This design comes from an exercise in tuning for small area, a short achievable clock period and few clock cycles on the open sky130 flow, not from production work.
Where RTL was checked, it was by simulation tests only, not by an equivalence proof against the original.
The series may have gaps, and a smaller design here may also do less where the tests do not look.
Function not checked in runs 2 to 5: the RTL went through the layout flow alone.

==> design.v <==
module SequentialMultiplier(clock, reset, multiplicand, multiplier, product, ready, start);
    parameter N = 32;
    input clock;
    input reset;
    input [N-1:0] multiplicand, multiplier;
    output [2*N-1:0] product;
    output ready;
    input start;
    logic busy;
    logic [2:0] count;                   
    logic [N-1:0] m_register;
    logic [33:0] acc_s, acc_c;       
    logic [N-1:0] pl_register;           
    logic [3:0] one, two, neg;      
    logic [7:0] pend_s, pend_c;          
    logic pend_n;                        
    logic [1:0] pend_ci;                 
    wire go = start & ~busy;
    wire accumulate = busy & ~count[2];
    wire resolve = busy & count[2];
    assign ready = ~busy;
    wire [8:0] bb = go ? {multiplier[8:1], 1'b0} : pl_register[15:7];
    wire [3:0] one_d, two_d, neg_d;
    genvar j;
    generate
        for (j = 0; j < 4; j = j + 1) begin : enc
            assign one_d[j] = bb[2*j+1] ^ bb[2*j];
            assign two_d[j] = (bb[2*j+2] & ~bb[2*j+1] & ~bb[2*j]) | (~bb[2*j+2] & bb[2*j+1] & bb[2*j]);
            assign neg_d[j] = bb[2*j+2] & ~(bb[2*j+1] & bb[2*j]);
        end
    endgenerate
    wire [N:0] m1 = {1'b0, m_register};
    wire [N:0] m2 = {m_register, 1'b0};
    wire [33:0] row0 = {~neg[0], ({33{one[0]}} & m1 | {33{two[0]}} & m2) ^ {33{neg[0]}}};
    wire [33:0] row1 = {~neg[1], ({33{one[1]}} & m1 | {33{two[1]}} & m2) ^ {33{neg[1]}}};
    wire [33:0] row2 = {~neg[2], ({33{one[2]}} & m1 | {33{two[2]}} & m2) ^ {33{neg[2]}}};
    wire [33:0] row3 = {~neg[3], ({33{one[3]}} & m1 | {33{two[3]}} & m2) ^ {33{neg[3]}}};
    wire hs0, hc0;
    HalfAdder ha0 (acc_c[3], acc_s[3], hs0, hc0);
    wire hs1, hc1;
    HalfAdder ha1 (acc_c[4], acc_s[4], hs1, hc1);
    wire fs0, fc0;
    FullAdder fa0 (acc_c[5], acc_s[5], neg[2], fs0, fc0);
    wire hs2, hc2;
    HalfAdder ha2 (row0[4], row1[2], hs2, hc2);
    wire fs1, fc1;
    FullAdder fa1 (acc_c[6], acc_s[6], row0[5], fs1, fc1);
    wire hs3, hc3;
    HalfAdder ha3 (row1[3], row2[1], hs3, hc3);
    wire fs2, fc2;
    FullAdder fa2 (acc_c[7], acc_s[7], row0[6], fs2, fc2);
    wire fs3, fc3;
    FullAdder fa3 (row1[4], row2[2], row3[0], fs3, fc3);
    wire fs4, fc4;
    FullAdder fa4 (acc_c[8], acc_s[8], row0[7], fs4, fc4);
    wire fs5, fc5;
    FullAdder fa5 (row1[5], row2[3], row3[1], fs5, fc5);
    wire fs6, fc6;
    FullAdder fa6 (acc_c[9], acc_s[9], row0[8], fs6, fc6);
    wire fs7, fc7;
    FullAdder fa7 (row1[6], row2[4], row3[2], fs7, fc7);
    wire fs8, fc8;
    FullAdder fa8 (acc_c[10], acc_s[10], row0[9], fs8, fc8);
    wire fs9, fc9;
    FullAdder fa9 (row1[7], row2[5], row3[3], fs9, fc9);
    wire fs10, fc10;
    FullAdder fa10 (acc_c[11], acc_s[11], row0[10], fs10, fc10);
    wire fs11, fc11;
    FullAdder fa11 (row1[8], row2[6], row3[4], fs11, fc11);
    wire fs12, fc12;
    FullAdder fa12 (acc_c[12], acc_s[12], row0[11], fs12, fc12);
    wire fs13, fc13;
    FullAdder fa13 (row1[9], row2[7], row3[5], fs13, fc13);
    wire fs14, fc14;
    FullAdder fa14 (acc_c[13], acc_s[13], row0[12], fs14, fc14);
    wire fs15, fc15;
    FullAdder fa15 (row1[10], row2[8], row3[6], fs15, fc15);
    wire fs16, fc16;
    FullAdder fa16 (acc_c[14], acc_s[14], row0[13], fs16, fc16);
    wire fs17, fc17;
    FullAdder fa17 (row1[11], row2[9], row3[7], fs17, fc17);
    wire fs18, fc18;
    FullAdder fa18 (acc_c[15], acc_s[15], row0[14], fs18, fc18);
    wire fs19, fc19;
    FullAdder fa19 (row1[12], row2[10], row3[8], fs19, fc19);
    wire fs20, fc20;
    FullAdder fa20 (acc_c[16], acc_s[16], row0[15], fs20, fc20);
    wire fs21, fc21;
    FullAdder fa21 (row1[13], row2[11], row3[9], fs21, fc21);
    wire fs22, fc22;
    FullAdder fa22 (acc_c[17], acc_s[17], row0[16], fs22, fc22);
    wire fs23, fc23;
    FullAdder fa23 (row1[14], row2[12], row3[10], fs23, fc23);
    wire fs24, fc24;
    FullAdder fa24 (acc_c[18], acc_s[18], row0[17], fs24, fc24);
    wire fs25, fc25;
    FullAdder fa25 (row1[15], row2[13], row3[11], fs25, fc25);
    wire fs26, fc26;
    FullAdder fa26 (acc_c[19], acc_s[19], row0[18], fs26, fc26);
    wire fs27, fc27;
    FullAdder fa27 (row1[16], row2[14], row3[12], fs27, fc27);
    wire fs28, fc28;
    FullAdder fa28 (acc_c[20], acc_s[20], row0[19], fs28, fc28);
    wire fs29, fc29;
    FullAdder fa29 (row1[17], row2[15], row3[13], fs29, fc29);
    wire fs30, fc30;
    FullAdder fa30 (acc_c[21], acc_s[21], row0[20], fs30, fc30);
    wire fs31, fc31;
    FullAdder fa31 (row1[18], row2[16], row3[14], fs31, fc31);
    wire fs32, fc32;
    FullAdder fa32 (acc_c[22], acc_s[22], row0[21], fs32, fc32);
    wire fs33, fc33;
    FullAdder fa33 (row1[19], row2[17], row3[15], fs33, fc33);
    wire fs34, fc34;
    FullAdder fa34 (acc_c[23], acc_s[23], row0[22], fs34, fc34);
    wire fs35, fc35;
    FullAdder fa35 (row1[20], row2[18], row3[16], fs35, fc35);
    wire fs36, fc36;
    FullAdder fa36 (acc_c[24], acc_s[24], row0[23], fs36, fc36);
    wire fs37, fc37;
    FullAdder fa37 (row1[21], row2[19], row3[17], fs37, fc37);
    wire fs38, fc38;
    FullAdder fa38 (acc_c[25], acc_s[25], row0[24], fs38, fc38);
    wire fs39, fc39;
    FullAdder fa39 (row1[22], row2[20], row3[18], fs39, fc39);
    wire fs40, fc40;
    FullAdder fa40 (acc_c[26], acc_s[26], row0[25], fs40, fc40);
    wire fs41, fc41;
    FullAdder fa41 (row1[23], row2[21], row3[19], fs41, fc41);
    wire fs42, fc42;
    FullAdder fa42 (acc_c[27], acc_s[27], row0[26], fs42, fc42);
    wire fs43, fc43;
    FullAdder fa43 (row1[24], row2[22], row3[20], fs43, fc43);
    wire fs44, fc44;
    FullAdder fa44 (acc_c[28], acc_s[28], row0[27], fs44, fc44);
    wire fs45, fc45;
    FullAdder fa45 (row1[25], row2[23], row3[21], fs45, fc45);
    wire fs46, fc46;
    FullAdder fa46 (acc_c[29], acc_s[29], row0[28], fs46, fc46);
    wire fs47, fc47;
    FullAdder fa47 (row1[26], row2[24], row3[22], fs47, fc47);
    wire fs48, fc48;
    FullAdder fa48 (acc_c[30], acc_s[30], row0[29], fs48, fc48);
    wire fs49, fc49;
    FullAdder fa49 (row1[27], row2[25], row3[23], fs49, fc49);
    wire fs50, fc50;
    FullAdder fa50 (acc_c[31], acc_s[31], row0[30], fs50, fc50);
    wire fs51, fc51;
    FullAdder fa51 (row1[28], row2[26], row3[24], fs51, fc51);
    wire fs52, fc52;
    FullAdder fa52 (acc_c[32], acc_s[32], row0[31], fs52, fc52);
    wire fs53, fc53;
    FullAdder fa53 (row1[29], row2[27], row3[25], fs53, fc53);
    wire fs54, fc54;
    FullAdder fa54 (acc_c[33], acc_s[33], row0[32], fs54, fc54);
    wire fs55, fc55;
    FullAdder fa55 (row1[30], row2[28], row3[26], fs55, fc55);
    wire fs56, fc56;
    FullAdder fa56 (row0[33], row1[31], row2[29], fs56, fc56);
    wire hs4, hc4;
    HalfAdder ha4 (acc_c[1], acc_s[1], hs4, hc4);
    wire hs5, hc5;
    HalfAdder ha5 (acc_c[2], acc_s[2], hs5, hc5);
    wire fs57, fc57;
    FullAdder fa57 (hs0, neg[1], row0[2], fs57, fc57);
    wire fs58, fc58;
    FullAdder fa58 (hc0, hs1, row0[3], fs58, fc58);
    wire fs59, fc59;
    FullAdder fa59 (hc1, row2[0], fs0, fs59, fc59);
    wire fs60, fc60;
    FullAdder fa60 (fc0, hc2, hs3, fs60, fc60);
    wire fs61, fc61;
    FullAdder fa61 (hc3, fc1, fs2, fs61, fc61);
    wire fs62, fc62;
    FullAdder fa62 (fc2, fc3, fs4, fs62, fc62);
    wire fs63, fc63;
    FullAdder fa63 (fc4, fc5, fs6, fs63, fc63);
    wire fs64, fc64;
    FullAdder fa64 (fc6, fc7, fs8, fs64, fc64);
    wire fs65, fc65;
    FullAdder fa65 (fc8, fc9, fs10, fs65, fc65);
    wire fs66, fc66;
    FullAdder fa66 (fc10, fc11, fs12, fs66, fc66);
    wire fs67, fc67;
    FullAdder fa67 (fc12, fc13, fs14, fs67, fc67);
    wire fs68, fc68;
    FullAdder fa68 (fc14, fc15, fs16, fs68, fc68);
    wire fs69, fc69;
    FullAdder fa69 (fc16, fc17, fs18, fs69, fc69);
    wire fs70, fc70;
    FullAdder fa70 (fc18, fc19, fs20, fs70, fc70);
    wire fs71, fc71;
    FullAdder fa71 (fc20, fc21, fs22, fs71, fc71);
    wire fs72, fc72;
    FullAdder fa72 (fc22, fc23, fs24, fs72, fc72);
    wire fs73, fc73;
    FullAdder fa73 (fc24, fc25, fs26, fs73, fc73);
    wire fs74, fc74;
    FullAdder fa74 (fc26, fc27, fs28, fs74, fc74);
    wire fs75, fc75;
    FullAdder fa75 (fc28, fc29, fs30, fs75, fc75);
    wire fs76, fc76;
    FullAdder fa76 (fc30, fc31, fs32, fs76, fc76);
    wire fs77, fc77;
    FullAdder fa77 (fc32, fc33, fs34, fs77, fc77);
    wire fs78, fc78;
    FullAdder fa78 (fc34, fc35, fs36, fs78, fc78);
    wire fs79, fc79;
    FullAdder fa79 (fc36, fc37, fs38, fs79, fc79);
    wire fs80, fc80;
    FullAdder fa80 (fc38, fc39, fs40, fs80, fc80);
    wire fs81, fc81;
    FullAdder fa81 (fc40, fc41, fs42, fs81, fc81);
    wire fs82, fc82;
    FullAdder fa82 (fc42, fc43, fs44, fs82, fc82);
    wire fs83, fc83;
    FullAdder fa83 (fc44, fc45, fs46, fs83, fc83);
    wire fs84, fc84;
    FullAdder fa84 (fc46, fc47, fs48, fs84, fc84);
    wire fs85, fc85;
    FullAdder fa85 (fc48, fc49, fs50, fs85, fc85);
    wire fs86, fc86;
    FullAdder fa86 (fc50, fc51, fs52, fs86, fc86);
    wire fs87, fc87;
    FullAdder fa87 (fc52, fc53, fs54, fs87, fc87);
    wire fs88, fc88;
    FullAdder fa88 (row3[27], fc54, fc55, fs88, fc88);
    wire fs89, fc89;
    FullAdder fa89 (row1[32], row2[30], row3[28], fs89, fc89);
    wire hs6, hc6;
    HalfAdder ha6 (row1[33], row2[31], hs6, hc6);
    wire hs7, hc7;
    HalfAdder ha7 (hs4, neg[0], hs7, hc7);
    wire fs90, fc90;
    FullAdder fa90 (hc4, hs5, row0[1], fs90, fc90);
    wire fs91, fc91;
    FullAdder fa91 (hc5, row1[0], fs57, fs91, fc91);
    wire fs92, fc92;
    FullAdder fa92 (row1[1], fc57, fs58, fs92, fc92);
    wire fs93, fc93;
    FullAdder fa93 (hs2, fc58, fs59, fs93, fc93);
    wire fs94, fc94;
    FullAdder fa94 (fs1, fc59, fs60, fs94, fc94);
    wire fs95, fc95;
    FullAdder fa95 (fs3, fc60, fs61, fs95, fc95);
    wire fs96, fc96;
    FullAdder fa96 (fs5, fc61, fs62, fs96, fc96);
    wire fs97, fc97;
    FullAdder fa97 (fs7, fc62, fs63, fs97, fc97);
    wire fs98, fc98;
    FullAdder fa98 (fs9, fc63, fs64, fs98, fc98);
    wire fs99, fc99;
    FullAdder fa99 (fs11, fc64, fs65, fs99, fc99);
    wire fs100, fc100;
    FullAdder fa100 (fs13, fc65, fs66, fs100, fc100);
    wire fs101, fc101;
    FullAdder fa101 (fs15, fc66, fs67, fs101, fc101);
    wire fs102, fc102;
    FullAdder fa102 (fs17, fc67, fs68, fs102, fc102);
    wire fs103, fc103;
    FullAdder fa103 (fs19, fc68, fs69, fs103, fc103);
    wire fs104, fc104;
    FullAdder fa104 (fs21, fc69, fs70, fs104, fc104);
    wire fs105, fc105;
    FullAdder fa105 (fs23, fc70, fs71, fs105, fc105);
    wire fs106, fc106;
    FullAdder fa106 (fs25, fc71, fs72, fs106, fc106);
    wire fs107, fc107;
    FullAdder fa107 (fs27, fc72, fs73, fs107, fc107);
    wire fs108, fc108;
    FullAdder fa108 (fs29, fc73, fs74, fs108, fc108);
    wire fs109, fc109;
    FullAdder fa109 (fs31, fc74, fs75, fs109, fc109);
    wire fs110, fc110;
    FullAdder fa110 (fs33, fc75, fs76, fs110, fc110);
    wire fs111, fc111;
    FullAdder fa111 (fs35, fc76, fs77, fs111, fc111);
    wire fs112, fc112;
    FullAdder fa112 (fs37, fc77, fs78, fs112, fc112);
    wire fs113, fc113;
    FullAdder fa113 (fs39, fc78, fs79, fs113, fc113);
    wire fs114, fc114;
    FullAdder fa114 (fs41, fc79, fs80, fs114, fc114);
    wire fs115, fc115;
    FullAdder fa115 (fs43, fc80, fs81, fs115, fc115);
    wire fs116, fc116;
    FullAdder fa116 (fs45, fc81, fs82, fs116, fc116);
    wire fs117, fc117;
    FullAdder fa117 (fs47, fc82, fs83, fs117, fc117);
    wire fs118, fc118;
    FullAdder fa118 (fs49, fc83, fs84, fs118, fc118);
    wire fs119, fc119;
    FullAdder fa119 (fs51, fc84, fs85, fs119, fc119);
    wire fs120, fc120;
    FullAdder fa120 (fs53, fc85, fs86, fs120, fc120);
    wire fs121, fc121;
    FullAdder fa121 (fs55, fc86, fs87, fs121, fc121);
    wire fs122, fc122;
    FullAdder fa122 (fs56, fc87, fs88, fs122, fc122);
    wire fs123, fc123;
    FullAdder fa123 (fc56, fs89, fc88, fs123, fc123);
    wire fs124, fc124;
    FullAdder fa124 (row3[29], hs6, fc89, fs124, fc124);
    wire fs125, fc125;
    FullAdder fa125 (row2[32], row3[30], hc6, fs125, fc125);
    wire hs8, hc8;
    HalfAdder ha8 (row2[33], row3[31], hs8, hc8);
    wire [41:0] tx = {1'b0, row3[33], row3[32], hs8, fs125, fs124, fc122, fc121, fc120, fc119, fc118, fc117, fc116, fc115, fc114, fc113, fc112, fc111, fc110, fc109, fc108, fc107, fc106, fc105, fc104, fc103, fc102, fc101, fc100, fc99, fc98, fc97, fc96, fc95, fc94, fc93, fc92, fc91, fc90, hc7, hs7, acc_c[0]};
    wire [41:0] ty = {1'b0, 1'b0, hc8, fc125, fc124, fc123, fs123, fs122, fs121, fs120, fs119, fs118, fs117, fs116, fs115, fs114, fs113, fs112, fs111, fs110, fs109, fs108, fs107, fs106, fs105, fs104, fs103, fs102, fs101, fs100, fs99, fs98, fs97, fs96, fs95, fs94, fs93, fs92, fs91, fs90, row0[0], acc_s[0]};
    wire [39:0] fx = {acc_s[N-1:0], pend_s};
    wire [39:0] fy = {acc_c[N-1:0], pend_c};
    wire [39:0] fk = {32'hAAAAAAAC, 8'b0};
    wire [39:0] fz = {32'b0, pend_n, 5'b0, pend_ci};    
    wire [39:0] fu = fx ^ fy ^ (fk | fz);
    wire [40:0] fv = {(fx & fy) | ((fx | fy) & (fk | fz)), 1'b0};
    wire [39:0] fsum = fu + fv[39:0];
    wire [7:0] low = fsum[7:0];
    wire c8 = fsum[8] ^ fu[8] ^ fv[8];                  
    wire [1:0] low_ci = {1'b0, c8} + {1'b0, fv[8]};   
    wire [N-1:0] hi = fsum[39:8];
    assign product = {acc_s[N-1:0], pl_register};
    always_ff @(posedge clock) begin
        if (~busy)
            m_register <= multiplicand;
        one <= one_d;
        two <= two_d;
        neg <= neg_d;
        if (go) begin
            pend_s <= '0;
            pend_c <= '0;
            pend_n <= 1'b0;
            pend_ci <= '0;
        end else begin
            pend_s <= tx[7:0];
            pend_c <= ty[7:0];
            pend_n <= neg[3];
            pend_ci <= low_ci;
        end
        if (go) begin
            acc_s <= {2'b0, multiplicand & {N{multiplier[0]}}};
            acc_c <= '0;
        end else if (accumulate) begin
            acc_s <= tx[41:8];
            acc_c <= ty[41:8];
        end else if (resolve) begin
            acc_s[N-1:0] <= hi;
        end
        if (go)
            pl_register <= {1'b0, multiplier[N-1:1]};
        else if (busy)
            pl_register <= {low[7:0], pl_register[N-1:8]};
    end
    always_ff @(posedge clock or posedge reset) begin
        if (reset) begin
            busy <= 1'b0;
            count <= '0;
        end else if (go) begin
            busy <= 1'b1;
            count <= '0;
        end else if (busy) begin
            count <= count + 1'b1;
            if (count == 3'd4)
                busy <= 1'b0;
        end
    end
endmodule
module FullAdder(input a, input b, input c, output s, output co);
    assign s = a ^ b ^ c;
    assign co = (a & b) | (a & c) | (b & c);
endmodule
module HalfAdder(input a, input b, output s, output co);
    assign s = a ^ b;
    assign co = a & b;
endmodule
==> run.sh <==
#!/bin/bash
# synth_recipe.tcl (not shown) runs the flow's synth.tcl, then flattens the netlist and writes it again
# the make line also repeats each setting of config.mk as NAME=value (left out here)
make -C /OpenROAD-flow-scripts/flow DESIGN_CONFIG=/design/flow/config.mk WORK_HOME=/design/flow/orfs CLKGATE_MAP_FILE= SYNTH_SCRIPT=/design/flow/synth_recipe.tcl finish
==> config.mk <==
export PLATFORM = sky130hd
export DESIGN_NAME = SequentialMultiplier
export DESIGN_NICKNAME = SequentialMultiplier
export VERILOG_FILES = /design/flow/design.v
export SDC_FILE = /design/flow/constraint.sdc
export NUM_CORES = 4
export LEC_CHECK = 0
export CAP_MARGIN = 20
export CORE_MARGIN = 2
export CORE_UTILIZATION = 40
export SLEW_MARGIN = 20
export SYNTH_HIERARCHICAL = 1
==> constraint.sdc <==
create_clock -name core_clock -period 4.0 [get_ports {clock}]
set_input_delay 0.8000 -clock core_clock [delete_from_list [all_inputs] [get_ports {clock}]]
set_output_delay 0.8000 -clock core_clock [all_outputs]
set_load 0.01 [all_outputs]
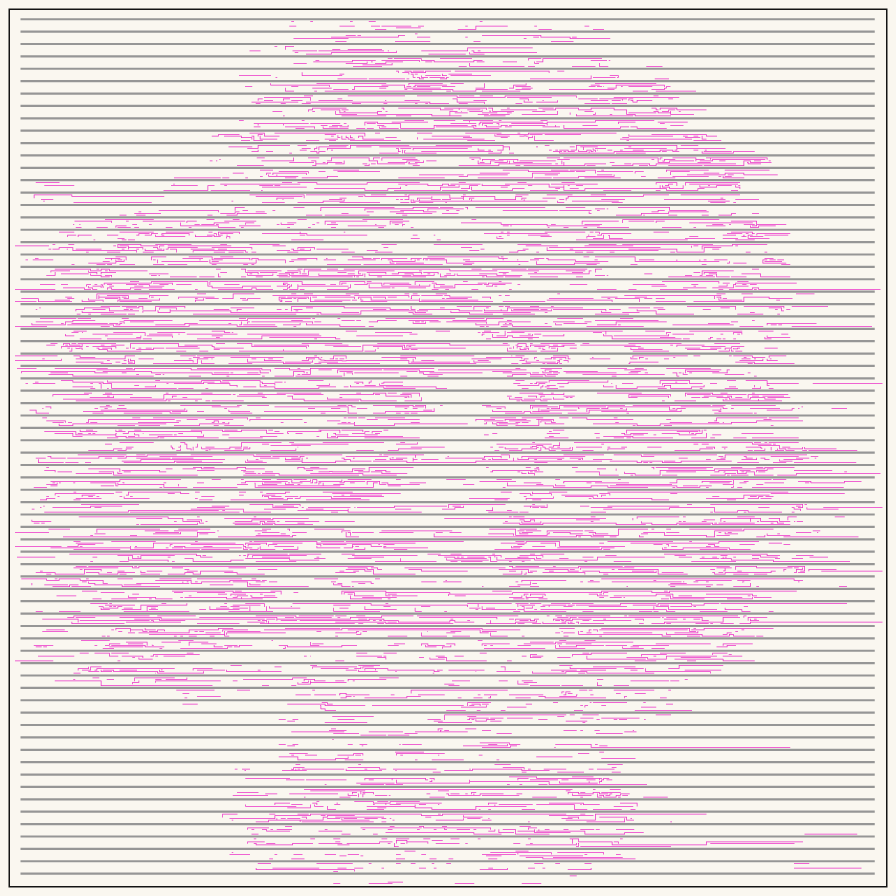
**Above:** run 1 (signal wires on met1).
Supply wires on this layer in grey.
share of all routed wire: 43%
longest straight run: 58.9 µm
main direction: horizontal
wire length on this layer: 18700 µm
DR vias: 10981
drt total wl: 43300 µm
GR Util met1: 0.324

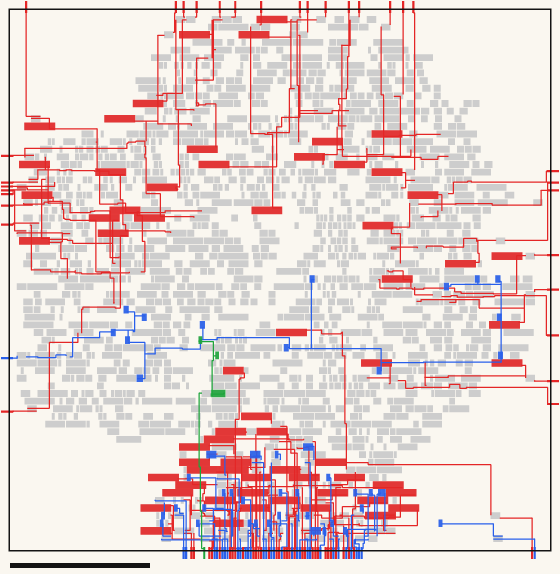
**Above:** run 1 (wires at chosen ports, followed through buffers).
Bar = 50 µm.
| colour | port | bits | direction | end cells | buffers | wire |
|---|---|---|---|---|---|---|
| blue | multiplier | 32 | input | 45 | 33 | 1050 µm |
| green | start | 1 | input | 3 | 1 | 90.4 µm |
| red | product | 64 | output | 64 | 64 | 3830 µm |

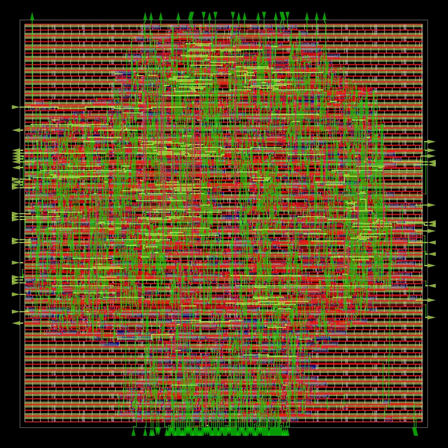
**Above:** run 1 (wires after detailed routing).
Detail Route met3 WL: 2500 µm
top sig layer: met4
wire per inst: 22.1 µm
routed wl met2: 20900 µm

==> flow_summary.toml, run 1 <==
[status]
outcome = "complete, no violations"

[sta]
rsz0062_at_grt = "false"
slew_violations = 0
final.setup.worst_slack_ns = 0.309
final.min_clock_period_ns = 3.69
finalCritPeriodShare = 0.923
fin_hold_ws_ns = 0.495
worst_slew_pin_slew_ns = 0.943
finalClockSkew_ns = 0.0137
fmax_mhz = 271
fin_setup_tns_ns = 0
slew_headroom = 0.370

[synth]
synth_area_leader_cell = "edfxtp_1"
synth_area_um2 = 14200
synth_edf_count = 95
async_flop_share = 0.0244
synth-xor-area-share = 0.107
syn_inst = 1442
netlist.area_leader.share = 0.201
synth_area_leaders = "edfxtp_1 (20%), fa_1 (18%), xnor2_1 (9.5%)"
ys.flop_type = "edfxtp_1"
synth_compound_area_frac = 0.166
synth-seq-area-share = 0.300
synth-seq-cells = 164
synth_most_common_cell = "nand2_1"
synth-simple-area-share = 0.0870
synthMuxAreaShare = 0.00432
synth_warnings = 7
synthTopCellsByCount = "nand2_1 (186), xnor2_1 (154), a22oi_1 (141)"
synth_top_family_by_area = "adder cells"

[setup_path]
start_kind = "register"
crit_path_end_kind = "register"
critPathRequiredTime_ns = 4.19
path_cells = "fa_1 -> ha_1 -> inv_1 -> fa_1 -> and2b_2 -> o2111ai_1 -> a211o_1 -> a2111oi_2 -> buf_4 -> o21ai_0 -> nand2_1 -> a211oi_1 -> xnor2_1 -> o21ai_0"
cp_max_fo = 3
slowest_delay_ns = 0.54
timing.critical_path.buf_inv = 2
crit_arrival_ns = 3.88
critPathTopFamily = "compound AO/OA/AOI/OAI gates"
r2r_setup_slack_ns = 0.31
r2r-start = "pend_s[1]$_SDFF_PP0_"
rr_worst_depth = 14
timing.rr.end = "product[63]$_DFFE_PP_"
crit_path_top_delay_cell = "fa_1"

[die]
start_util = 0.403
die_w_um = 192
tap_cells = 461
rows = 69
dieArea_um2 = 37000
dieHeight_um = 192

[final_layout]
num-nets-final = 1767
multi_input_cells = 1051
n_all_buffers = 162
final_util = 0.461
dominant_cells = "multi-input gates"
clockNetworkAreaShare = 0.0351
fin_area_um2 = 16200
drive_above_1_share = 0.0582
seq_cell_count = 164
n_all_inverters = 86
nClkBuffers = 17
multi_input_area_um2 = 8920
area_growth_pct = 14.3
ff_latch_area_um2 = 4260
fill_cells = 3403
seq_share = 0.262
layout.nonclk_buf_frac = 0.0975

[grt]
grt_overflow = 0
grt_max_degree = 60
met3_usage = 0.0349
use_met2 = 0.398
grt_pass1_vias = 11176
grt.total_usage = 0.241
grt_pass1_wl_um = 66600

[clock_tree]
clockBufferDepth = 2
cts.sinks = 164
insertion_delay_ns = 0.45
clk_pin_slew_worst_paths_ns = 0.08
cts_buffers = 17
post_cts_buffers = 0
h-tree-depth = 4
hold_buffers = 0
root_buffer = "clkbuf_16"

[place]
place_congestion = 0.906
dp_slack_ns = 0.140
io_buffers = 131
placed_cell_area_um2 = 15700
dp_hpwl_um = 32500

[hold_path]
hold_end = "acc_c[2]$_SDFFE_PP0P_"
worstHoldPathCells = 2

[detailed_routing]
ant_nets = 0
drc_errors = 0
dr.pass1.iters = 5
wl_met1_um = 18700
drt-vias-per-instance = 5.61
drtIter0Drc = 784

[job]
max-cap-violations = 0
Testbench counts for the RTL of run 1, summed over its fixed seeds: cycles 28,808.
[run 1: cell usage in the layout, fill, tap and decap left out, types with 65 or more instances in the layout]
cell             instances
inv_1                   85
edfxtp_1                95
fa_1                   130
ha_1                    88
o21ai_0                 65
nand2_1                186
a21oi_1                 95
a22oi_1                141
clkdlybuf4s50_1        131
xnor2_1                154
[run 1: per-stage QoR]
step,cells
after floorplan,1444
after global placement,1924
after detailed placement,1924
after CTS,1956
after global routing,1956
final,1956
[run 1: worst max-delay path by stage]
| stage | from | depth (start not counted) | end |
|---|---|---|---|
| after floorplan | pend_s[1]$_SDFF_PP0_ | 13 | product[61]$_DFFE_PP_ |
| after global placement | pend_s[1]$_SDFF_PP0_ | 14 | product[63]$_DFFE_PP_ |
| after detailed placement | pend_s[1]$_SDFF_PP0_ | 14 | product[63]$_DFFE_PP_ |
| after CTS | pend_s[1]$_SDFF_PP0_ | 14 | product[51]$_DFFE_PP_ |
| after global routing | pend_s[1]$_SDFF_PP0_ | 14 | product[63]$_DFFE_PP_ |
| final | pend_s[1]$_SDFF_PP0_ | 14 | product[63]$_DFFE_PP_ |
--- run 2 (diff from run 1) ---
--- a/design.v
+++ b/design.v
@@ -313,9 +313,174 @@
     wire [39:0] fz = {32'b0, pend_n, 5'b0, pend_ci};    
     wire [39:0] fu = fx ^ fy ^ (fk | fz);
     wire [40:0] fv = {(fx & fy) | ((fx | fy) & (fk | fz)), 1'b0};
-    wire [39:0] fsum = fu + fv[39:0];
+    wire [39:0] fa_p = fu ^ fv[39:0];
+    wire [39:0] fa_g = fu & fv[39:0];
+    wire fa_G0 = fa_g[1] | (fa_p[1] & fa_g[0]);
+    wire fa_G1 = fa_g[3] | (fa_p[3] & fa_g[2]);
+    wire fa_P1 = fa_p[3] & fa_p[2];
+    wire fa_G2 = fa_g[5] | (fa_p[5] & fa_g[4]);
+    wire fa_P2 = fa_p[5] & fa_p[4];
+    wire fa_G3 = fa_g[7] | (fa_p[7] & fa_g[6]);
+    wire fa_P3 = fa_p[7] & fa_p[6];
+    wire fa_G4 = fa_g[9] | (fa_p[9] & fa_g[8]);
+    wire fa_P4 = fa_p[9] & fa_p[8];
+    wire fa_G5 = fa_g[11] | (fa_p[11] & fa_g[10]);
+    wire fa_P5 = fa_p[11] & fa_p[10];
+    wire fa_G6 = fa_g[13] | (fa_p[13] & fa_g[12]);
+    wire fa_P6 = fa_p[13] & fa_p[12];
+    wire fa_G7 = fa_g[15] | (fa_p[15] & fa_g[14]);
+    wire fa_P7 = fa_p[15] & fa_p[14];
+    wire fa_G8 = fa_g[17] | (fa_p[17] & fa_g[16]);
+    wire fa_P8 = fa_p[17] & fa_p[16];
+    wire fa_G9 = fa_g[19] | (fa_p[19] & fa_g[18]);
+    wire fa_P9 = fa_p[19] & fa_p[18];
+    wire fa_G10 = fa_g[21] | (fa_p[21] & fa_g[20]);
+    wire fa_P10 = fa_p[21] & fa_p[20];
+    wire fa_G11 = fa_g[23] | (fa_p[23] & fa_g[22]);
+    wire fa_P11 = fa_p[23] & fa_p[22];
+    wire fa_G12 = fa_g[25] | (fa_p[25] & fa_g[24]);
+    wire fa_P12 = fa_p[25] & fa_p[24];
+    wire fa_G13 = fa_g[27] | (fa_p[27] & fa_g[26]);
+    wire fa_P13 = fa_p[27] & fa_p[26];
+    wire fa_G14 = fa_g[29] | (fa_p[29] & fa_g[28]);
+    wire fa_P14 = fa_p[29] & fa_p[28];
+    wire fa_G15 = fa_g[31] | (fa_p[31] & fa_g[30]);
+    wire fa_P15 = fa_p[31] & fa_p[30];
+    wire fa_G16 = fa_g[33] | (fa_p[33] & fa_g[32]);
+    wire fa_P16 = fa_p[33] & fa_p[32];
+    wire fa_G17 = fa_g[35] | (fa_p[35] & fa_g[34]);
+    wire fa_P17 = fa_p[35] & fa_p[34];
+    wire fa_G18 = fa_g[37] | (fa_p[37] & fa_g[36]);
+    wire fa_P18 = fa_p[37] & fa_p[36];
+    wire fa_G19 = fa_g[39] | (fa_p[39] & fa_g[38]);
+    wire fa_P19 = fa_p[39] & fa_p[38];
+    wire fa_G20 = fa_g[2] | (fa_p[2] & fa_G0);
+    wire fa_G21 = fa_G1 | (fa_P1 & fa_G0);
+    wire fa_G22 = fa_g[6] | (fa_p[6] & fa_G2);
+    wire fa_P22 = fa_p[6] & fa_P2;
+    wire fa_G23 = fa_G3 | (fa_P3 & fa_G2);
+    wire fa_P23 = fa_P3 & fa_P2;
+    wire fa_G24 = fa_g[10] | (fa_p[10] & fa_G4);
+    wire fa_P24 = fa_p[10] & fa_P4;
+    wire fa_G25 = fa_G5 | (fa_P5 & fa_G4);
+    wire fa_P25 = fa_P5 & fa_P4;
+    wire fa_G26 = fa_g[14] | (fa_p[14] & fa_G6);
+    wire fa_P26 = fa_p[14] & fa_P6;
+    wire fa_G27 = fa_G7 | (fa_P7 & fa_G6);
+    wire fa_P27 = fa_P7 & fa_P6;
+    wire fa_G28 = fa_g[18] | (fa_p[18] & fa_G8);
+    wire fa_P28 = fa_p[18] & fa_P8;
+    wire fa_G29 = fa_G9 | (fa_P9 & fa_G8);
+    wire fa_P29 = fa_P9 & fa_P8;
+    wire fa_G30 = fa_g[22] | (fa_p[22] & fa_G10);
+    wire fa_P30 = fa_p[22] & fa_P10;
+    wire fa_G31 = fa_G11 | (fa_P11 & fa_G10);
+    wire fa_P31 = fa_P11 & fa_P10;
+    wire fa_G32 = fa_g[26] | (fa_p[26] & fa_G12);
+    wire fa_P32 = fa_p[26] & fa_P12;
+    wire fa_G33 = fa_G13 | (fa_P13 & fa_G12);
+    wire fa_P33 = fa_P13 & fa_P12;
+    wire fa_G34 = fa_g[30] | (fa_p[30] & fa_G14);
+    wire fa_P34 = fa_p[30] & fa_P14;
+    wire fa_G35 = fa_G15 | (fa_P15 & fa_G14);
+    wire fa_P35 = fa_P15 & fa_P14;
+    wire fa_G36 = fa_g[34] | (fa_p[34] & fa_G16);
+    wire fa_P36 = fa_p[34] & fa_P16;
+    wire fa_G37 = fa_G17 | (fa_P17 & fa_G16);
+    wire fa_P37 = fa_P17 & fa_P16;
+    wire fa_G38 = fa_g[38] | (fa_p[38] & fa_G18);
+    wire fa_P38 = fa_p[38] & fa_P18;
+    wire fa_G39 = fa_G19 | (fa_P19 & fa_G18);
+    wire fa_P39 = fa_P19 & fa_P18;
+    wire fa_G40 = fa_g[4] | (fa_p[4] & fa_G21);
+    wire fa_G41 = fa_G2 | (fa_P2 & fa_G21);
+    wire fa_G42 = fa_G22 | (fa_P22 & fa_G21);
+    wire fa_G43 = fa_G23 | (fa_P23 & fa_G21);
+    wire fa_G44 = fa_g[12] | (fa_p[12] & fa_G25);
+    wire fa_P44 = fa_p[12] & fa_P25;
+    wire fa_G45 = fa_G6 | (fa_P6 & fa_G25);
+    wire fa_P45 = fa_P6 & fa_P25;
+    wire fa_G46 = fa_G26 | (fa_P26 & fa_G25);
+    wire fa_P46 = fa_P26 & fa_P25;
+    wire fa_G47 = fa_G27 | (fa_P27 & fa_G25);
+    wire fa_P47 = fa_P27 & fa_P25;
+    wire fa_G48 = fa_g[20] | (fa_p[20] & fa_G29);
+    wire fa_P48 = fa_p[20] & fa_P29;
+    wire fa_G49 = fa_G10 | (fa_P10 & fa_G29);
+    wire fa_P49 = fa_P10 & fa_P29;
+    wire fa_G50 = fa_G30 | (fa_P30 & fa_G29);
+    wire fa_P50 = fa_P30 & fa_P29;
+    wire fa_G51 = fa_G31 | (fa_P31 & fa_G29);
+    wire fa_P51 = fa_P31 & fa_P29;
+    wire fa_G52 = fa_g[28] | (fa_p[28] & fa_G33);
+    wire fa_P52 = fa_p[28] & fa_P33;
+    wire fa_G53 = fa_G14 | (fa_P14 & fa_G33);
+    wire fa_P53 = fa_P14 & fa_P33;
+    wire fa_G54 = fa_G34 | (fa_P34 & fa_G33);
+    wire fa_P54 = fa_P34 & fa_P33;
+    wire fa_G55 = fa_G35 | (fa_P35 & fa_G33);
+    wire fa_P55 = fa_P35 & fa_P33;
+    wire fa_G56 = fa_g[36] | (fa_p[36] & fa_G37);
+    wire fa_P56 = fa_p[36] & fa_P37;
+    wire fa_G57 = fa_G18 | (fa_P18 & fa_G37);
+    wire fa_P57 = fa_P18 & fa_P37;
+    wire fa_G58 = fa_G38 | (fa_P38 & fa_G37);
+    wire fa_P58 = fa_P38 & fa_P37;
+    wire fa_G59 = fa_G39 | (fa_P39 & fa_G37);
+    wire fa_P59 = fa_P39 & fa_P37;
+    wire fa_G60 = fa_g[8] | (fa_p[8] & fa_G43);
+    wire fa_G61 = fa_G4 | (fa_P4 & fa_G43);
+    wire fa_G62 = fa_G24 | (fa_P24 & fa_G43);
+    wire fa_G63 = fa_G25 | (fa_P25 & fa_G43);
+    wire fa_G64 = fa_G44 | (fa_P44 & fa_G43);
+    wire fa_G65 = fa_G45 | (fa_P45 & fa_G43);
+    wire fa_G66 = fa_G46 | (fa_P46 & fa_G43);
+    wire fa_G67 = fa_G47 | (fa_P47 & fa_G43);
+    wire fa_G68 = fa_g[24] | (fa_p[24] & fa_G51);
+    wire fa_P68 = fa_p[24] & fa_P51;
+    wire fa_G69 = fa_G12 | (fa_P12 & fa_G51);
+    wire fa_P69 = fa_P12 & fa_P51;
+    wire fa_G70 = fa_G32 | (fa_P32 & fa_G51);
+    wire fa_P70 = fa_P32 & fa_P51;
+    wire fa_G71 = fa_G33 | (fa_P33 & fa_G51);
+    wire fa_P71 = fa_P33 & fa_P51;
+    wire fa_G72 = fa_G52 | (fa_P52 & fa_G51);
+    wire fa_P72 = fa_P52 & fa_P51;
+    wire fa_G73 = fa_G53 | (fa_P53 & fa_G51);
+    wire fa_P73 = fa_P53 & fa_P51;
+    wire fa_G74 = fa_G54 | (fa_P54 & fa_G51);
+    wire fa_P74 = fa_P54 & fa_P51;
+    wire fa_G75 = fa_G55 | (fa_P55 & fa_G51);
+    wire fa_P75 = fa_P55 & fa_P51;
+    wire fa_G76 = fa_g[16] | (fa_p[16] & fa_G67);
+    wire fa_G77 = fa_G8 | (fa_P8 & fa_G67);
+    wire fa_G78 = fa_G28 | (fa_P28 & fa_G67);
+    wire fa_G79 = fa_G29 | (fa_P29 & fa_G67);
+    wire fa_G80 = fa_G48 | (fa_P48 & fa_G67);
+    wire fa_G81 = fa_G49 | (fa_P49 & fa_G67);
+    wire fa_G82 = fa_G50 | (fa_P50 & fa_G67);
+    wire fa_G83 = fa_G51 | (fa_P51 & fa_G67);
+    wire fa_G84 = fa_G68 | (fa_P68 & fa_G67);
+    wire fa_G85 = fa_G69 | (fa_P69 & fa_G67);
+    wire fa_G86 = fa_G70 | (fa_P70 & fa_G67);
+    wire fa_G87 = fa_G71 | (fa_P71 & fa_G67);
+    wire fa_G88 = fa_G72 | (fa_P72 & fa_G67);
+    wire fa_G89 = fa_G73 | (fa_P73 & fa_G67);
+    wire fa_G90 = fa_G74 | (fa_P74 & fa_G67);
+    wire fa_G91 = fa_G75 | (fa_P75 & fa_G67);
+    wire fa_G92 = fa_g[32] | (fa_p[32] & fa_G91);
+    wire fa_G93 = fa_G16 | (fa_P16 & fa_G91);
+    wire fa_G94 = fa_G36 | (fa_P36 & fa_G91);
+    wire fa_G95 = fa_G37 | (fa_P37 & fa_G91);
+    wire fa_G96 = fa_G56 | (fa_P56 & fa_G91);
+    wire fa_G97 = fa_G57 | (fa_P57 & fa_G91);
+    wire fa_G98 = fa_G58 | (fa_P58 & fa_G91);
+    wire fa_G99 = fa_G59 | (fa_P59 & fa_G91);
+    wire [39:0] fa_c = {fa_G98, fa_G97, fa_G96, fa_G95, fa_G94, fa_G93, fa_G92, fa_G91, fa_G90, fa_G89, fa_G88, fa_G87, fa_G86, fa_G85, fa_G84, fa_G83, fa_G82, fa_G81, fa_G80, fa_G79, fa_G78, fa_G77, fa_G76, fa_G67, fa_G66, fa_G65, fa_G64, fa_G63, fa_G62, fa_G61, fa_G60, fa_G43, fa_G42, fa_G41, fa_G40, fa_G21, fa_G20, fa_G0, fa_g[0], 1'b0};
+    wire [39:0] fa_sum = fa_p ^ fa_c;
+    wire [39:0] fsum = fa_sum;
     wire [7:0] low = fsum[7:0];
-    wire c8 = fsum[8] ^ fu[8] ^ fv[8];                  
+    wire c8 = fa_c[8];   
     wire [1:0] low_ci = {1'b0, c8} + {1'b0, fv[8]};   
     wire [N-1:0] hi = fsum[39:8];
     assign product = {acc_s[N-1:0], pl_register};
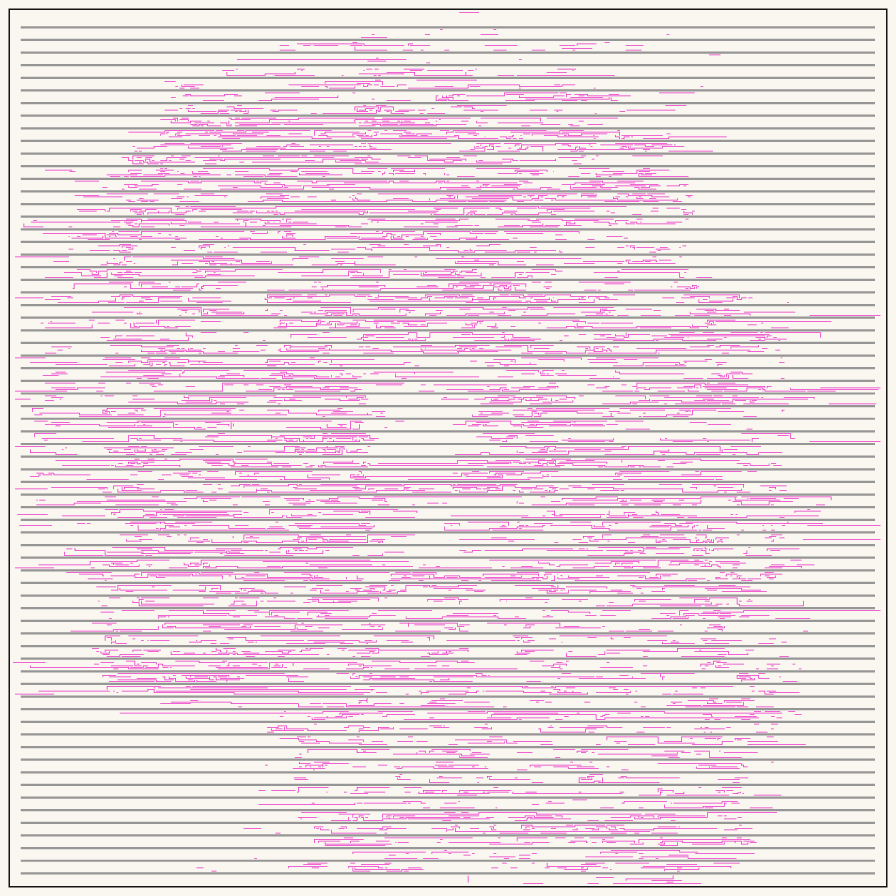
**Above:** run 2 (signal wires on met1).
Supply wires on this layer in grey.
main direction: horizontal
nets with wire on the layer: 1545
longest straight run: 56.6 µm
wire length on this layer: 17100 µm

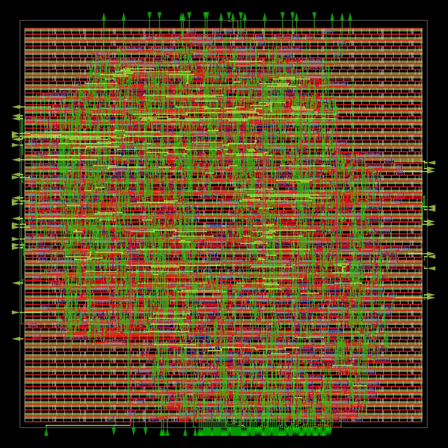
**Above:** run 2 (wires after detailed routing).
routed wl met2: 18600 µm
Detail Route met3 WL: 2280 µm

==> flow_summary.toml, run 2 <==
[status]
outcome = "complete, no violations"

[sta]
slew_headroom = 0.282
fmax_mhz = 279
fin_setup_tns_ns = 0
slew_violations = 0
finalCritPeriodShare = 0.895
rsz0062_at_grt = "false"
fin_hold_ws_ns = 0.490

[synth]
synth-simple-area-share = 0.0784
synth-seq-cells = 164
synth-seq-area-share = 0.312
synth-xor-area-share = 0.0995
netlist.area_leader.share = 0.209
synth_most_common_cell = "nand2_1"
synthTopCellsByCount = "nand2_1 (168), a22oi_1 (143), xnor2_1 (140)"
synth_top_family_by_area = "adder cells"
synth_area_leader_cell = "edfxtp_1"
synth_edf_count = 95
synth_warnings = 7
synthMuxAreaShare = 0.00449
synth_area_um2 = 13600
async_flop_share = 0.0244
synth_compound_area_frac = 0.153
syn_inst = 1337

[setup_path]
timing.rr.end = "product[63]$_DFFE_PP_"
r2r_setup_slack_ns = 0.42
r2r-start = "pend_s[1]$_SDFF_PP0_"
crit_path_top_delay_cell = "fa_1"
slowest_delay_ns = 0.46
path_cells = "fa_1 -> ha_1 -> a211oi_1 -> o211ai_1 -> nand4_1 -> a211oi_2 -> nor3_4 -> o221ai_2 -> a211oi_2 -> mux2i_1 -> a21oi_1"
critical_path_depth = 11
crit_path_end = "product[63]$_DFFE_PP_"
crit_arrival_ns = 3.78
crit_path_start = "pend_s[1]$_SDFF_PP0_"
timing.critical_path.buf_inv = 0
rr_worst_depth = 11

[detailed_routing]
wl_met1_um = 17100
dr.pass1.iters = 5
ant_nets = 0
wl_um = 38600

[clock_tree]
cts.sinks = 164
clk_pin_slew_worst_paths_ns = 0.08
h-tree-depth = 4
cts_buffers = 17
clockBufferDepth = 2
root_buffer = "clkbuf_16"

[place]
place_congestion = 0.872

[final_layout]
mostFrequentLayoutCell = "nand2_1"
layout_common_cells = "nand2_1 (168), a22oi_1 (143), xnor2_1 (140)"
area_growth_pct = 15.0
multi_input_area_um2 = 8400
num-nets-final = 1670
ff_latch_area_um2 = 4260

[die]
dieHeight_um = 189
die_w_um = 189

[hold_path]
worstHoldPathCells = 1
hold_end = "pend_s[0]$_SDFF_PP0_"

[job]
max-cap-violations = 0

[grt]
grt_overflow = 0
use_met2 = 0.368
grt.total_usage = 0.225
met3_usage = 0.0302
grt_pass1_wl_um = 61200
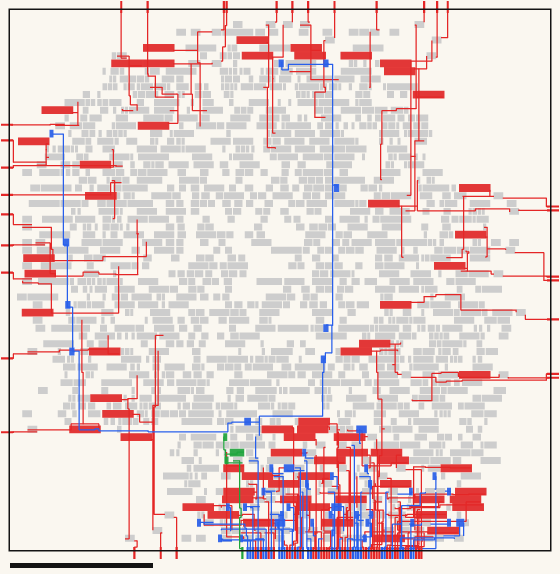
**Above:** run 2 (wires at chosen ports, followed through buffers).
Bar = 50 µm.
| colour | port | bits | direction | end cells | buffers | wire |
|---|---|---|---|---|---|---|
| green | start | 1 | input | 3 | 1 | 58.0 µm |
| blue | multiplier | 32 | input | 41 | 33 | 1140 µm |
| red | product | 64 | output | 64 | 64 | 3210 µm |

## run 2: changes by cell type after synthesis, sizes merged, moves of 4 or more
cell / change
a21o: -10
a21oi: -22
a31oi: -5
buf: -5
inv: +9
nand2: -18
nand3: -6
nor2: -15
o21a: +4
o21ai: -25
o31ai: +6
or3: +5
xnor2: -14
xor2: -4
## run 2: metrics by stage
step,setup slack [ns],util,instance area (µm²),std cells
CTS,0.408,0.468,15700,1841
detailed placement,0.420,0.451,15100,1809
floorplan,0.870,-,13700,1339
global route,0.188,0.468,15700,1842
finish,0.421,0.468,15700,1842
global placement,0.500,0.451,15100,1809
## run 2: cell type report
type	instances	area share
diodes	1	0.000159
clock buffers	19	0.0276
clock inverters	13	0.00885
inverters	95	0.0227
multi-input cells	945	0.535
flip-flops and latches	164	0.271
well taps	448	0.0357
repair buffers	157	0.0984
## run 2: per-module statistics from Yosys, one instance, submodules excluded
module,times used,area [µm²]
SequentialMultiplier,1,11000
FullAdder,126,20.0
HalfAdder,9,12.5
--- run 3 (diff from run 2) ---
--- a/design.v
+++ b/design.v
@@ -10,6 +10,7 @@
     logic [2:0] count;                   
     logic [N-1:0] m_register;
     logic [33:0] acc_s, acc_c;       
+    logic b0;                            
     logic [N-1:0] pl_register;           
     logic [3:0] one, two, neg;      
     logic [7:0] pend_s, pend_c;          
@@ -17,6 +18,7 @@
     logic [1:0] pend_ci;                 
     wire go = start & ~busy;
     wire accumulate = busy & ~count[2];
+    logic first;                         
     wire resolve = busy & count[2];
     assign ready = ~busy;
     wire [8:0] bb = go ? {multiplier[8:1], 1'b0} : pl_register[15:7];
@@ -29,6 +31,8 @@
             assign neg_d[j] = bb[2*j+2] & ~(bb[2*j+1] & bb[2*j]);
         end
     endgenerate
+    wire [33:0] sum_in = first ? {2'b0, m_register & {N{b0}}} : acc_s;
+    wire [33:0] carry_in = first ? '0 : acc_c;
     wire [N:0] m1 = {1'b0, m_register};
     wire [N:0] m2 = {m_register, 1'b0};
     wire [33:0] row0 = {~neg[0], ({33{one[0]}} & m1 | {33{two[0]}} & m2) ^ {33{neg[0]}}};
@@ -36,131 +40,131 @@
     wire [33:0] row2 = {~neg[2], ({33{one[2]}} & m1 | {33{two[2]}} & m2) ^ {33{neg[2]}}};
     wire [33:0] row3 = {~neg[3], ({33{one[3]}} & m1 | {33{two[3]}} & m2) ^ {33{neg[3]}}};
     wire hs0, hc0;
-    HalfAdder ha0 (acc_c[3], acc_s[3], hs0, hc0);
+    HalfAdder ha0 (carry_in[3], sum_in[3], hs0, hc0);
     wire hs1, hc1;
-    HalfAdder ha1 (acc_c[4], acc_s[4], hs1, hc1);
+    HalfAdder ha1 (carry_in[4], sum_in[4], hs1, hc1);
     wire fs0, fc0;
-    FullAdder fa0 (acc_c[5], acc_s[5], neg[2], fs0, fc0);
+    FullAdder fa0 (carry_in[5], sum_in[5], neg[2], fs0, fc0);
     wire hs2, hc2;
     HalfAdder ha2 (row0[4], row1[2], hs2, hc2);
     wire fs1, fc1;
-    FullAdder fa1 (acc_c[6], acc_s[6], row0[5], fs1, fc1);
+    FullAdder fa1 (carry_in[6], sum_in[6], row0[5], fs1, fc1);
     wire hs3, hc3;
     HalfAdder ha3 (row1[3], row2[1], hs3, hc3);
     wire fs2, fc2;
-    FullAdder fa2 (acc_c[7], acc_s[7], row0[6], fs2, fc2);
+    FullAdder fa2 (carry_in[7], sum_in[7], row0[6], fs2, fc2);
     wire fs3, fc3;
     FullAdder fa3 (row1[4], row2[2], row3[0], fs3, fc3);
     wire fs4, fc4;
-    FullAdder fa4 (acc_c[8], acc_s[8], row0[7], fs4, fc4);
+    FullAdder fa4 (carry_in[8], sum_in[8], row0[7], fs4, fc4);
     wire fs5, fc5;
     FullAdder fa5 (row1[5], row2[3], row3[1], fs5, fc5);
     wire fs6, fc6;
-    FullAdder fa6 (acc_c[9], acc_s[9], row0[8], fs6, fc6);
+    FullAdder fa6 (carry_in[9], sum_in[9], row0[8], fs6, fc6);
     wire fs7, fc7;
     FullAdder fa7 (row1[6], row2[4], row3[2], fs7, fc7);
     wire fs8, fc8;
-    FullAdder fa8 (acc_c[10], acc_s[10], row0[9], fs8, fc8);
+    FullAdder fa8 (carry_in[10], sum_in[10], row0[9], fs8, fc8);
     wire fs9, fc9;
     FullAdder fa9 (row1[7], row2[5], row3[3], fs9, fc9);
     wire fs10, fc10;
-    FullAdder fa10 (acc_c[11], acc_s[11], row0[10], fs10, fc10);
+    FullAdder fa10 (carry_in[11], sum_in[11], row0[10], fs10, fc10);
     wire fs11, fc11;
     FullAdder fa11 (row1[8], row2[6], row3[4], fs11, fc11);
     wire fs12, fc12;
-    FullAdder fa12 (acc_c[12], acc_s[12], row0[11], fs12, fc12);
+    FullAdder fa12 (carry_in[12], sum_in[12], row0[11], fs12, fc12);
     wire fs13, fc13;
     FullAdder fa13 (row1[9], row2[7], row3[5], fs13, fc13);
     wire fs14, fc14;
-    FullAdder fa14 (acc_c[13], acc_s[13], row0[12], fs14, fc14);
+    FullAdder fa14 (carry_in[13], sum_in[13], row0[12], fs14, fc14);
     wire fs15, fc15;
     FullAdder fa15 (row1[10], row2[8], row3[6], fs15, fc15);
     wire fs16, fc16;
-    FullAdder fa16 (acc_c[14], acc_s[14], row0[13], fs16, fc16);
+    FullAdder fa16 (carry_in[14], sum_in[14], row0[13], fs16, fc16);
     wire fs17, fc17;
     FullAdder fa17 (row1[11], row2[9], row3[7], fs17, fc17);
     wire fs18, fc18;
-    FullAdder fa18 (acc_c[15], acc_s[15], row0[14], fs18, fc18);
+    FullAdder fa18 (carry_in[15], sum_in[15], row0[14], fs18, fc18);
     wire fs19, fc19;
     FullAdder fa19 (row1[12], row2[10], row3[8], fs19, fc19);
     wire fs20, fc20;
-    FullAdder fa20 (acc_c[16], acc_s[16], row0[15], fs20, fc20);
+    FullAdder fa20 (carry_in[16], sum_in[16], row0[15], fs20, fc20);
     wire fs21, fc21;
     FullAdder fa21 (row1[13], row2[11], row3[9], fs21, fc21);
     wire fs22, fc22;
-    FullAdder fa22 (acc_c[17], acc_s[17], row0[16], fs22, fc22);
+    FullAdder fa22 (carry_in[17], sum_in[17], row0[16], fs22, fc22);
     wire fs23, fc23;
     FullAdder fa23 (row1[14], row2[12], row3[10], fs23, fc23);
     wire fs24, fc24;
-    FullAdder fa24 (acc_c[18], acc_s[18], row0[17], fs24, fc24);
+    FullAdder fa24 (carry_in[18], sum_in[18], row0[17], fs24, fc24);
     wire fs25, fc25;
     FullAdder fa25 (row1[15], row2[13], row3[11], fs25, fc25);
     wire fs26, fc26;
-    FullAdder fa26 (acc_c[19], acc_s[19], row0[18], fs26, fc26);
+    FullAdder fa26 (carry_in[19], sum_in[19], row0[18], fs26, fc26);
     wire fs27, fc27;
     FullAdder fa27 (row1[16], row2[14], row3[12], fs27, fc27);
     wire fs28, fc28;
-    FullAdder fa28 (acc_c[20], acc_s[20], row0[19], fs28, fc28);
+    FullAdder fa28 (carry_in[20], sum_in[20], row0[19], fs28, fc28);
     wire fs29, fc29;
     FullAdder fa29 (row1[17], row2[15], row3[13], fs29, fc29);
     wire fs30, fc30;
-    FullAdder fa30 (acc_c[21], acc_s[21], row0[20], fs30, fc30);
+    FullAdder fa30 (carry_in[21], sum_in[21], row0[20], fs30, fc30);
     wire fs31, fc31;
     FullAdder fa31 (row1[18], row2[16], row3[14], fs31, fc31);
     wire fs32, fc32;
-    FullAdder fa32 (acc_c[22], acc_s[22], row0[21], fs32, fc32);
+    FullAdder fa32 (carry_in[22], sum_in[22], row0[21], fs32, fc32);
     wire fs33, fc33;
     FullAdder fa33 (row1[19], row2[17], row3[15], fs33, fc33);
     wire fs34, fc34;
-    FullAdder fa34 (acc_c[23], acc_s[23], row0[22], fs34, fc34);
+    FullAdder fa34 (carry_in[23], sum_in[23], row0[22], fs34, fc34);
     wire fs35, fc35;
     FullAdder fa35 (row1[20], row2[18], row3[16], fs35, fc35);
     wire fs36, fc36;
-    FullAdder fa36 (acc_c[24], acc_s[24], row0[23], fs36, fc36);
+    FullAdder fa36 (carry_in[24], sum_in[24], row0[23], fs36, fc36);
     wire fs37, fc37;
     FullAdder fa37 (row1[21], row2[19], row3[17], fs37, fc37);
     wire fs38, fc38;
-    FullAdder fa38 (acc_c[25], acc_s[25], row0[24], fs38, fc38);
+    FullAdder fa38 (carry_in[25], sum_in[25], row0[24], fs38, fc38);
     wire fs39, fc39;
     FullAdder fa39 (row1[22], row2[20], row3[18], fs39, fc39);
     wire fs40, fc40;
-    FullAdder fa40 (acc_c[26], acc_s[26], row0[25], fs40, fc40);
+    FullAdder fa40 (carry_in[26], sum_in[26], row0[25], fs40, fc40);
     wire fs41, fc41;
     FullAdder fa41 (row1[23], row2[21], row3[19], fs41, fc41);
     wire fs42, fc42;
-    FullAdder fa42 (acc_c[27], acc_s[27], row0[26], fs42, fc42);
+    FullAdder fa42 (carry_in[27], sum_in[27], row0[26], fs42, fc42);
     wire fs43, fc43;
     FullAdder fa43 (row1[24], row2[22], row3[20], fs43, fc43);
     wire fs44, fc44;
-    FullAdder fa44 (acc_c[28], acc_s[28], row0[27], fs44, fc44);
+    FullAdder fa44 (carry_in[28], sum_in[28], row0[27], fs44, fc44);
     wire fs45, fc45;
     FullAdder fa45 (row1[25], row2[23], row3[21], fs45, fc45);
     wire fs46, fc46;
-    FullAdder fa46 (acc_c[29], acc_s[29], row0[28], fs46, fc46);
+    FullAdder fa46 (carry_in[29], sum_in[29], row0[28], fs46, fc46);
     wire fs47, fc47;
     FullAdder fa47 (row1[26], row2[24], row3[22], fs47, fc47);
     wire fs48, fc48;
-    FullAdder fa48 (acc_c[30], acc_s[30], row0[29], fs48, fc48);
+    FullAdder fa48 (carry_in[30], sum_in[30], row0[29], fs48, fc48);
     wire fs49, fc49;
     FullAdder fa49 (row1[27], row2[25], row3[23], fs49, fc49);
     wire fs50, fc50;
-    FullAdder fa50 (acc_c[31], acc_s[31], row0[30], fs50, fc50);
+    FullAdder fa50 (carry_in[31], sum_in[31], row0[30], fs50, fc50);
     wire fs51, fc51;
     FullAdder fa51 (row1[28], row2[26], row3[24], fs51, fc51);
     wire fs52, fc52;
-    FullAdder fa52 (acc_c[32], acc_s[32], row0[31], fs52, fc52);
+    FullAdder fa52 (carry_in[32], sum_in[32], row0[31], fs52, fc52);
     wire fs53, fc53;
     FullAdder fa53 (row1[29], row2[27], row3[25], fs53, fc53);
     wire fs54, fc54;
-    FullAdder fa54 (acc_c[33], acc_s[33], row0[32], fs54, fc54);
+    FullAdder fa54 (carry_in[33], sum_in[33], row0[32], fs54, fc54);
     wire fs55, fc55;
     FullAdder fa55 (row1[30], row2[28], row3[26], fs55, fc55);
     wire fs56, fc56;
     FullAdder fa56 (row0[33], row1[31], row2[29], fs56, fc56);
     wire hs4, hc4;
-    HalfAdder ha4 (acc_c[1], acc_s[1], hs4, hc4);
+    HalfAdder ha4 (carry_in[1], sum_in[1], hs4, hc4);
     wire hs5, hc5;
-    HalfAdder ha5 (acc_c[2], acc_s[2], hs5, hc5);
+    HalfAdder ha5 (carry_in[2], sum_in[2], hs5, hc5);
     wire fs57, fc57;
     FullAdder fa57 (hs0, neg[1], row0[2], fs57, fc57);
     wire fs58, fc58;
@@ -305,8 +309,8 @@
     FullAdder fa125 (row2[32], row3[30], hc6, fs125, fc125);
     wire hs8, hc8;
     HalfAdder ha8 (row2[33], row3[31], hs8, hc8);
-    wire [41:0] tx = {1'b0, row3[33], row3[32], hs8, fs125, fs124, fc122, fc121, fc120, fc119, fc118, fc117, fc116, fc115, fc114, fc113, fc112, fc111, fc110, fc109, fc108, fc107, fc106, fc105, fc104, fc103, fc102, fc101, fc100, fc99, fc98, fc97, fc96, fc95, fc94, fc93, fc92, fc91, fc90, hc7, hs7, acc_c[0]};
-    wire [41:0] ty = {1'b0, 1'b0, hc8, fc125, fc124, fc123, fs123, fs122, fs121, fs120, fs119, fs118, fs117, fs116, fs115, fs114, fs113, fs112, fs111, fs110, fs109, fs108, fs107, fs106, fs105, fs104, fs103, fs102, fs101, fs100, fs99, fs98, fs97, fs96, fs95, fs94, fs93, fs92, fs91, fs90, row0[0], acc_s[0]};
+    wire [41:0] tx = {1'b0, row3[33], row3[32], hs8, fs125, fs124, fc122, fc121, fc120, fc119, fc118, fc117, fc116, fc115, fc114, fc113, fc112, fc111, fc110, fc109, fc108, fc107, fc106, fc105, fc104, fc103, fc102, fc101, fc100, fc99, fc98, fc97, fc96, fc95, fc94, fc93, fc92, fc91, fc90, hc7, hs7, carry_in[0]};
+    wire [41:0] ty = {1'b0, 1'b0, hc8, fc125, fc124, fc123, fs123, fs122, fs121, fs120, fs119, fs118, fs117, fs116, fs115, fs114, fs113, fs112, fs111, fs110, fs109, fs108, fs107, fs106, fs105, fs104, fs103, fs102, fs101, fs100, fs99, fs98, fs97, fs96, fs95, fs94, fs93, fs92, fs91, fs90, row0[0], sum_in[0]};
     wire [39:0] fx = {acc_s[N-1:0], pend_s};
     wire [39:0] fy = {acc_c[N-1:0], pend_c};
     wire [39:0] fk = {32'hAAAAAAAC, 8'b0};
@@ -487,35 +491,32 @@
     always_ff @(posedge clock) begin
         if (~busy)
             m_register <= multiplicand;
+        if (go)
+            b0 <= multiplier[0];
         one <= one_d;
         two <= two_d;
         neg <= neg_d;
-        if (go) begin
-            pend_s <= '0;
-            pend_c <= '0;
-            pend_n <= 1'b0;
-            pend_ci <= '0;
-        end else begin
-            pend_s <= tx[7:0];
-            pend_c <= ty[7:0];
-            pend_n <= neg[3];
-            pend_ci <= low_ci;
-        end
-        if (go) begin
-            acc_s <= {2'b0, multiplicand & {N{multiplier[0]}}};
-            acc_c <= '0;
-        end else if (accumulate) begin
+        pend_s <= tx[7:0];
+        pend_c <= ty[7:0];
+        pend_n <= neg[3];
+        pend_ci <= first ? 2'b0 : low_ci;
+        acc_c <= ty[41:8];
+        if (accumulate)
             acc_s <= tx[41:8];
-            acc_c <= ty[41:8];
-        end else if (resolve) begin
+        else if (resolve)
             acc_s[N-1:0] <= hi;
-        end
         if (go)
             pl_register <= {1'b0, multiplier[N-1:1]};
         else if (busy)
             pl_register <= {low[7:0], pl_register[N-1:8]};
     end
     always_ff @(posedge clock or posedge reset) begin
+        if (reset)
+            first <= 1'b0;
+        else
+            first <= go;
+    end
+    always_ff @(posedge clock or posedge reset) begin
         if (reset) begin
             busy <= 1'b0;
             count <= '0;
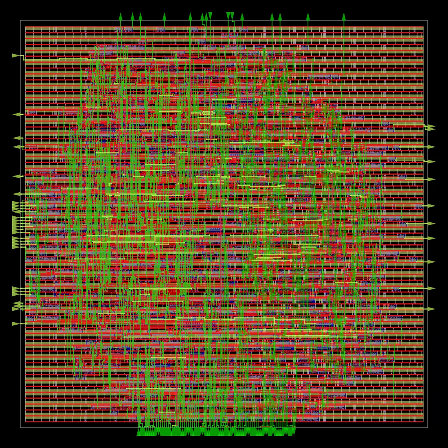
**Above:** run 3 (wires after detailed routing).
routed wl met2: 17300 µm
wire per inst: 19.7 µm
drt total wl: 34800 µm

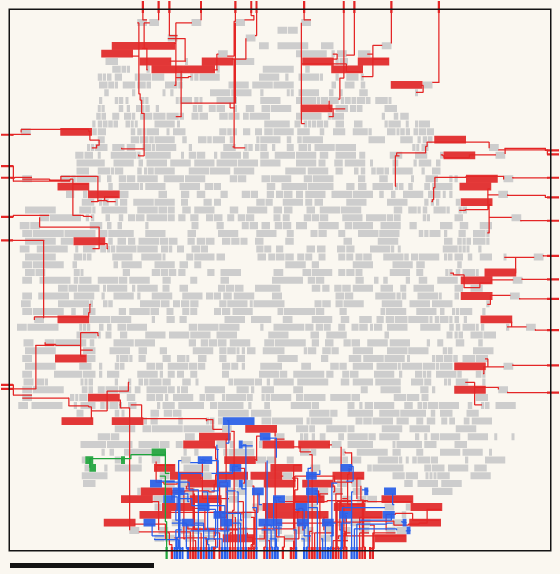
**Above:** run 3 (wires at chosen ports, followed through buffers).
Bar = 50 µm.
| colour | port | bits | direction | end cells | buffers | wire |
|---|---|---|---|---|---|---|
| red | product | 64 | output | 64 | 64 | 2640 µm |
| green | start | 1 | input | 4 | 1 | 67.8 µm |
| blue | multiplier | 32 | input | 32 | 32 | 865 µm |

==> flow_summary.toml, run 3 <==
[synth]
synth-seq-area-share = 0.319
syn_inst = 1265
synth_warnings = 7
synth_top_family_by_area = "adder cells"
synth_compound_area_frac = 0.134
synthTopCellsByCount = "xnor2_1 (146), fa_1 (134), a22oi_1 (124)"
netlist.area_leader.share = 0.215
synth-seq-cells = 166
synth_area_um2 = 13500
synthMuxAreaShare = 0.0205
synth_area_leader_cell = "edfxtp_1"
synth_most_common_cell = "xnor2_1"
synth_edf_count = 97
synth-xor-area-share = 0.106
synth-simple-area-share = 0.0626

[final_layout]
clockNetworkAreaShare = 0.0366
n_all_buffers = 153
layout.cells.non_filler = 1769
dominant_cells = "multi-input gates"
seq_cell_count = 166
final_util = 0.467
antenna_cells = 0
num-nets-final = 1599
multi_input_cells = 859
mostFrequentLayoutCell = "xnor2_1"
n_all_inverters = 111
area_growth_pct = 15.5
fin_area_um2 = 15600
layout_common_cells = "xnor2_1 (146), fa_1 (134), clkdlybuf4s50_1 (131)"
multi_input_area_share = 0.525
multi_input_area_um2 = 8200
seq_share = 0.277

[setup_path]
timing.rr.end = "product[62]$_DFFE_PP_"
crit_path_end = "product[62]$_DFFE_PP_"
timing.critical_path.buf_inv = 0
rr_worst_depth = 12
critical_path_depth = 12
slowest_delay_ns = 0.44
crit_path_top_delay_cell = "fa_1"
crit_path_start = "pend_s[1]$_DFF_P_"
path_cells = "fa_1 -> ha_1 -> a211oi_1 -> o211a_1 -> or3_1 -> a21boi_2 -> a21bo_4 -> a32oi_4 -> a31oi_4 -> a21o_4 -> a2111oi_4 -> nor3_1"
crit_arrival_ns = 3.71

[place]
dp.cells = 1737
dp_hpwl_um = 26000
placed_cell_area_um2 = 15100
place_congestion = 0.834

[clock_tree]
root_buffer = "clkbuf_16"
clockBufferDepth = 2
cts_buffers = 17
h-tree-depth = 4
clk_pin_slew_worst_paths_ns = 0.07
cts.sinks = 166

[grt]
met3_usage = 0.0346
use_met2 = 0.345
grt_pass1_wl_um = 55500
grt.total_usage = 0.203
grt_overflow = 0

[sta]
final.setup.worst_slack_ns = 0.465
slew_headroom = 0.268
slew_violations = 0
fin_hold_ws_ns = 0.472
fmax_mhz = 283
fin_setup_tns_ns = 0
rsz0062_at_grt = "false"
finalCritPeriodShare = 0.884

[hold_path]
hold_end = "pend_s[0]$_SDFF_PP0_"
worstHoldPathCells = 1

[die]
rows = 67
dieHeight_um = 188
tap_cells = 448
die_w_um = 188

[detailed_routing]
met3_length_um = 1590
wl_met1_um = 15500
ant_nets = 0
dr.pass1.iters = 7

[status]
outcome = "complete, no violations"
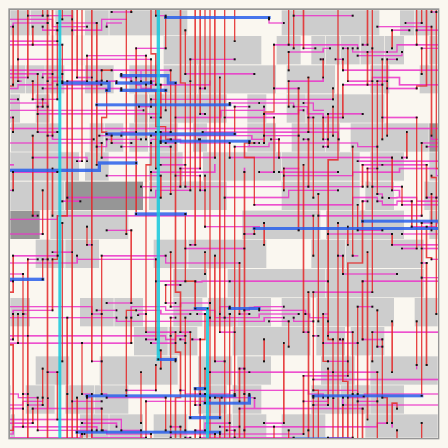
**Above:** run 3 (zoomed window).
Region (74, 112) to (114, 152) µm. Cells in grey, sequential cells in the stronger grey; small squares are vias.
| colour | layer |
|---|---|
| blue | met3 |
| cyan | met4 |
| red | met2 |
| magenta | met1 |
cells with their middle in the window: 96
netlist names of flops here include: acc_c (1)
most frequent: a22oi_1 (22), fa_1 (21), xnor2_1 (20)
sequential cells in the window: 1

## run 3: changes by cell type in the layout (fill, tap and decap cells not counted), sizes merged, moves of 5 or more
cell,previous run,this run
o21ai,41,59
a22oi,143,124
nand2,168,46
inv,101,117
o31ai,9,3
a21oi,74,43
a211oi,9,3
xnor2,140,146
nand3,3,36
a21o,11,6
mux2,1,22
nor2b,20,25
nor2,24,53
## run 3: per-module statistics from Yosys, one instance, submodules excluded
| module | flops+latches | cell area (µm²) | times used | cells inside |
|---|---|---|---|---|
| HalfAdder | 0 | 12.5 | 9 | 1 |
| SequentialMultiplier | 166 | 10900 | 1 | 1130 |
| FullAdder | 0 | 20.0 | 126 | 1 |
## run 3: cell families after synthesis
kind of cell	after synthesis
buffers and inverters	242
multiplexers	25
flip-flops	166
adder cells (fa/ha/maj)	224
other	1
AND/OR/NAND/NOR	182
AO/OA/AOI/OAI	261
XOR/XNOR	164
--- run 4 (diff from run 3) ---
--- a/config.mk
+++ b/config.mk
@@ -8,5 +8,6 @@
 export CAP_MARGIN = 20
 export CORE_MARGIN = 2
 export CORE_UTILIZATION = 40
+export SETUP_SLACK_MARGIN = 1.0
 export SLEW_MARGIN = 20
 export SYNTH_HIERARCHICAL = 1
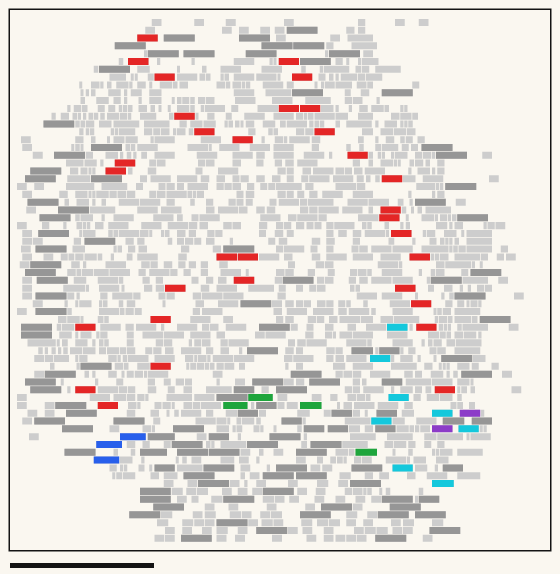
**Above:** run 4 (sequential cells coloured by netlist name).
Bar = 50 µm. Other sequential cells in the stronger grey, the rest of the logic in the fainter grey.
| colour | name in the netlist | placed flops |
|---|---|---|
| green | neg | 4 |
| purple | pend_ci | 2 |
| blue | count | 3 |
| cyan | pend_c | 8 |
| red | acc_c | 32 |
fin util: 0.492
FF/Latch Area: 4340 µm²
sequential cell area share: 0.263

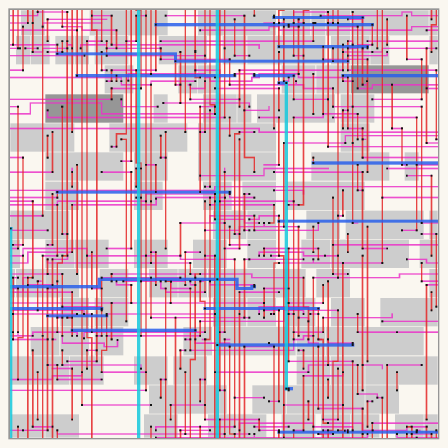
**Above:** run 4 (zoomed window).
Region (74, 112) to (114, 152) µm. Cells in grey, sequential cells in the stronger grey; small squares are vias.

==> flow_summary.toml, run 4 <==
[setup_path]
timing.rr.end = "product[47]$_DFFE_PP_"
crit_path_end = "product[47]$_DFFE_PP_"
crit_arrival_ns = 3.41
crit_path_top_delay_cell = "o41a_1"
path_cells = "inv_2 -> ha_4 -> inv_4 -> ha_4 -> a21oi_4 -> o21ai_2 -> a221oi_4 -> a21boi_4 -> o21a_1 -> o41a_1 -> a41o_1 -> nor2_2 -> xor2_2 -> o21ai_1"
timing.critical_path.buf_inv = 2
critical_path_depth = 14
r2r-start = "product[35]$_DFFE_PP_"
crit_path_start = "product[35]$_DFFE_PP_"
start_kind = "register"
critPathTopFamily = "compound AO/OA/AOI/OAI gates"
rr_worst_depth = 14
slowest_delay_ns = 0.42

[synth]
synth-seq-area-share = 0.319
synth_top_family_by_area = "adder cells"
netlist.area_leader.share = 0.215
synth-seq-cells = 166
synth-simple-area-share = 0.0626
synth_warnings = 7
synth-xor-area-share = 0.106
syn_inst = 1265
synth_area_leader_cell = "edfxtp_1"
synthTopCellsByCount = "xnor2_1 (146), fa_1 (134), a22oi_1 (124)"
synth_compound_area_frac = 0.134
synth_area_um2 = 13500
synthMuxAreaShare = 0.0205
synth_most_common_cell = "xnor2_1"
synth_edf_count = 97

[detailed_routing]
wl_per_cell_um = 20.2
met3_length_um = 1930
drc_errors = 0
dr_wl_met2_um = 17800
dr.pass1.iters = 6
wl_um = 36800
num_vias = 9645
ant_nets = 0
wl_met1_um = 16300

[hold_path]
worstHoldPathCells = 1

[die]
dieHeight_um = 188
start_util = 0.405
dieArea_um2 = 35300
rows = 67
die_w_um = 188

[place]
dp_hpwl_um = 26400
place_congestion = 0.843
dp.cells = 1739
placed_cell_area_um2 = 15200

[sta]
slew_violations = 0
rsz0062_at_grt = "true"
slew_headroom = 0.492
hold_viol = 0
fin_hold_ws_ns = 0.485
final.setup.worst_slack_ns = 0.770
fmax_mhz = 310
finalCritPeriodShare = 0.808
fin_setup_tns_ns = 0

[grt]
grt_pass1_vias = 10131
met3_usage = 0.0346
grt.total_usage = 0.212
grt_pass1_wl_um = 57400
use_met2 = 0.344
grt_overflow = 0

[clock_tree]
cts_buffers = 17
clk_pin_slew_worst_paths_ns = 0.07
h-tree-depth = 4
hold_buffers = 0
root_buffer = "clkbuf_16"
clockBufferDepth = 2
cts.sinks = 166

[final_layout]
fin_area_um2 = 16500
area_growth_pct = 21.7
layout.cells.non_filler = 1820
mostFrequentLayoutCell = "xnor2_1"
layout_common_cells = "xnor2_1 (144), fa_1 (132), clkdlybuf4s50_1 (131)"
num-nets-final = 1649

[status]
outcome = "complete, no violations"
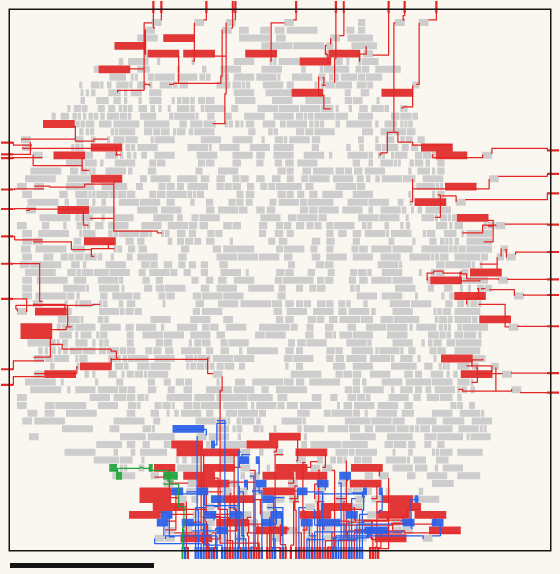
**Above:** run 4 (wires at chosen ports, followed through buffers).
Bar = 50 µm.
| colour | port | bits | direction | end cells | buffers | wire |
|---|---|---|---|---|---|---|
| green | start | 1 | input | 4 | 1 | 63.8 µm |
| red | product | 64 | output | 64 | 76 | 2560 µm |
| blue | multiplier | 32 | input | 32 | 32 | 883 µm |

==> run 4: worst min path at each step <==
stage,startpoint,endpoint
global placement,count[2]$_DFFE_PP0P_,busy$_DFF_PP0_
global route,acc_c[0]$_DFF_P_,pend_s[0]$_SDFF_PP0_
finish,acc_c[0]$_DFF_P_,pend_s[0]$_SDFF_PP0_
CTS,acc_c[0]$_DFF_P_,pend_s[0]$_SDFF_PP0_
detailed placement,acc_c[0]$_DFF_P_,pend_s[0]$_SDFF_PP0_
floorplan,neg[3]$_DFF_P_,pend_n$_DFF_P_
==> run 4: area by class of cell <==
class / count / area [µm²] / share of cell area
Sequential cell: 166 / 4340 / 0.263
Tap cell: 448 / 561 / 0.0340
Timing Repair Buffer: 203 / 1980 / 0.120
Inverter: 111 / 419 / 0.0255
Clock buffer: 21 / 472 / 0.0286
Clock inverter: 11 / 86.3 / 0.00524
Antenna cell: 1 / 2.50 / 0.000152
Multi-Input combinational cell: 859 / 8620 / 0.523
==> run 4: Yosys stat by module (local to each module, per instance) <==
module,copies in the design,cells inside,flip-flops and latches,cell area [µm²]
HalfAdder,9,1,0,12.5
FullAdder,126,1,0,20.0
SequentialMultiplier,1,1130,166,10900
--- run 5 (changed files replaced; the others as in run 4) ---
==> design.v <==
module SequentialMultiplier(clock, reset, multiplicand, multiplier, product, ready, start);
    parameter N = 32;
    input clock;
    input reset;
    input [N-1:0] multiplicand, multiplier;
    output [2*N-1:0] product;
    output ready;
    input start;
    logic busy;
    logic first;                         
    logic [2:0] count;                   
    logic [N-1:0] m_register;
    logic b0;                            
    logic [34:0] acc_s, acc_c;       
    logic [N-1:0] ph_register;           
    logic [N-1:0] pl_register;           
    logic [3:0] one, two, neg;      
    logic [7:0] pend_s, pend_c;          
    logic pend_n;                        
    logic [1:0] pend_ci;                 
    wire go = start & ~busy;
    wire accumulate = busy & ~count[2];
    wire resolve = busy & count[2];
    assign ready = ~busy;
    wire [8:0] bb = go ? {multiplier[8:1], 1'b0} : pl_register[15:7];
    wire [3:0] one_d, two_d, neg_d;
    genvar j;
    generate
        for (j = 0; j < 4; j = j + 1) begin : enc
            assign one_d[j] = bb[2*j+1] ^ bb[2*j];
            assign two_d[j] = (bb[2*j+2] & ~bb[2*j+1] & ~bb[2*j]) | (~bb[2*j+2] & bb[2*j+1] & bb[2*j]);
            assign neg_d[j] = bb[2*j+2] & ~(bb[2*j+1] & bb[2*j]);
        end
    endgenerate
    wire [34:0] sum_in = first ? {3'b0, m_register & {N{b0}}} : acc_s;
    wire [34:0] carry_in = first ? {1'b1, 34'b0} : acc_c;
    wire inj41 = ~(count[1] & count[0]);
    wire [N:0] m1 = {1'b0, m_register};
    wire [N:0] m2 = {m_register, 1'b0};
    wire [33:0] row0 = {~neg[0], ({33{one[0]}} & m1 | {33{two[0]}} & m2) ^ {33{neg[0]}}};
    wire [33:0] row1 = {~neg[1], ({33{one[1]}} & m1 | {33{two[1]}} & m2) ^ {33{neg[1]}}};
    wire [33:0] row2 = {~neg[2], ({33{one[2]}} & m1 | {33{two[2]}} & m2) ^ {33{neg[2]}}};
    wire [33:0] row3 = {~neg[3], ({33{one[3]}} & m1 | {33{two[3]}} & m2) ^ {33{neg[3]}}};
    wire hs0, hc0;
    HalfAdder ha0 (carry_in[3], sum_in[3], hs0, hc0);
    wire hs1, hc1;
    HalfAdder ha1 (carry_in[4], sum_in[4], hs1, hc1);
    wire fs0, fc0;
    FullAdder fa0 (carry_in[5], sum_in[5], neg[2], fs0, fc0);
    wire hs2, hc2;
    HalfAdder ha2 (row0[4], row1[2], hs2, hc2);
    wire fs1, fc1;
    FullAdder fa1 (carry_in[6], sum_in[6], row0[5], fs1, fc1);
    wire hs3, hc3;
    HalfAdder ha3 (row1[3], row2[1], hs3, hc3);
    wire fs2, fc2;
    FullAdder fa2 (carry_in[7], sum_in[7], row0[6], fs2, fc2);
    wire fs3, fc3;
    FullAdder fa3 (row1[4], row2[2], row3[0], fs3, fc3);
    wire fs4, fc4;
    FullAdder fa4 (carry_in[8], sum_in[8], row0[7], fs4, fc4);
    wire fs5, fc5;
    FullAdder fa5 (row1[5], row2[3], row3[1], fs5, fc5);
    wire fs6, fc6;
    FullAdder fa6 (carry_in[9], sum_in[9], row0[8], fs6, fc6);
    wire fs7, fc7;
    FullAdder fa7 (row1[6], row2[4], row3[2], fs7, fc7);
    wire fs8, fc8;
    FullAdder fa8 (carry_in[10], sum_in[10], row0[9], fs8, fc8);
    wire fs9, fc9;
    FullAdder fa9 (row1[7], row2[5], row3[3], fs9, fc9);
    wire fs10, fc10;
    FullAdder fa10 (carry_in[11], sum_in[11], row0[10], fs10, fc10);
    wire fs11, fc11;
    FullAdder fa11 (row1[8], row2[6], row3[4], fs11, fc11);
    wire fs12, fc12;
    FullAdder fa12 (carry_in[12], sum_in[12], row0[11], fs12, fc12);
    wire fs13, fc13;
    FullAdder fa13 (row1[9], row2[7], row3[5], fs13, fc13);
    wire fs14, fc14;
    FullAdder fa14 (carry_in[13], sum_in[13], row0[12], fs14, fc14);
    wire fs15, fc15;
    FullAdder fa15 (row1[10], row2[8], row3[6], fs15, fc15);
    wire fs16, fc16;
    FullAdder fa16 (carry_in[14], sum_in[14], row0[13], fs16, fc16);
    wire fs17, fc17;
    FullAdder fa17 (row1[11], row2[9], row3[7], fs17, fc17);
    wire fs18, fc18;
    FullAdder fa18 (carry_in[15], sum_in[15], row0[14], fs18, fc18);
    wire fs19, fc19;
    FullAdder fa19 (row1[12], row2[10], row3[8], fs19, fc19);
    wire fs20, fc20;
    FullAdder fa20 (carry_in[16], sum_in[16], row0[15], fs20, fc20);
    wire fs21, fc21;
    FullAdder fa21 (row1[13], row2[11], row3[9], fs21, fc21);
    wire fs22, fc22;
    FullAdder fa22 (carry_in[17], sum_in[17], row0[16], fs22, fc22);
    wire fs23, fc23;
    FullAdder fa23 (row1[14], row2[12], row3[10], fs23, fc23);
    wire fs24, fc24;
    FullAdder fa24 (carry_in[18], sum_in[18], row0[17], fs24, fc24);
    wire fs25, fc25;
    FullAdder fa25 (row1[15], row2[13], row3[11], fs25, fc25);
    wire fs26, fc26;
    FullAdder fa26 (carry_in[19], sum_in[19], row0[18], fs26, fc26);
    wire fs27, fc27;
    FullAdder fa27 (row1[16], row2[14], row3[12], fs27, fc27);
    wire fs28, fc28;
    FullAdder fa28 (carry_in[20], sum_in[20], row0[19], fs28, fc28);
    wire fs29, fc29;
    FullAdder fa29 (row1[17], row2[15], row3[13], fs29, fc29);
    wire fs30, fc30;
    FullAdder fa30 (carry_in[21], sum_in[21], row0[20], fs30, fc30);
    wire fs31, fc31;
    FullAdder fa31 (row1[18], row2[16], row3[14], fs31, fc31);
    wire fs32, fc32;
    FullAdder fa32 (carry_in[22], sum_in[22], row0[21], fs32, fc32);
    wire fs33, fc33;
    FullAdder fa33 (row1[19], row2[17], row3[15], fs33, fc33);
    wire fs34, fc34;
    FullAdder fa34 (carry_in[23], sum_in[23], row0[22], fs34, fc34);
    wire fs35, fc35;
    FullAdder fa35 (row1[20], row2[18], row3[16], fs35, fc35);
    wire fs36, fc36;
    FullAdder fa36 (carry_in[24], sum_in[24], row0[23], fs36, fc36);
    wire fs37, fc37;
    FullAdder fa37 (row1[21], row2[19], row3[17], fs37, fc37);
    wire fs38, fc38;
    FullAdder fa38 (carry_in[25], sum_in[25], row0[24], fs38, fc38);
    wire fs39, fc39;
    FullAdder fa39 (row1[22], row2[20], row3[18], fs39, fc39);
    wire fs40, fc40;
    FullAdder fa40 (carry_in[26], sum_in[26], row0[25], fs40, fc40);
    wire fs41, fc41;
    FullAdder fa41 (row1[23], row2[21], row3[19], fs41, fc41);
    wire fs42, fc42;
    FullAdder fa42 (carry_in[27], sum_in[27], row0[26], fs42, fc42);
    wire fs43, fc43;
    FullAdder fa43 (row1[24], row2[22], row3[20], fs43, fc43);
    wire fs44, fc44;
    FullAdder fa44 (carry_in[28], sum_in[28], row0[27], fs44, fc44);
    wire fs45, fc45;
    FullAdder fa45 (row1[25], row2[23], row3[21], fs45, fc45);
    wire fs46, fc46;
    FullAdder fa46 (carry_in[29], sum_in[29], row0[28], fs46, fc46);
    wire fs47, fc47;
    FullAdder fa47 (row1[26], row2[24], row3[22], fs47, fc47);
    wire fs48, fc48;
    FullAdder fa48 (carry_in[30], sum_in[30], row0[29], fs48, fc48);
    wire fs49, fc49;
    FullAdder fa49 (row1[27], row2[25], row3[23], fs49, fc49);
    wire fs50, fc50;
    FullAdder fa50 (carry_in[31], sum_in[31], row0[30], fs50, fc50);
    wire fs51, fc51;
    FullAdder fa51 (row1[28], row2[26], row3[24], fs51, fc51);
    wire fs52, fc52;
    FullAdder fa52 (carry_in[32], sum_in[32], row0[31], fs52, fc52);
    wire fs53, fc53;
    FullAdder fa53 (row1[29], row2[27], row3[25], fs53, fc53);
    wire fs54, fc54;
    FullAdder fa54 (carry_in[33], sum_in[33], row0[32], fs54, fc54);
    wire fs55, fc55;
    FullAdder fa55 (row1[30], row2[28], row3[26], fs55, fc55);
    wire fs56, fc56;
    FullAdder fa56 (carry_in[34], sum_in[34], row0[33], fs56, fc56);
    wire fs57, fc57;
    FullAdder fa57 (row1[31], row2[29], row3[27], fs57, fc57);
    wire fs58 = ~(row1[32] ^ row2[30]);
    wire fc58 = row1[32] | row2[30];
    wire hs4, hc4;
    HalfAdder ha4 (carry_in[1], sum_in[1], hs4, hc4);
    wire hs5, hc5;
    HalfAdder ha5 (carry_in[2], sum_in[2], hs5, hc5);
    wire fs59, fc59;
    FullAdder fa59 (hs0, neg[1], row0[2], fs59, fc59);
    wire fs60, fc60;
    FullAdder fa60 (hc0, hs1, row0[3], fs60, fc60);
    wire fs61, fc61;
    FullAdder fa61 (hc1, row2[0], fs0, fs61, fc61);
    wire fs62, fc62;
    FullAdder fa62 (fc0, hc2, hs3, fs62, fc62);
    wire fs63, fc63;
    FullAdder fa63 (hc3, fc1, fs2, fs63, fc63);
    wire fs64, fc64;
    FullAdder fa64 (fc2, fc3, fs4, fs64, fc64);
    wire fs65, fc65;
    FullAdder fa65 (fc4, fc5, fs6, fs65, fc65);
    wire fs66, fc66;
    FullAdder fa66 (fc6, fc7, fs8, fs66, fc66);
    wire fs67, fc67;
    FullAdder fa67 (fc8, fc9, fs10, fs67, fc67);
    wire fs68, fc68;
    FullAdder fa68 (fc10, fc11, fs12, fs68, fc68);
    wire fs69, fc69;
    FullAdder fa69 (fc12, fc13, fs14, fs69, fc69);
    wire fs70, fc70;
    FullAdder fa70 (fc14, fc15, fs16, fs70, fc70);
    wire fs71, fc71;
    FullAdder fa71 (fc16, fc17, fs18, fs71, fc71);
    wire fs72, fc72;
    FullAdder fa72 (fc18, fc19, fs20, fs72, fc72);
    wire fs73, fc73;
    FullAdder fa73 (fc20, fc21, fs22, fs73, fc73);
    wire fs74, fc74;
    FullAdder fa74 (fc22, fc23, fs24, fs74, fc74);
    wire fs75, fc75;
    FullAdder fa75 (fc24, fc25, fs26, fs75, fc75);
    wire fs76, fc76;
    FullAdder fa76 (fc26, fc27, fs28, fs76, fc76);
    wire fs77, fc77;
    FullAdder fa77 (fc28, fc29, fs30, fs77, fc77);
    wire fs78, fc78;
    FullAdder fa78 (fc30, fc31, fs32, fs78, fc78);
    wire fs79, fc79;
    FullAdder fa79 (fc32, fc33, fs34, fs79, fc79);
    wire fs80, fc80;
    FullAdder fa80 (fc34, fc35, fs36, fs80, fc80);
    wire fs81, fc81;
    FullAdder fa81 (fc36, fc37, fs38, fs81, fc81);
    wire fs82, fc82;
    FullAdder fa82 (fc38, fc39, fs40, fs82, fc82);
    wire fs83, fc83;
    FullAdder fa83 (fc40, fc41, fs42, fs83, fc83);
    wire fs84, fc84;
    FullAdder fa84 (fc42, fc43, fs44, fs84, fc84);
    wire fs85, fc85;
    FullAdder fa85 (fc44, fc45, fs46, fs85, fc85);
    wire fs86, fc86;
    FullAdder fa86 (fc46, fc47, fs48, fs86, fc86);
    wire fs87, fc87;
    FullAdder fa87 (fc48, fc49, fs50, fs87, fc87);
    wire fs88, fc88;
    FullAdder fa88 (fc50, fc51, fs52, fs88, fc88);
    wire fs89, fc89;
    FullAdder fa89 (fc52, fc53, fs54, fs89, fc89);
    wire fs90, fc90;
    FullAdder fa90 (fc54, fc55, fs56, fs90, fc90);
    wire fs91, fc91;
    FullAdder fa91 (row3[28], fc56, fc57, fs91, fc91);
    wire fs92, fc92;
    FullAdder fa92 (row1[33], row2[31], row3[29], fs92, fc92);
    wire hs6 = ~row2[32];
    wire hc6 = row2[32];
    wire hs7, hc7;
    HalfAdder ha7 (hs4, neg[0], hs7, hc7);
    wire fs93, fc93;
    FullAdder fa93 (hc4, hs5, row0[1], fs93, fc93);
    wire fs94, fc94;
    FullAdder fa94 (hc5, row1[0], fs59, fs94, fc94);
    wire fs95, fc95;
    FullAdder fa95 (row1[1], fc59, fs60, fs95, fc95);
    wire fs96, fc96;
    FullAdder fa96 (hs2, fc60, fs61, fs96, fc96);
    wire fs97, fc97;
    FullAdder fa97 (fs1, fc61, fs62, fs97, fc97);
    wire fs98, fc98;
    FullAdder fa98 (fs3, fc62, fs63, fs98, fc98);
    wire fs99, fc99;
    FullAdder fa99 (fs5, fc63, fs64, fs99, fc99);
    wire fs100, fc100;
    FullAdder fa100 (fs7, fc64, fs65, fs100, fc100);
    wire fs101, fc101;
    FullAdder fa101 (fs9, fc65, fs66, fs101, fc101);
    wire fs102, fc102;
    FullAdder fa102 (fs11, fc66, fs67, fs102, fc102);
    wire fs103, fc103;
    FullAdder fa103 (fs13, fc67, fs68, fs103, fc103);
    wire fs104, fc104;
    FullAdder fa104 (fs15, fc68, fs69, fs104, fc104);
    wire fs105, fc105;
    FullAdder fa105 (fs17, fc69, fs70, fs105, fc105);
    wire fs106, fc106;
    FullAdder fa106 (fs19, fc70, fs71, fs106, fc106);
    wire fs107, fc107;
    FullAdder fa107 (fs21, fc71, fs72, fs107, fc107);
    wire fs108, fc108;
    FullAdder fa108 (fs23, fc72, fs73, fs108, fc108);
    wire fs109, fc109;
    FullAdder fa109 (fs25, fc73, fs74, fs109, fc109);
    wire fs110, fc110;
    FullAdder fa110 (fs27, fc74, fs75, fs110, fc110);
    wire fs111, fc111;
    FullAdder fa111 (fs29, fc75, fs76, fs111, fc111);
    wire fs112, fc112;
    FullAdder fa112 (fs31, fc76, fs77, fs112, fc112);
    wire fs113, fc113;
    FullAdder fa113 (fs33, fc77, fs78, fs113, fc113);
    wire fs114, fc114;
    FullAdder fa114 (fs35, fc78, fs79, fs114, fc114);
    wire fs115, fc115;
    FullAdder fa115 (fs37, fc79, fs80, fs115, fc115);
    wire fs116, fc116;
    FullAdder fa116 (fs39, fc80, fs81, fs116, fc116);
    wire fs117, fc117;
    FullAdder fa117 (fs41, fc81, fs82, fs117, fc117);
    wire fs118, fc118;
    FullAdder fa118 (fs43, fc82, fs83, fs118, fc118);
    wire fs119, fc119;
    FullAdder fa119 (fs45, fc83, fs84, fs119, fc119);
    wire fs120, fc120;
    FullAdder fa120 (fs47, fc84, fs85, fs120, fc120);
    wire fs121, fc121;
    FullAdder fa121 (fs49, fc85, fs86, fs121, fc121);
    wire fs122, fc122;
    FullAdder fa122 (fs51, fc86, fs87, fs122, fc122);
    wire fs123, fc123;
    FullAdder fa123 (fs53, fc87, fs88, fs123, fc123);
    wire fs124, fc124;
    FullAdder fa124 (fs55, fc88, fs89, fs124, fc124);
    wire fs125, fc125;
    FullAdder fa125 (fs57, fc89, fs90, fs125, fc125);
    wire fs126, fc126;
    FullAdder fa126 (fs58, fc90, fs91, fs126, fc126);
    wire fs127, fc127;
    FullAdder fa127 (fc58, fs92, fc91, fs127, fc127);
    wire fs128, fc128;
    FullAdder fa128 (row3[30], hs6, fc92, fs128, fc128);
    wire fs129, fc129;
    FullAdder fa129 (row2[33], row3[31], hc6, fs129, fc129);
    wire hs8 = ~row3[32];
    wire hc8 = row3[32];
    wire [42:0] tx = {1'b0, inj41, row3[33], hs8, fs129, fs128, fc126, fc125, fc124, fc123, fc122, fc121, fc120, fc119, fc118, fc117, fc116, fc115, fc114, fc113, fc112, fc111, fc110, fc109, fc108, fc107, fc106, fc105, fc104, fc103, fc102, fc101, fc100, fc99, fc98, fc97, fc96, fc95, fc94, fc93, hc7, hs7, carry_in[0]};
    wire [42:0] ty = {1'b0, 1'b0, hc8, fc129, fc128, fc127, fs127, fs126, fs125, fs124, fs123, fs122, fs121, fs120, fs119, fs118, fs117, fs116, fs115, fs114, fs113, fs112, fs111, fs110, fs109, fs108, fs107, fs106, fs105, fs104, fs103, fs102, fs101, fs100, fs99, fs98, fs97, fs96, fs95, fs94, fs93, row0[0], sum_in[0]};
    wire [39:0] fsum;
    wire [1:0] low_ci;
    FinalAdder final_add ({acc_s[N-1:0], pend_s}, {acc_c[N-1:0], pend_c}, pend_n, pend_ci, fsum, low_ci);
    wire [7:0] low = fsum[7:0];
    wire [N-1:0] hi = fsum[39:8];
    assign product = {ph_register, pl_register};
    always_ff @(posedge clock) begin
        if (~busy)
            m_register <= multiplicand;
        if (go)
            b0 <= multiplier[0];
        one <= one_d;
        two <= two_d;
        neg <= neg_d;
        pend_s <= tx[7:0];
        pend_c <= ty[7:0];
        pend_n <= neg[3];
        pend_ci <= first ? 2'b0 : low_ci;
        acc_s <= tx[42:8];
        acc_c <= ty[42:8];
        if (resolve)
            ph_register <= hi;
        if (go)
            pl_register <= {1'b0, multiplier[N-1:1]};
        else if (busy)
            pl_register <= {low, pl_register[N-1:8]};
    end
    always_ff @(posedge clock or posedge reset) begin
        if (reset)
            first <= 1'b0;
        else
            first <= go;
    end
    always_ff @(posedge clock or posedge reset) begin
        if (reset) begin
            busy <= 1'b0;
            count <= '0;
        end else if (go) begin
            busy <= 1'b1;
            count <= '0;
        end else if (busy) begin
            count <= count + 1'b1;
            if (count == 3'd4)
                busy <= 1'b0;
        end
    end
endmodule
module FinalAdder(input [39:0] x, input [39:0] y, input n, input [1:0] ci,
                  output [39:0] sum, output [1:0] low_ci);
    wire [39:0] z = {32'b0, n, 5'b0, ci};
    wire [39:0] u = x ^ y ^ z;
    wire [40:0] v = {(x & y) | ((x | y) & z), 1'b0};
    wire c8;
    wire [39:0] p = u ^ v;
    wire [39:0] g = u & v;
    wire G0 = g[1] | (p[1] & g[0]);
    wire G1 = g[3] | (p[3] & g[2]);
    wire P1 = p[3] & p[2];
    wire G2 = g[5] | (p[5] & g[4]);
    wire P2 = p[5] & p[4];
    wire G3 = g[7] | (p[7] & g[6]);
    wire P3 = p[7] & p[6];
    wire G4 = g[9] | (p[9] & g[8]);
    wire P4 = p[9] & p[8];
    wire G5 = g[11] | (p[11] & g[10]);
    wire P5 = p[11] & p[10];
    wire G6 = g[13] | (p[13] & g[12]);
    wire P6 = p[13] & p[12];
    wire G7 = g[15] | (p[15] & g[14]);
    wire P7 = p[15] & p[14];
    wire G8 = g[17] | (p[17] & g[16]);
    wire P8 = p[17] & p[16];
    wire G9 = g[19] | (p[19] & g[18]);
    wire P9 = p[19] & p[18];
    wire G10 = g[21] | (p[21] & g[20]);
    wire P10 = p[21] & p[20];
    wire G11 = g[23] | (p[23] & g[22]);
    wire P11 = p[23] & p[22];
    wire G12 = g[25] | (p[25] & g[24]);
    wire P12 = p[25] & p[24];
    wire G13 = g[27] | (p[27] & g[26]);
    wire P13 = p[27] & p[26];
    wire G14 = g[29] | (p[29] & g[28]);
    wire P14 = p[29] & p[28];
    wire G15 = g[31] | (p[31] & g[30]);
    wire P15 = p[31] & p[30];
    wire G16 = g[33] | (p[33] & g[32]);
    wire P16 = p[33] & p[32];
    wire G17 = g[35] | (p[35] & g[34]);
    wire P17 = p[35] & p[34];
    wire G18 = g[37] | (p[37] & g[36]);
    wire P18 = p[37] & p[36];
    wire G19 = g[39] | (p[39] & g[38]);
    wire P19 = p[39] & p[38];
    wire G20 = g[2] | (p[2] & G0);
    wire G21 = G1 | (P1 & G0);
    wire G22 = g[6] | (p[6] & G2);
    wire P22 = p[6] & P2;
    wire G23 = G3 | (P3 & G2);
    wire P23 = P3 & P2;
    wire G24 = g[10] | (p[10] & G4);
    wire P24 = p[10] & P4;
    wire G25 = G5 | (P5 & G4);
    wire P25 = P5 & P4;
    wire G26 = g[14] | (p[14] & G6);
    wire P26 = p[14] & P6;
    wire G27 = G7 | (P7 & G6);
    wire P27 = P7 & P6;
    wire G28 = g[18] | (p[18] & G8);
    wire P28 = p[18] & P8;
    wire G29 = G9 | (P9 & G8);
    wire P29 = P9 & P8;
    wire G30 = g[22] | (p[22] & G10);
    wire P30 = p[22] & P10;
    wire G31 = G11 | (P11 & G10);
    wire P31 = P11 & P10;
    wire G32 = g[26] | (p[26] & G12);
    wire P32 = p[26] & P12;
    wire G33 = G13 | (P13 & G12);
    wire P33 = P13 & P12;
    wire G34 = g[30] | (p[30] & G14);
    wire P34 = p[30] & P14;
    wire G35 = G15 | (P15 & G14);
    wire P35 = P15 & P14;
    wire G36 = g[34] | (p[34] & G16);
    wire P36 = p[34] & P16;
    wire G37 = G17 | (P17 & G16);
    wire P37 = P17 & P16;
    wire G38 = g[38] | (p[38] & G18);
    wire P38 = p[38] & P18;
    wire G39 = G19 | (P19 & G18);
    wire P39 = P19 & P18;
    wire G40 = g[4] | (p[4] & G21);
    wire G41 = G2 | (P2 & G21);
    wire G42 = G22 | (P22 & G21);
    wire G43 = G23 | (P23 & G21);
    wire G44 = g[12] | (p[12] & G25);
    wire P44 = p[12] & P25;
    wire G45 = G6 | (P6 & G25);
    wire P45 = P6 & P25;
    wire G46 = G26 | (P26 & G25);
    wire P46 = P26 & P25;
    wire G47 = G27 | (P27 & G25);
    wire P47 = P27 & P25;
    wire G48 = g[20] | (p[20] & G29);
    wire P48 = p[20] & P29;
    wire G49 = G10 | (P10 & G29);
    wire P49 = P10 & P29;
    wire G50 = G30 | (P30 & G29);
    wire P50 = P30 & P29;
    wire G51 = G31 | (P31 & G29);
    wire P51 = P31 & P29;
    wire G52 = g[28] | (p[28] & G33);
    wire P52 = p[28] & P33;
    wire G53 = G14 | (P14 & G33);
    wire P53 = P14 & P33;
    wire G54 = G34 | (P34 & G33);
    wire P54 = P34 & P33;
    wire G55 = G35 | (P35 & G33);
    wire P55 = P35 & P33;
    wire G56 = g[36] | (p[36] & G37);
    wire P56 = p[36] & P37;
    wire G57 = G18 | (P18 & G37);
    wire P57 = P18 & P37;
    wire G58 = G38 | (P38 & G37);
    wire P58 = P38 & P37;
    wire G59 = G39 | (P39 & G37);
    wire P59 = P39 & P37;
    wire G60 = g[8] | (p[8] & G43);
    wire G61 = G4 | (P4 & G43);
    wire G62 = G24 | (P24 & G43);
    wire G63 = G25 | (P25 & G43);
    wire G64 = G44 | (P44 & G43);
    wire G65 = G45 | (P45 & G43);
    wire G66 = G46 | (P46 & G43);
    wire G67 = G47 | (P47 & G43);
    wire G68 = g[24] | (p[24] & G51);
    wire P68 = p[24] & P51;
    wire G69 = G12 | (P12 & G51);
    wire P69 = P12 & P51;
    wire G70 = G32 | (P32 & G51);
    wire P70 = P32 & P51;
    wire G71 = G33 | (P33 & G51);
    wire P71 = P33 & P51;
    wire G72 = G52 | (P52 & G51);
    wire P72 = P52 & P51;
    wire G73 = G53 | (P53 & G51);
    wire P73 = P53 & P51;
    wire G74 = G54 | (P54 & G51);
    wire P74 = P54 & P51;
    wire G75 = G55 | (P55 & G51);
    wire P75 = P55 & P51;
    wire G76 = g[16] | (p[16] & G67);
    wire G77 = G8 | (P8 & G67);
    wire G78 = G28 | (P28 & G67);
    wire G79 = G29 | (P29 & G67);
    wire G80 = G48 | (P48 & G67);
    wire G81 = G49 | (P49 & G67);
    wire G82 = G50 | (P50 & G67);
    wire G83 = G51 | (P51 & G67);
    wire G84 = G68 | (P68 & G67);
    wire G85 = G69 | (P69 & G67);
    wire G86 = G70 | (P70 & G67);
    wire G87 = G71 | (P71 & G67);
    wire G88 = G72 | (P72 & G67);
    wire G89 = G73 | (P73 & G67);
    wire G90 = G74 | (P74 & G67);
    wire G91 = G75 | (P75 & G67);
    wire G92 = g[32] | (p[32] & G91);
    wire G93 = G16 | (P16 & G91);
    wire G94 = G36 | (P36 & G91);
    wire G95 = G37 | (P37 & G91);
    wire G96 = G56 | (P56 & G91);
    wire G97 = G57 | (P57 & G91);
    wire G98 = G58 | (P58 & G91);
    wire G99 = G59 | (P59 & G91);
    wire [39:0] c = {G98, G97, G96, G95, G94, G93, G92, G91, G90, G89, G88, G87, G86, G85, G84, G83, G82, G81, G80, G79, G78, G77, G76, G67, G66, G65, G64, G63, G62, G61, G60, G43, G42, G41, G40, G21, G20, G0, g[0], 1'b0};
    assign sum = p ^ c;
    assign c8 = c[8];
    assign low_ci = {1'b0, c8} + {1'b0, v[8]};
endmodule
module AndOr(input a, input b, input c, output y);
    assign y = (a & b) | c;
endmodule
module And2(input a, input b, output y);
    assign y = a & b;
endmodule
module Xor2(input a, input b, output y);
    assign y = a ^ b;
endmodule
module FullAdder(input a, input b, input c, output s, output co);
    assign s = a ^ b ^ c;
    assign co = (a & b) | (a & c) | (b & c);
endmodule
module HalfAdder(input a, input b, output s, output co);
    assign s = a ^ b;
    assign co = a & b;
endmodule
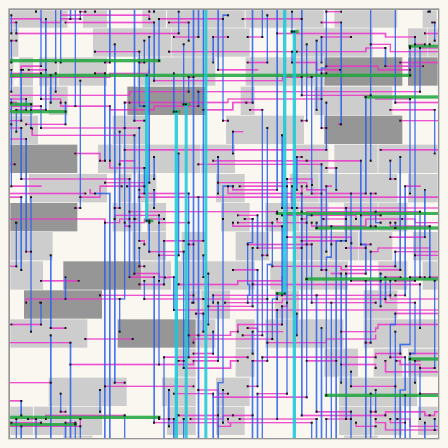
**Above:** run 5 (zoomed window).
Region (76, 114) to (116, 154) µm. Cells in grey, sequential cells in the stronger grey; small squares are vias.

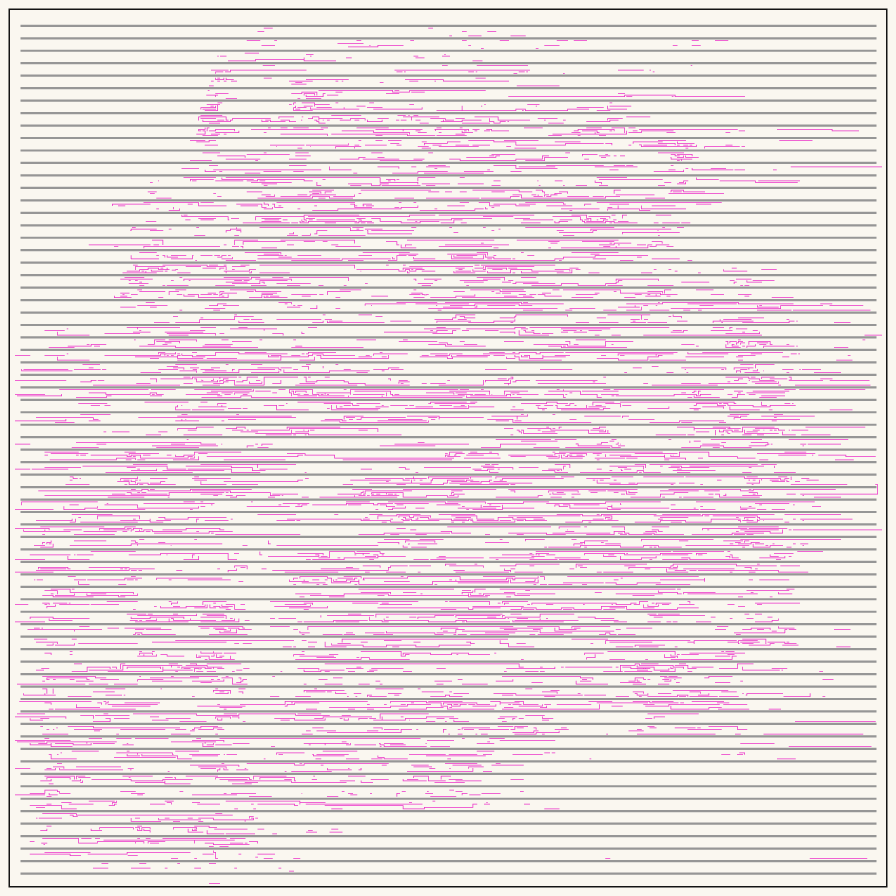
**Above:** run 5 (signal wires on met1).
Supply wires on this layer in grey.
longest straight run: 46.0 µm
share of all routed wire: 44%
nets with wire on the layer: 1477
main direction: horizontal
wire length on this layer: 15400 µm

==> flow_summary.toml, run 5 <==
[final_layout]
n_all_buffers = 168
dominant_cells = "multi-input gates"
fill_cells = 3207
seq_cell_count = 200
area_growth_pct = 19.3
antenna_cells = 1
n_all_inverters = 79
layout_common_cells = "xnor2_1 (160), fa_1 (134), clkdlybuf4s50_1 (131)"
multi_input_area_share = 0.513
layout.nonclk_buf_frac = 0.0987
multi_input_cells = 895
clockNetworkAreaShare = 0.0363
mostFrequentLayoutCell = "xnor2_1"
nClkBuffers = 17
multi_input_area_um2 = 8580

[clock_tree]
cts.sinks = 200
cts_buffers = 17
h-tree-depth = 4
root_buffer = "clkbuf_16"
hold_buffers = 0
clk_pin_slew_worst_paths_ns = 0.08

[setup_path]
start_kind = "register"
critPathTopFamily = "adder cells"
path_cells = "ha_4 -> ha_4 -> nand4_1 -> buf_6 -> nor4_4 -> buf_4 -> nand3_4 -> a21oi_4 -> o211ai_1 -> nand2_1 -> inv_2 -> fa_2 -> inv_2"
timing.critical_path.buf_inv = 4
crit_path_top_delay_cell = "fa_2"
slowest_delay_ns = 0.52
rr_worst_depth = 13
timing.rr.end = "ph_register[24]$_DFFE_PP_"

[synth]
synth-seq-cells = 200
synthTopCellsByCount = "xnor2_1 (160), fa_1 (137), a22oi_1 (125)"
synth_area_leader_cell = "edfxtp_1"
synth_compound_area_frac = 0.124
synth_most_common_cell = "xnor2_1"
synth.distinct_cells = 60
synth_edf_count = 96
synthMuxAreaShare = 0.000804
netlist.area_leader.share = 0.206
synth-simple-area-share = 0.0874
synth-xor-area-share = 0.104
synth_warnings = 7
synth_top_family_by_area = "adder cells"
synth_area_um2 = 14000
synth_fa_ha_area_frac = 0.273
synth-seq-area-share = 0.356

[detailed_routing]
dr.pass1.iters = 5
drt-vias-per-instance = 5.31
wl_um = 34800
dr_wl_met2_um = 16000
wl_met1_um = 15400
met3_length_um = 2520
wl_per_cell_um = 19.0
num_vias = 9716
ant_nets = 0

[hold_path]
hold_end = "pl_register[31]$_SDFFE_PN0P_"
min_from = "pl_register[31]$_SDFFE_PN0P_"
worstHoldPathCells = 2

[grt]
met3_usage = 0.0475
grt_pass1_vias = 10073
use_met2 = 0.305
grt_pass1_wl_um = 55400
grt.total_usage = 0.198
grt_overflow = 0

[sta]
slew_headroom = 0.331
fin_setup_tns_ns = 0
rsz0062_at_grt = "true"
hold_viol = 0
final.setup.worst_slack_ns = 0.946
fin_hold_ws_ns = 0.489
fmax_mhz = 327
finalCritPeriodShare = 0.764
slew_violations = 0

[place]
dp_hpwl_um = 24700
place_congestion = 0.827

[status]
outcome = "complete, no violations"

[die]
die_w_um = 191
rows = 68
dieArea_um2 = 36500
start_util = 0.405
tap_cells = 455
dieHeight_um = 191
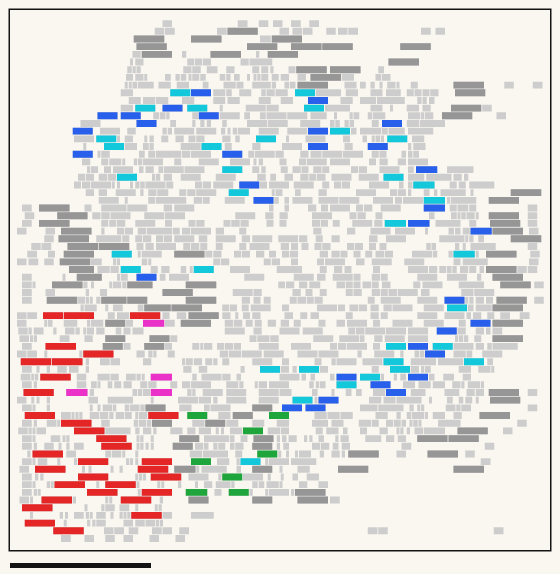
**Above:** run 5 (sequential cells coloured by netlist name).
Bar = 50 µm. Other sequential cells in the stronger grey, the rest of the logic in the fainter grey.
| colour | name in the netlist | placed flops |
|---|---|---|
| red | pl_register | 32 |
| green | pend_c | 8 |
| magenta | neg | 4 |
| cyan | acc_s | 34 |
| blue | acc_c | 33 |
sequential cell area share: 0.300
FF/Latch Area: 5010 µm²
fin util: 0.484

==> run 5: worst max path at each step <==
stage | startpoint | end | cells after the start
6_report | acc_s[13]$_DFF_P_ | ph_register[24]$_DFFE_PP_ | 13
5_1_grt | acc_s[13]$_DFF_P_ | ph_register[24]$_DFFE_PP_ | 13
4_1_cts | acc_c[7]$_DFF_P_ | ph_register[25]$_DFFE_PP_ | 11
3_5_place_dp | acc_c[14]$_DFF_P_ | ph_register[25]$_DFFE_PP_ | 11
3_3_place_gp | acc_c[15]$_DFF_P_ | ph_register[24]$_DFFE_PP_ | 11
2_1_floorplan | pend_c[7]$_DFF_P_ | ph_register[25]$_DFFE_PP_ | 13
==> run 5: through the flow <==
step / utilization / std cells / instance area [µm²]
4_1_cts: 0.477 / 1820 / 16500
5_1_grt: 0.484 / 1829 / 16700
3_3_place_gp: 0.452 / 1778 / 15600
3_5_place_dp: 0.452 / 1778 / 15600
6_report: 0.484 / 1830 / 16700
2_1_floorplan: - / 1271 / 14000
==> run 5: worst min-delay path: cells and delay by family, from the launching register on <==
kind	cells	cell delay (ns)
simple gates	1	0.05
flops	1	0.33
compound gates	1	0.06
## Run 6: large edit since run 5, in outline
design.v: 561 -> 838 lines; modules unchanged: 6
  FinalAdder: edited, 174 -> 451 lines
--- a/config.mk
+++ b/config.mk
@@ -9,5 +9,5 @@
 export CORE_MARGIN = 2
 export CORE_UTILIZATION = 40
-export SETUP_SLACK_MARGIN = 1.0
+export SETUP_SLACK_MARGIN = 1.5
 export SLEW_MARGIN = 20
 export SYNTH_HIERARCHICAL = 1
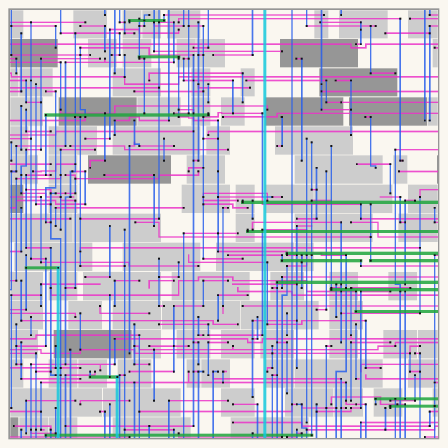
**Above:** run 6 (zoomed window).
Region (76, 115) to (116, 155) µm. Cells in grey, sequential cells in the stronger grey; small squares are vias.
| colour | layer |
|---|---|
| cyan | met4 |
| blue | met2 |
| magenta | met1 |
| green | met3 |
most frequent: xnor2_1 (15), a22oi_1 (11), fa_1 (10)
sequential cells in the window: 8
netlist names of flops here include: acc_c (2), acc_s (2), pend_c (2)
cells with their middle in the window: 88

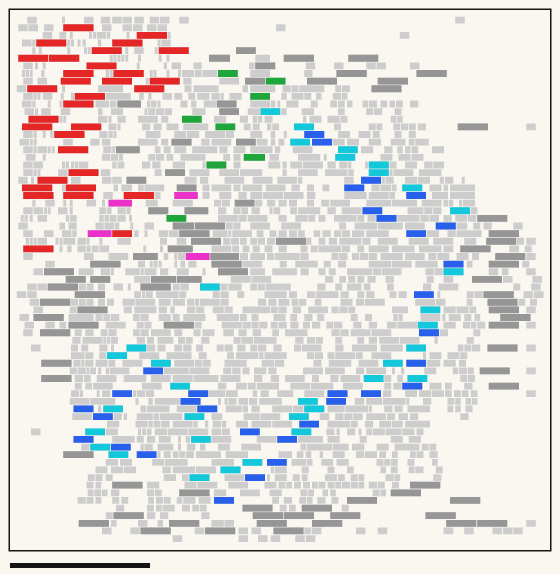
**Above:** run 6 (sequential cells coloured by netlist name).
Bar = 50 µm. Other sequential cells in the stronger grey, the rest of the logic in the fainter grey.
sequential cell area share: 0.275
fin util: 0.516

==> flow_summary.toml, run 6 <==
[sta]
finalCritPeriodShare = 0.687
final.setup.worst_slack_ns = 1.25
slew_violations = 0
finalSetupViolations = 0
hold_viol = 0
fin_setup_tns_ns = 0
fin_hold_ws_ns = 0.470
finalClockSkew_ns = 0.0134
rsz0062_at_grt = "true"
fmax_mhz = 364

[synth]
synth_compound_area_frac = 0.142
synth_fa_ha_area_frac = 0.263
synth.distinct_cells = 34
synth-seq-area-share = 0.350
synth_area_um2 = 14200
synth_warnings = 7
synthMuxAreaShare = 0.000791
synth-seq-cells = 200
ys.flop_type = "dfxtp_1"
netlist.area_leader.share = 0.202
synth-simple-area-share = 0.0871
synth_edf_count = 96
postSynthAreaPerCell_um2 = 11.1
synth_top_family_by_area = "adder cells"
syn_inst = 1277
synth_area_leader_cell = "edfxtp_1"
synthTopCellsByCount = "xnor2_1 (136), fa_1 (132), a22oi_1 (124)"
synth_most_common_cell = "xnor2_1"
synth-xor-area-share = 0.110

[clock_tree]
clk_pin_slew_worst_paths_ns = 0.08
cts_tree = "yes"
hold_buffers = 0
cts_buffers = 17
root_buffer = "clkbuf_16"
h-tree-depth = 4
cts.sinks = 200

[final_layout]
multi_input_area_share = 0.507
multi_input_area_um2 = 9250
dominant_cells = "multi-input gates"
drive_above_1_share = 0.212
fill_cells = 3058
mostFrequentLayoutCell = "clkdlybuf4s50_1"
n_all_buffers = 239
layout.nonclk_buf_frac = 0.142
layout.cells.non_filler = 1914
seq_cell_count = 200
layout_common_cells = "clkdlybuf4s50_1 (131), xnor2_1 (129), nand2_1 (108)"
multi_input_cells = 932
nClkBuffers = 22
area_growth_pct = 28.1
n_all_inverters = 48
clockNetworkAreaShare = 0.0336
antenna_cells = 2
ff_latch_area_um2 = 5020

[setup_path]
crit_path_top_delay_cell = "fa_2"
timing.rr.end = "ph_register[30]$_DFFE_PP_"
rr_worst_depth = 9
critPathTopFamily = "compound AO/OA/AOI/OAI gates"
slowest_delay_ns = 0.60
path_cells = "fa_2 -> ha_4 -> and2_4 -> a21o_1 -> a21o_4 -> a21o_4 -> a21o_4 -> a21o_1 -> xor2_1"
r2r_setup_slack_ns = 1.25
start_kind = "register"
timing.critical_path.buf_inv = 0

[grt]
grt_overflow = 0
grt.total_usage = 0.208
use_met2 = 0.329
grt_pass1_vias = 10413
grt_pass1_wl_um = 58300
met3_usage = 0.0464

[hold_path]
worstHoldPathCells = 2
hold_end = "pend_c[0]$_DFF_P_"
min_from = "acc_s[0]$_DFF_P_"

[detailed_routing]
top_layer_used = "met5"
met3_length_um = 2580
wl_per_cell_um = 20.4
dr_wl_met2_um = 18300
wl_met1_um = 17000
wl_um = 39000
num_vias = 10164
ant_nets = 0
drt-vias-per-instance = 5.31
dr.pass1.iters = 5

[place]
dp_hpwl_um = 25300
placed_cell_area_um2 = 15900
dp.cells = 1792
place_congestion = 0.830

[die]
dieArea_um2 = 37100
dieHeight_um = 193
start_util = 0.403
die_w_um = 193
tap_cells = 461
rows = 69

[status]
outcome = "complete, no violations"
Testbench counts for the RTL of run 6, summed over its fixed seeds: cycles 28,808.
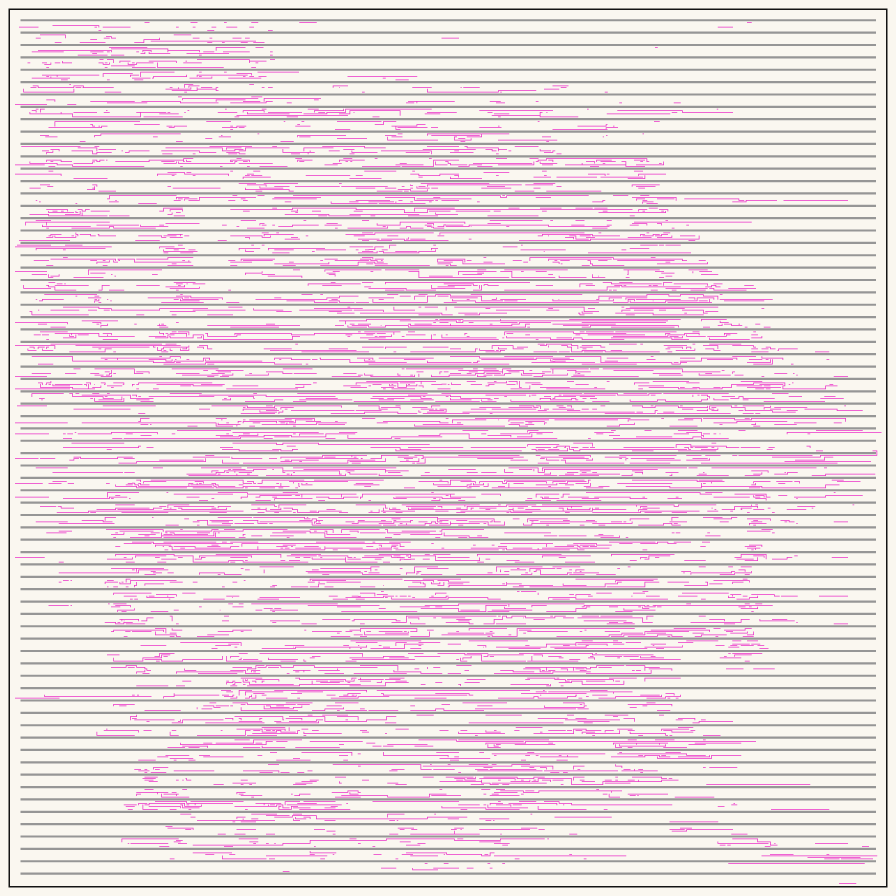
**Above:** run 6 (signal wires on met1).
Supply wires on this layer in grey.
wire length on this layer: 17000 µm
nets with wire on the layer: 1550
longest straight run: 50.6 µm
share of all routed wire: 44%
main direction: horizontal

## run 6: cell count changes after synthesis, moves of 6 or more
cell	delta
a21o_1	+92
and2_1	+57
xor2_1	+36
inv_1	-31
xnor2_1	-24
nor2_1	-21
a21oi_1	-19
nand2_1	-8
nor3_1	-8
o21ai_0	-7
nand3_1	-6
nor2b_1	-6
## run 6: how the worst max path moves through the flow
stage | to | cells after the start | slack, ns | from
final | ph_register[30]$_DFFE_PP_ | 9 | 1.25 | pend_c[7]$_DFF_P_
after global routing | ph_register[31]$_DFFE_PP_ | 9 | 1.18 | pend_c[7]$_DFF_P_
after CTS | ph_register[31]$_DFFE_PP_ | 9 | 1.23 | pend_c[7]$_DFF_P_
after global placement | acc_c[15]$_DFF_P_ | 6 | 0.87 | first$_DFF_PP0_
after detailed placement | acc_c[21]$_DFF_P_ | 6 | 0.75 | first$_DFF_PP0_
after floorplan | ph_register[26]$_DFFE_PP_ | 9 | 1.31 | pend_s[1]$_DFF_P_
--- run 7 (diff from run 6) ---
--- a/config.mk
+++ b/config.mk
@@ -8,6 +8,6 @@
 export CAP_MARGIN = 20
 export CORE_MARGIN = 2
 export CORE_UTILIZATION = 40
-export SETUP_SLACK_MARGIN = 1.5
+export SETUP_SLACK_MARGIN = 1.0
 export SLEW_MARGIN = 20
 export SYNTH_HIERARCHICAL = 1
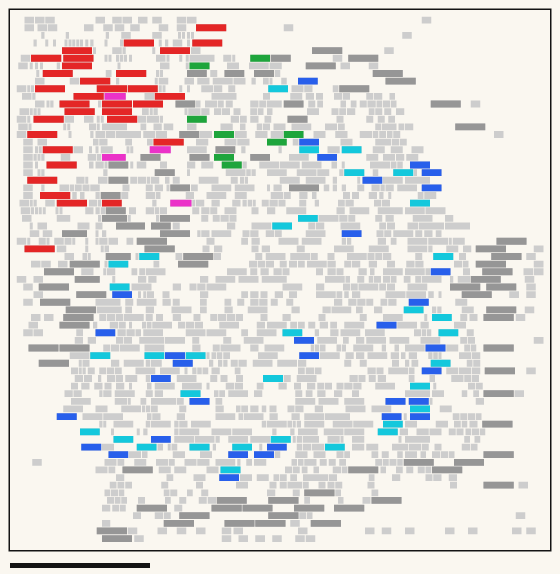
**Above:** run 7 (sequential cells coloured by netlist name).
Bar = 50 µm. Other sequential cells in the stronger grey, the rest of the logic in the fainter grey.
| colour | name in the netlist | placed flops |
|---|---|---|
| red | pl_register | 32 |
| cyan | acc_s | 34 |
| magenta | neg | 4 |
| green | pend_c | 8 |
| blue | acc_c | 33 |
not coloured: 89

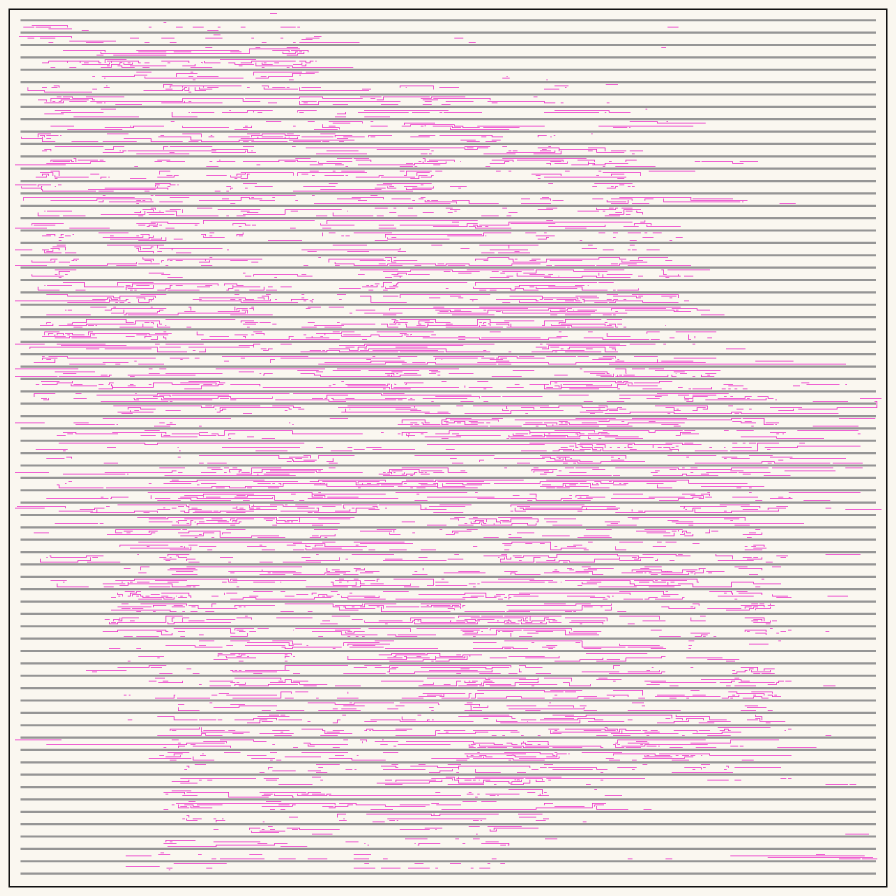
**Above:** run 7 (signal wires on met1).
Supply wires on this layer in grey.
longest straight run: 52.0 µm
nets with wire on the layer: 1454
wire length on this layer: 15600 µm

==> flow_summary.toml, run 7 <==
[grt]
grt.total_usage = 0.198
grt_overflow = 0
met3_usage = 0.0440
grt_pass1_wl_um = 55800
gr-max-usage-layer = "met2"
grt_pass1_vias = 10082
use_met2 = 0.321

[clock_tree]
h-tree-depth = 4
cts.sinks = 200
root_buffer = "clkbuf_16"
cts_tree = "yes"
clockBufferDepth = 2
clk_pin_slew_worst_paths_ns = 0.08
cts_buffers = 17

[detailed_routing]
top_layer_used = "met4"
wl_um = 35000
dr.pass1.iters = 5
met3_length_um = 2020
ant_nets = 0
drt-vias-per-instance = 5.29
dr_wl_met2_um = 16800
wl_per_cell_um = 19.2
num_vias = 9661
wl_met1_um = 15600

[setup_path]
critical_path_depth = 9
path_cells = "fa_1 -> ha_1 -> and2_1 -> and2_1 -> a21o_4 -> a21o_4 -> a21o_4 -> a21o_1 -> xor2_1"
timing.critical_path.buf_inv = 0
r2r_setup_slack_ns = 1.14
crit_path_start = "pend_c[7]$_DFF_P_"
crit_path_top_delay_cell = "fa_1"
critPathTopFamily = "compound AO/OA/AOI/OAI gates"
timing.rr.end = "ph_register[29]$_DFFE_PP_"
rr_worst_depth = 9
crit_path_end = "ph_register[29]$_DFFE_PP_"
slowest_delay_ns = 0.48

[synth]
synth-seq-cells = 200
synth_edf_count = 96
synth_area_leader_cell = "edfxtp_1"
netlist.area_leader.share = 0.202
postSynthAreaPerCell_um2 = 11.1
ys.flop_type = "dfxtp_1"
synth_area_um2 = 14200
syn_inst = 1277
synth_most_common_cell = "xnor2_1"
synth.distinct_cells = 34
synth-seq-area-share = 0.350
synthTopCellsByCount = "xnor2_1 (136), fa_1 (132), a22oi_1 (124)"
synth_warnings = 7

[die]
die_w_um = 193
dieArea_um2 = 37100
rows = 69
dieHeight_um = 193
start_util = 0.403

[final_layout]
layout_common_cells = "xnor2_1 (136), fa_1 (132), clkdlybuf4s50_1 (131)"
num-nets-final = 1638
mostFrequentLayoutCell = "xnor2_1"
layout.cells.non_filler = 1825
antenna_cells = 0
area_growth_pct = 15.5
fill_cells = 3285
drive_above_1_share = 0.0513

[sta]
rsz0062_at_grt = "false"
worst_slew_pin_slew_ns = 1.01
final.setup.worst_slack_ns = 1.14
slew_violations = 0
finalCritPeriodShare = 0.715
fmax_mhz = 350
slew_headroom = 0.327
finalSetupViolations = 0
hold_viol = 0
finalClockSkew_ns = 0.0117
fin_hold_ws_ns = 0.481

[status]
outcome = "complete, no violations"

[hold_path]
hold_end = "pend_c[0]$_DFF_P_"
worstHoldPathCells = 2
min_from = "acc_s[0]$_DFF_P_"

[place]
io_buffers = 131
dp_hpwl_um = 24700
dp_slack_ns = 0.911
dp.cells = 1792
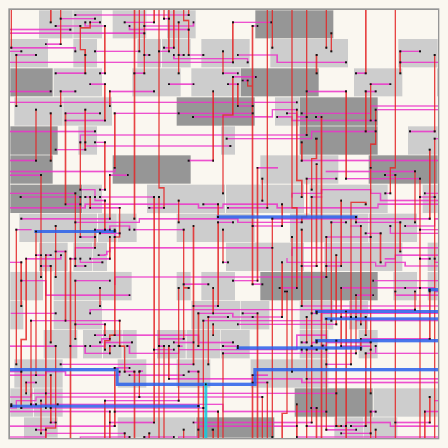
**Above:** run 7 (zoomed window).
Region (76, 115) to (116, 155) µm. Cells in grey, sequential cells in the stronger grey; small squares are vias.
| colour | layer |
|---|---|
| magenta | met1 |
| cyan | met4 |
| blue | met3 |
| red | met2 |
cells with their middle in the window: 83
netlist names of flops here include: pend_c (5), acc_s (3), acc_c (2)
most frequent: fa_1 (14), ha_1 (14), dfxtp_1 (13)
sequential cells in the window: 14

-- run 7: cell families (layout without fill, tap and decap cells) --
kind of cell | count (synthesis) | in the layout | share of synthesized area
AOI/OAI and AO/OA | 283 | 283 | 0.142
and+or+nand+nor | 246 | 246 | 0.0871
adders and majority gates | 220 | 220 | 0.263
DFF | 200 | 200 | 0.350
xor gates and xnor gates | 179 | 179 | 0.110
buffers and inverters | 146 | 232 | 0.0460
other | 2 | 3 | 0.000527
muxes | 1 | 1 | 0.000791
-- run 7: what timing repair did --
item | in CTS | in global routing
hold buffers | 0 | 0
buffers inserted | 0 | 1
cloned | 0 | 0
endpoints found under the setup margin | 19 | 25
resized for setup | 3 | 5
-- run 7: final cells by class --
cell class | count | area, µm² | share of cell area
multi-input cells | 932 | 8620 | 0.524
flip-flops and latches | 200 | 5000 | 0.304
repair buffers | 152 | 1510 | 0.0916
well taps | 461 | 577 | 0.0351
clock buffers | 17 | 425 | 0.0259
inverters | 48 | 180 | 0.0110
clock inverters | 15 | 140 | 0.00852
-- run 7: through the flow --
stage,utilization,cell area (µm²)
global route,0.466,16500
floorplan,-,14200
global placement,0.449,15900
detailed placement,0.449,15900
CTS,0.465,16400
finish,0.466,16500

-- port drivers added, routing unchanged --
The flow's constraints put no driver on any port. The routed layouts listed below were extracted and timed again, unchanged, in two steps.
Step 1 (the two cells are an assumption about what drives the block):
set clk [get_ports {clock}]
set_driving_cell -lib_cell sky130_fd_sc_hd__clkbuf_16 $clk
set_driving_cell -lib_cell sky130_fd_sc_hd__buf_2 [delete_from_list [all_inputs] $clk]
Step 2, shift: input delay + t, output delay - t, t = (earliest + latest rising clock arrival at the registers) / 2. This alone moves slack from input paths to output paths.
a / b / c = no drivers / after step 1 / after step 2; a / b = the first two.
run	t, ns	setup WS [ns]	hold slack, ns	slew at the worst register clock pin (ns)
run 1	0.497	0.309 / 0.309 / 0.309	0.495 / 0.495 / 0.495	0.08 / 0.08
run 2	0.491	0.421 / 0.421 / 0.421	0.490 / 0.490 / 0.490	0.08 / 0.08
run 3	0.478	0.465 / 0.465 / 0.465	0.472 / 0.472 / 0.472	0.07 / 0.07
run 4	0.493	0.770 / 0.770 / 0.770	0.485 / 0.485 / 0.485	0.07 / 0.07
run 5	0.504	0.946 / 0.946 / 0.946	0.489 / 0.489 / 0.489	0.09 / 0.09
run 6	0.504	1.251 / 1.251 / 1.195	0.470 / 0.470 / 0.470	0.08 / 0.08
run 7	0.506	1.139 / 1.139 / 1.139	0.481 / 0.481 / 0.481	0.08 / 0.08
After both steps setup and hold are still met in every run listed. The setup slack of run 6, which loses most, moves by 0.000 ns with the drivers and by -0.056 ns with both steps.
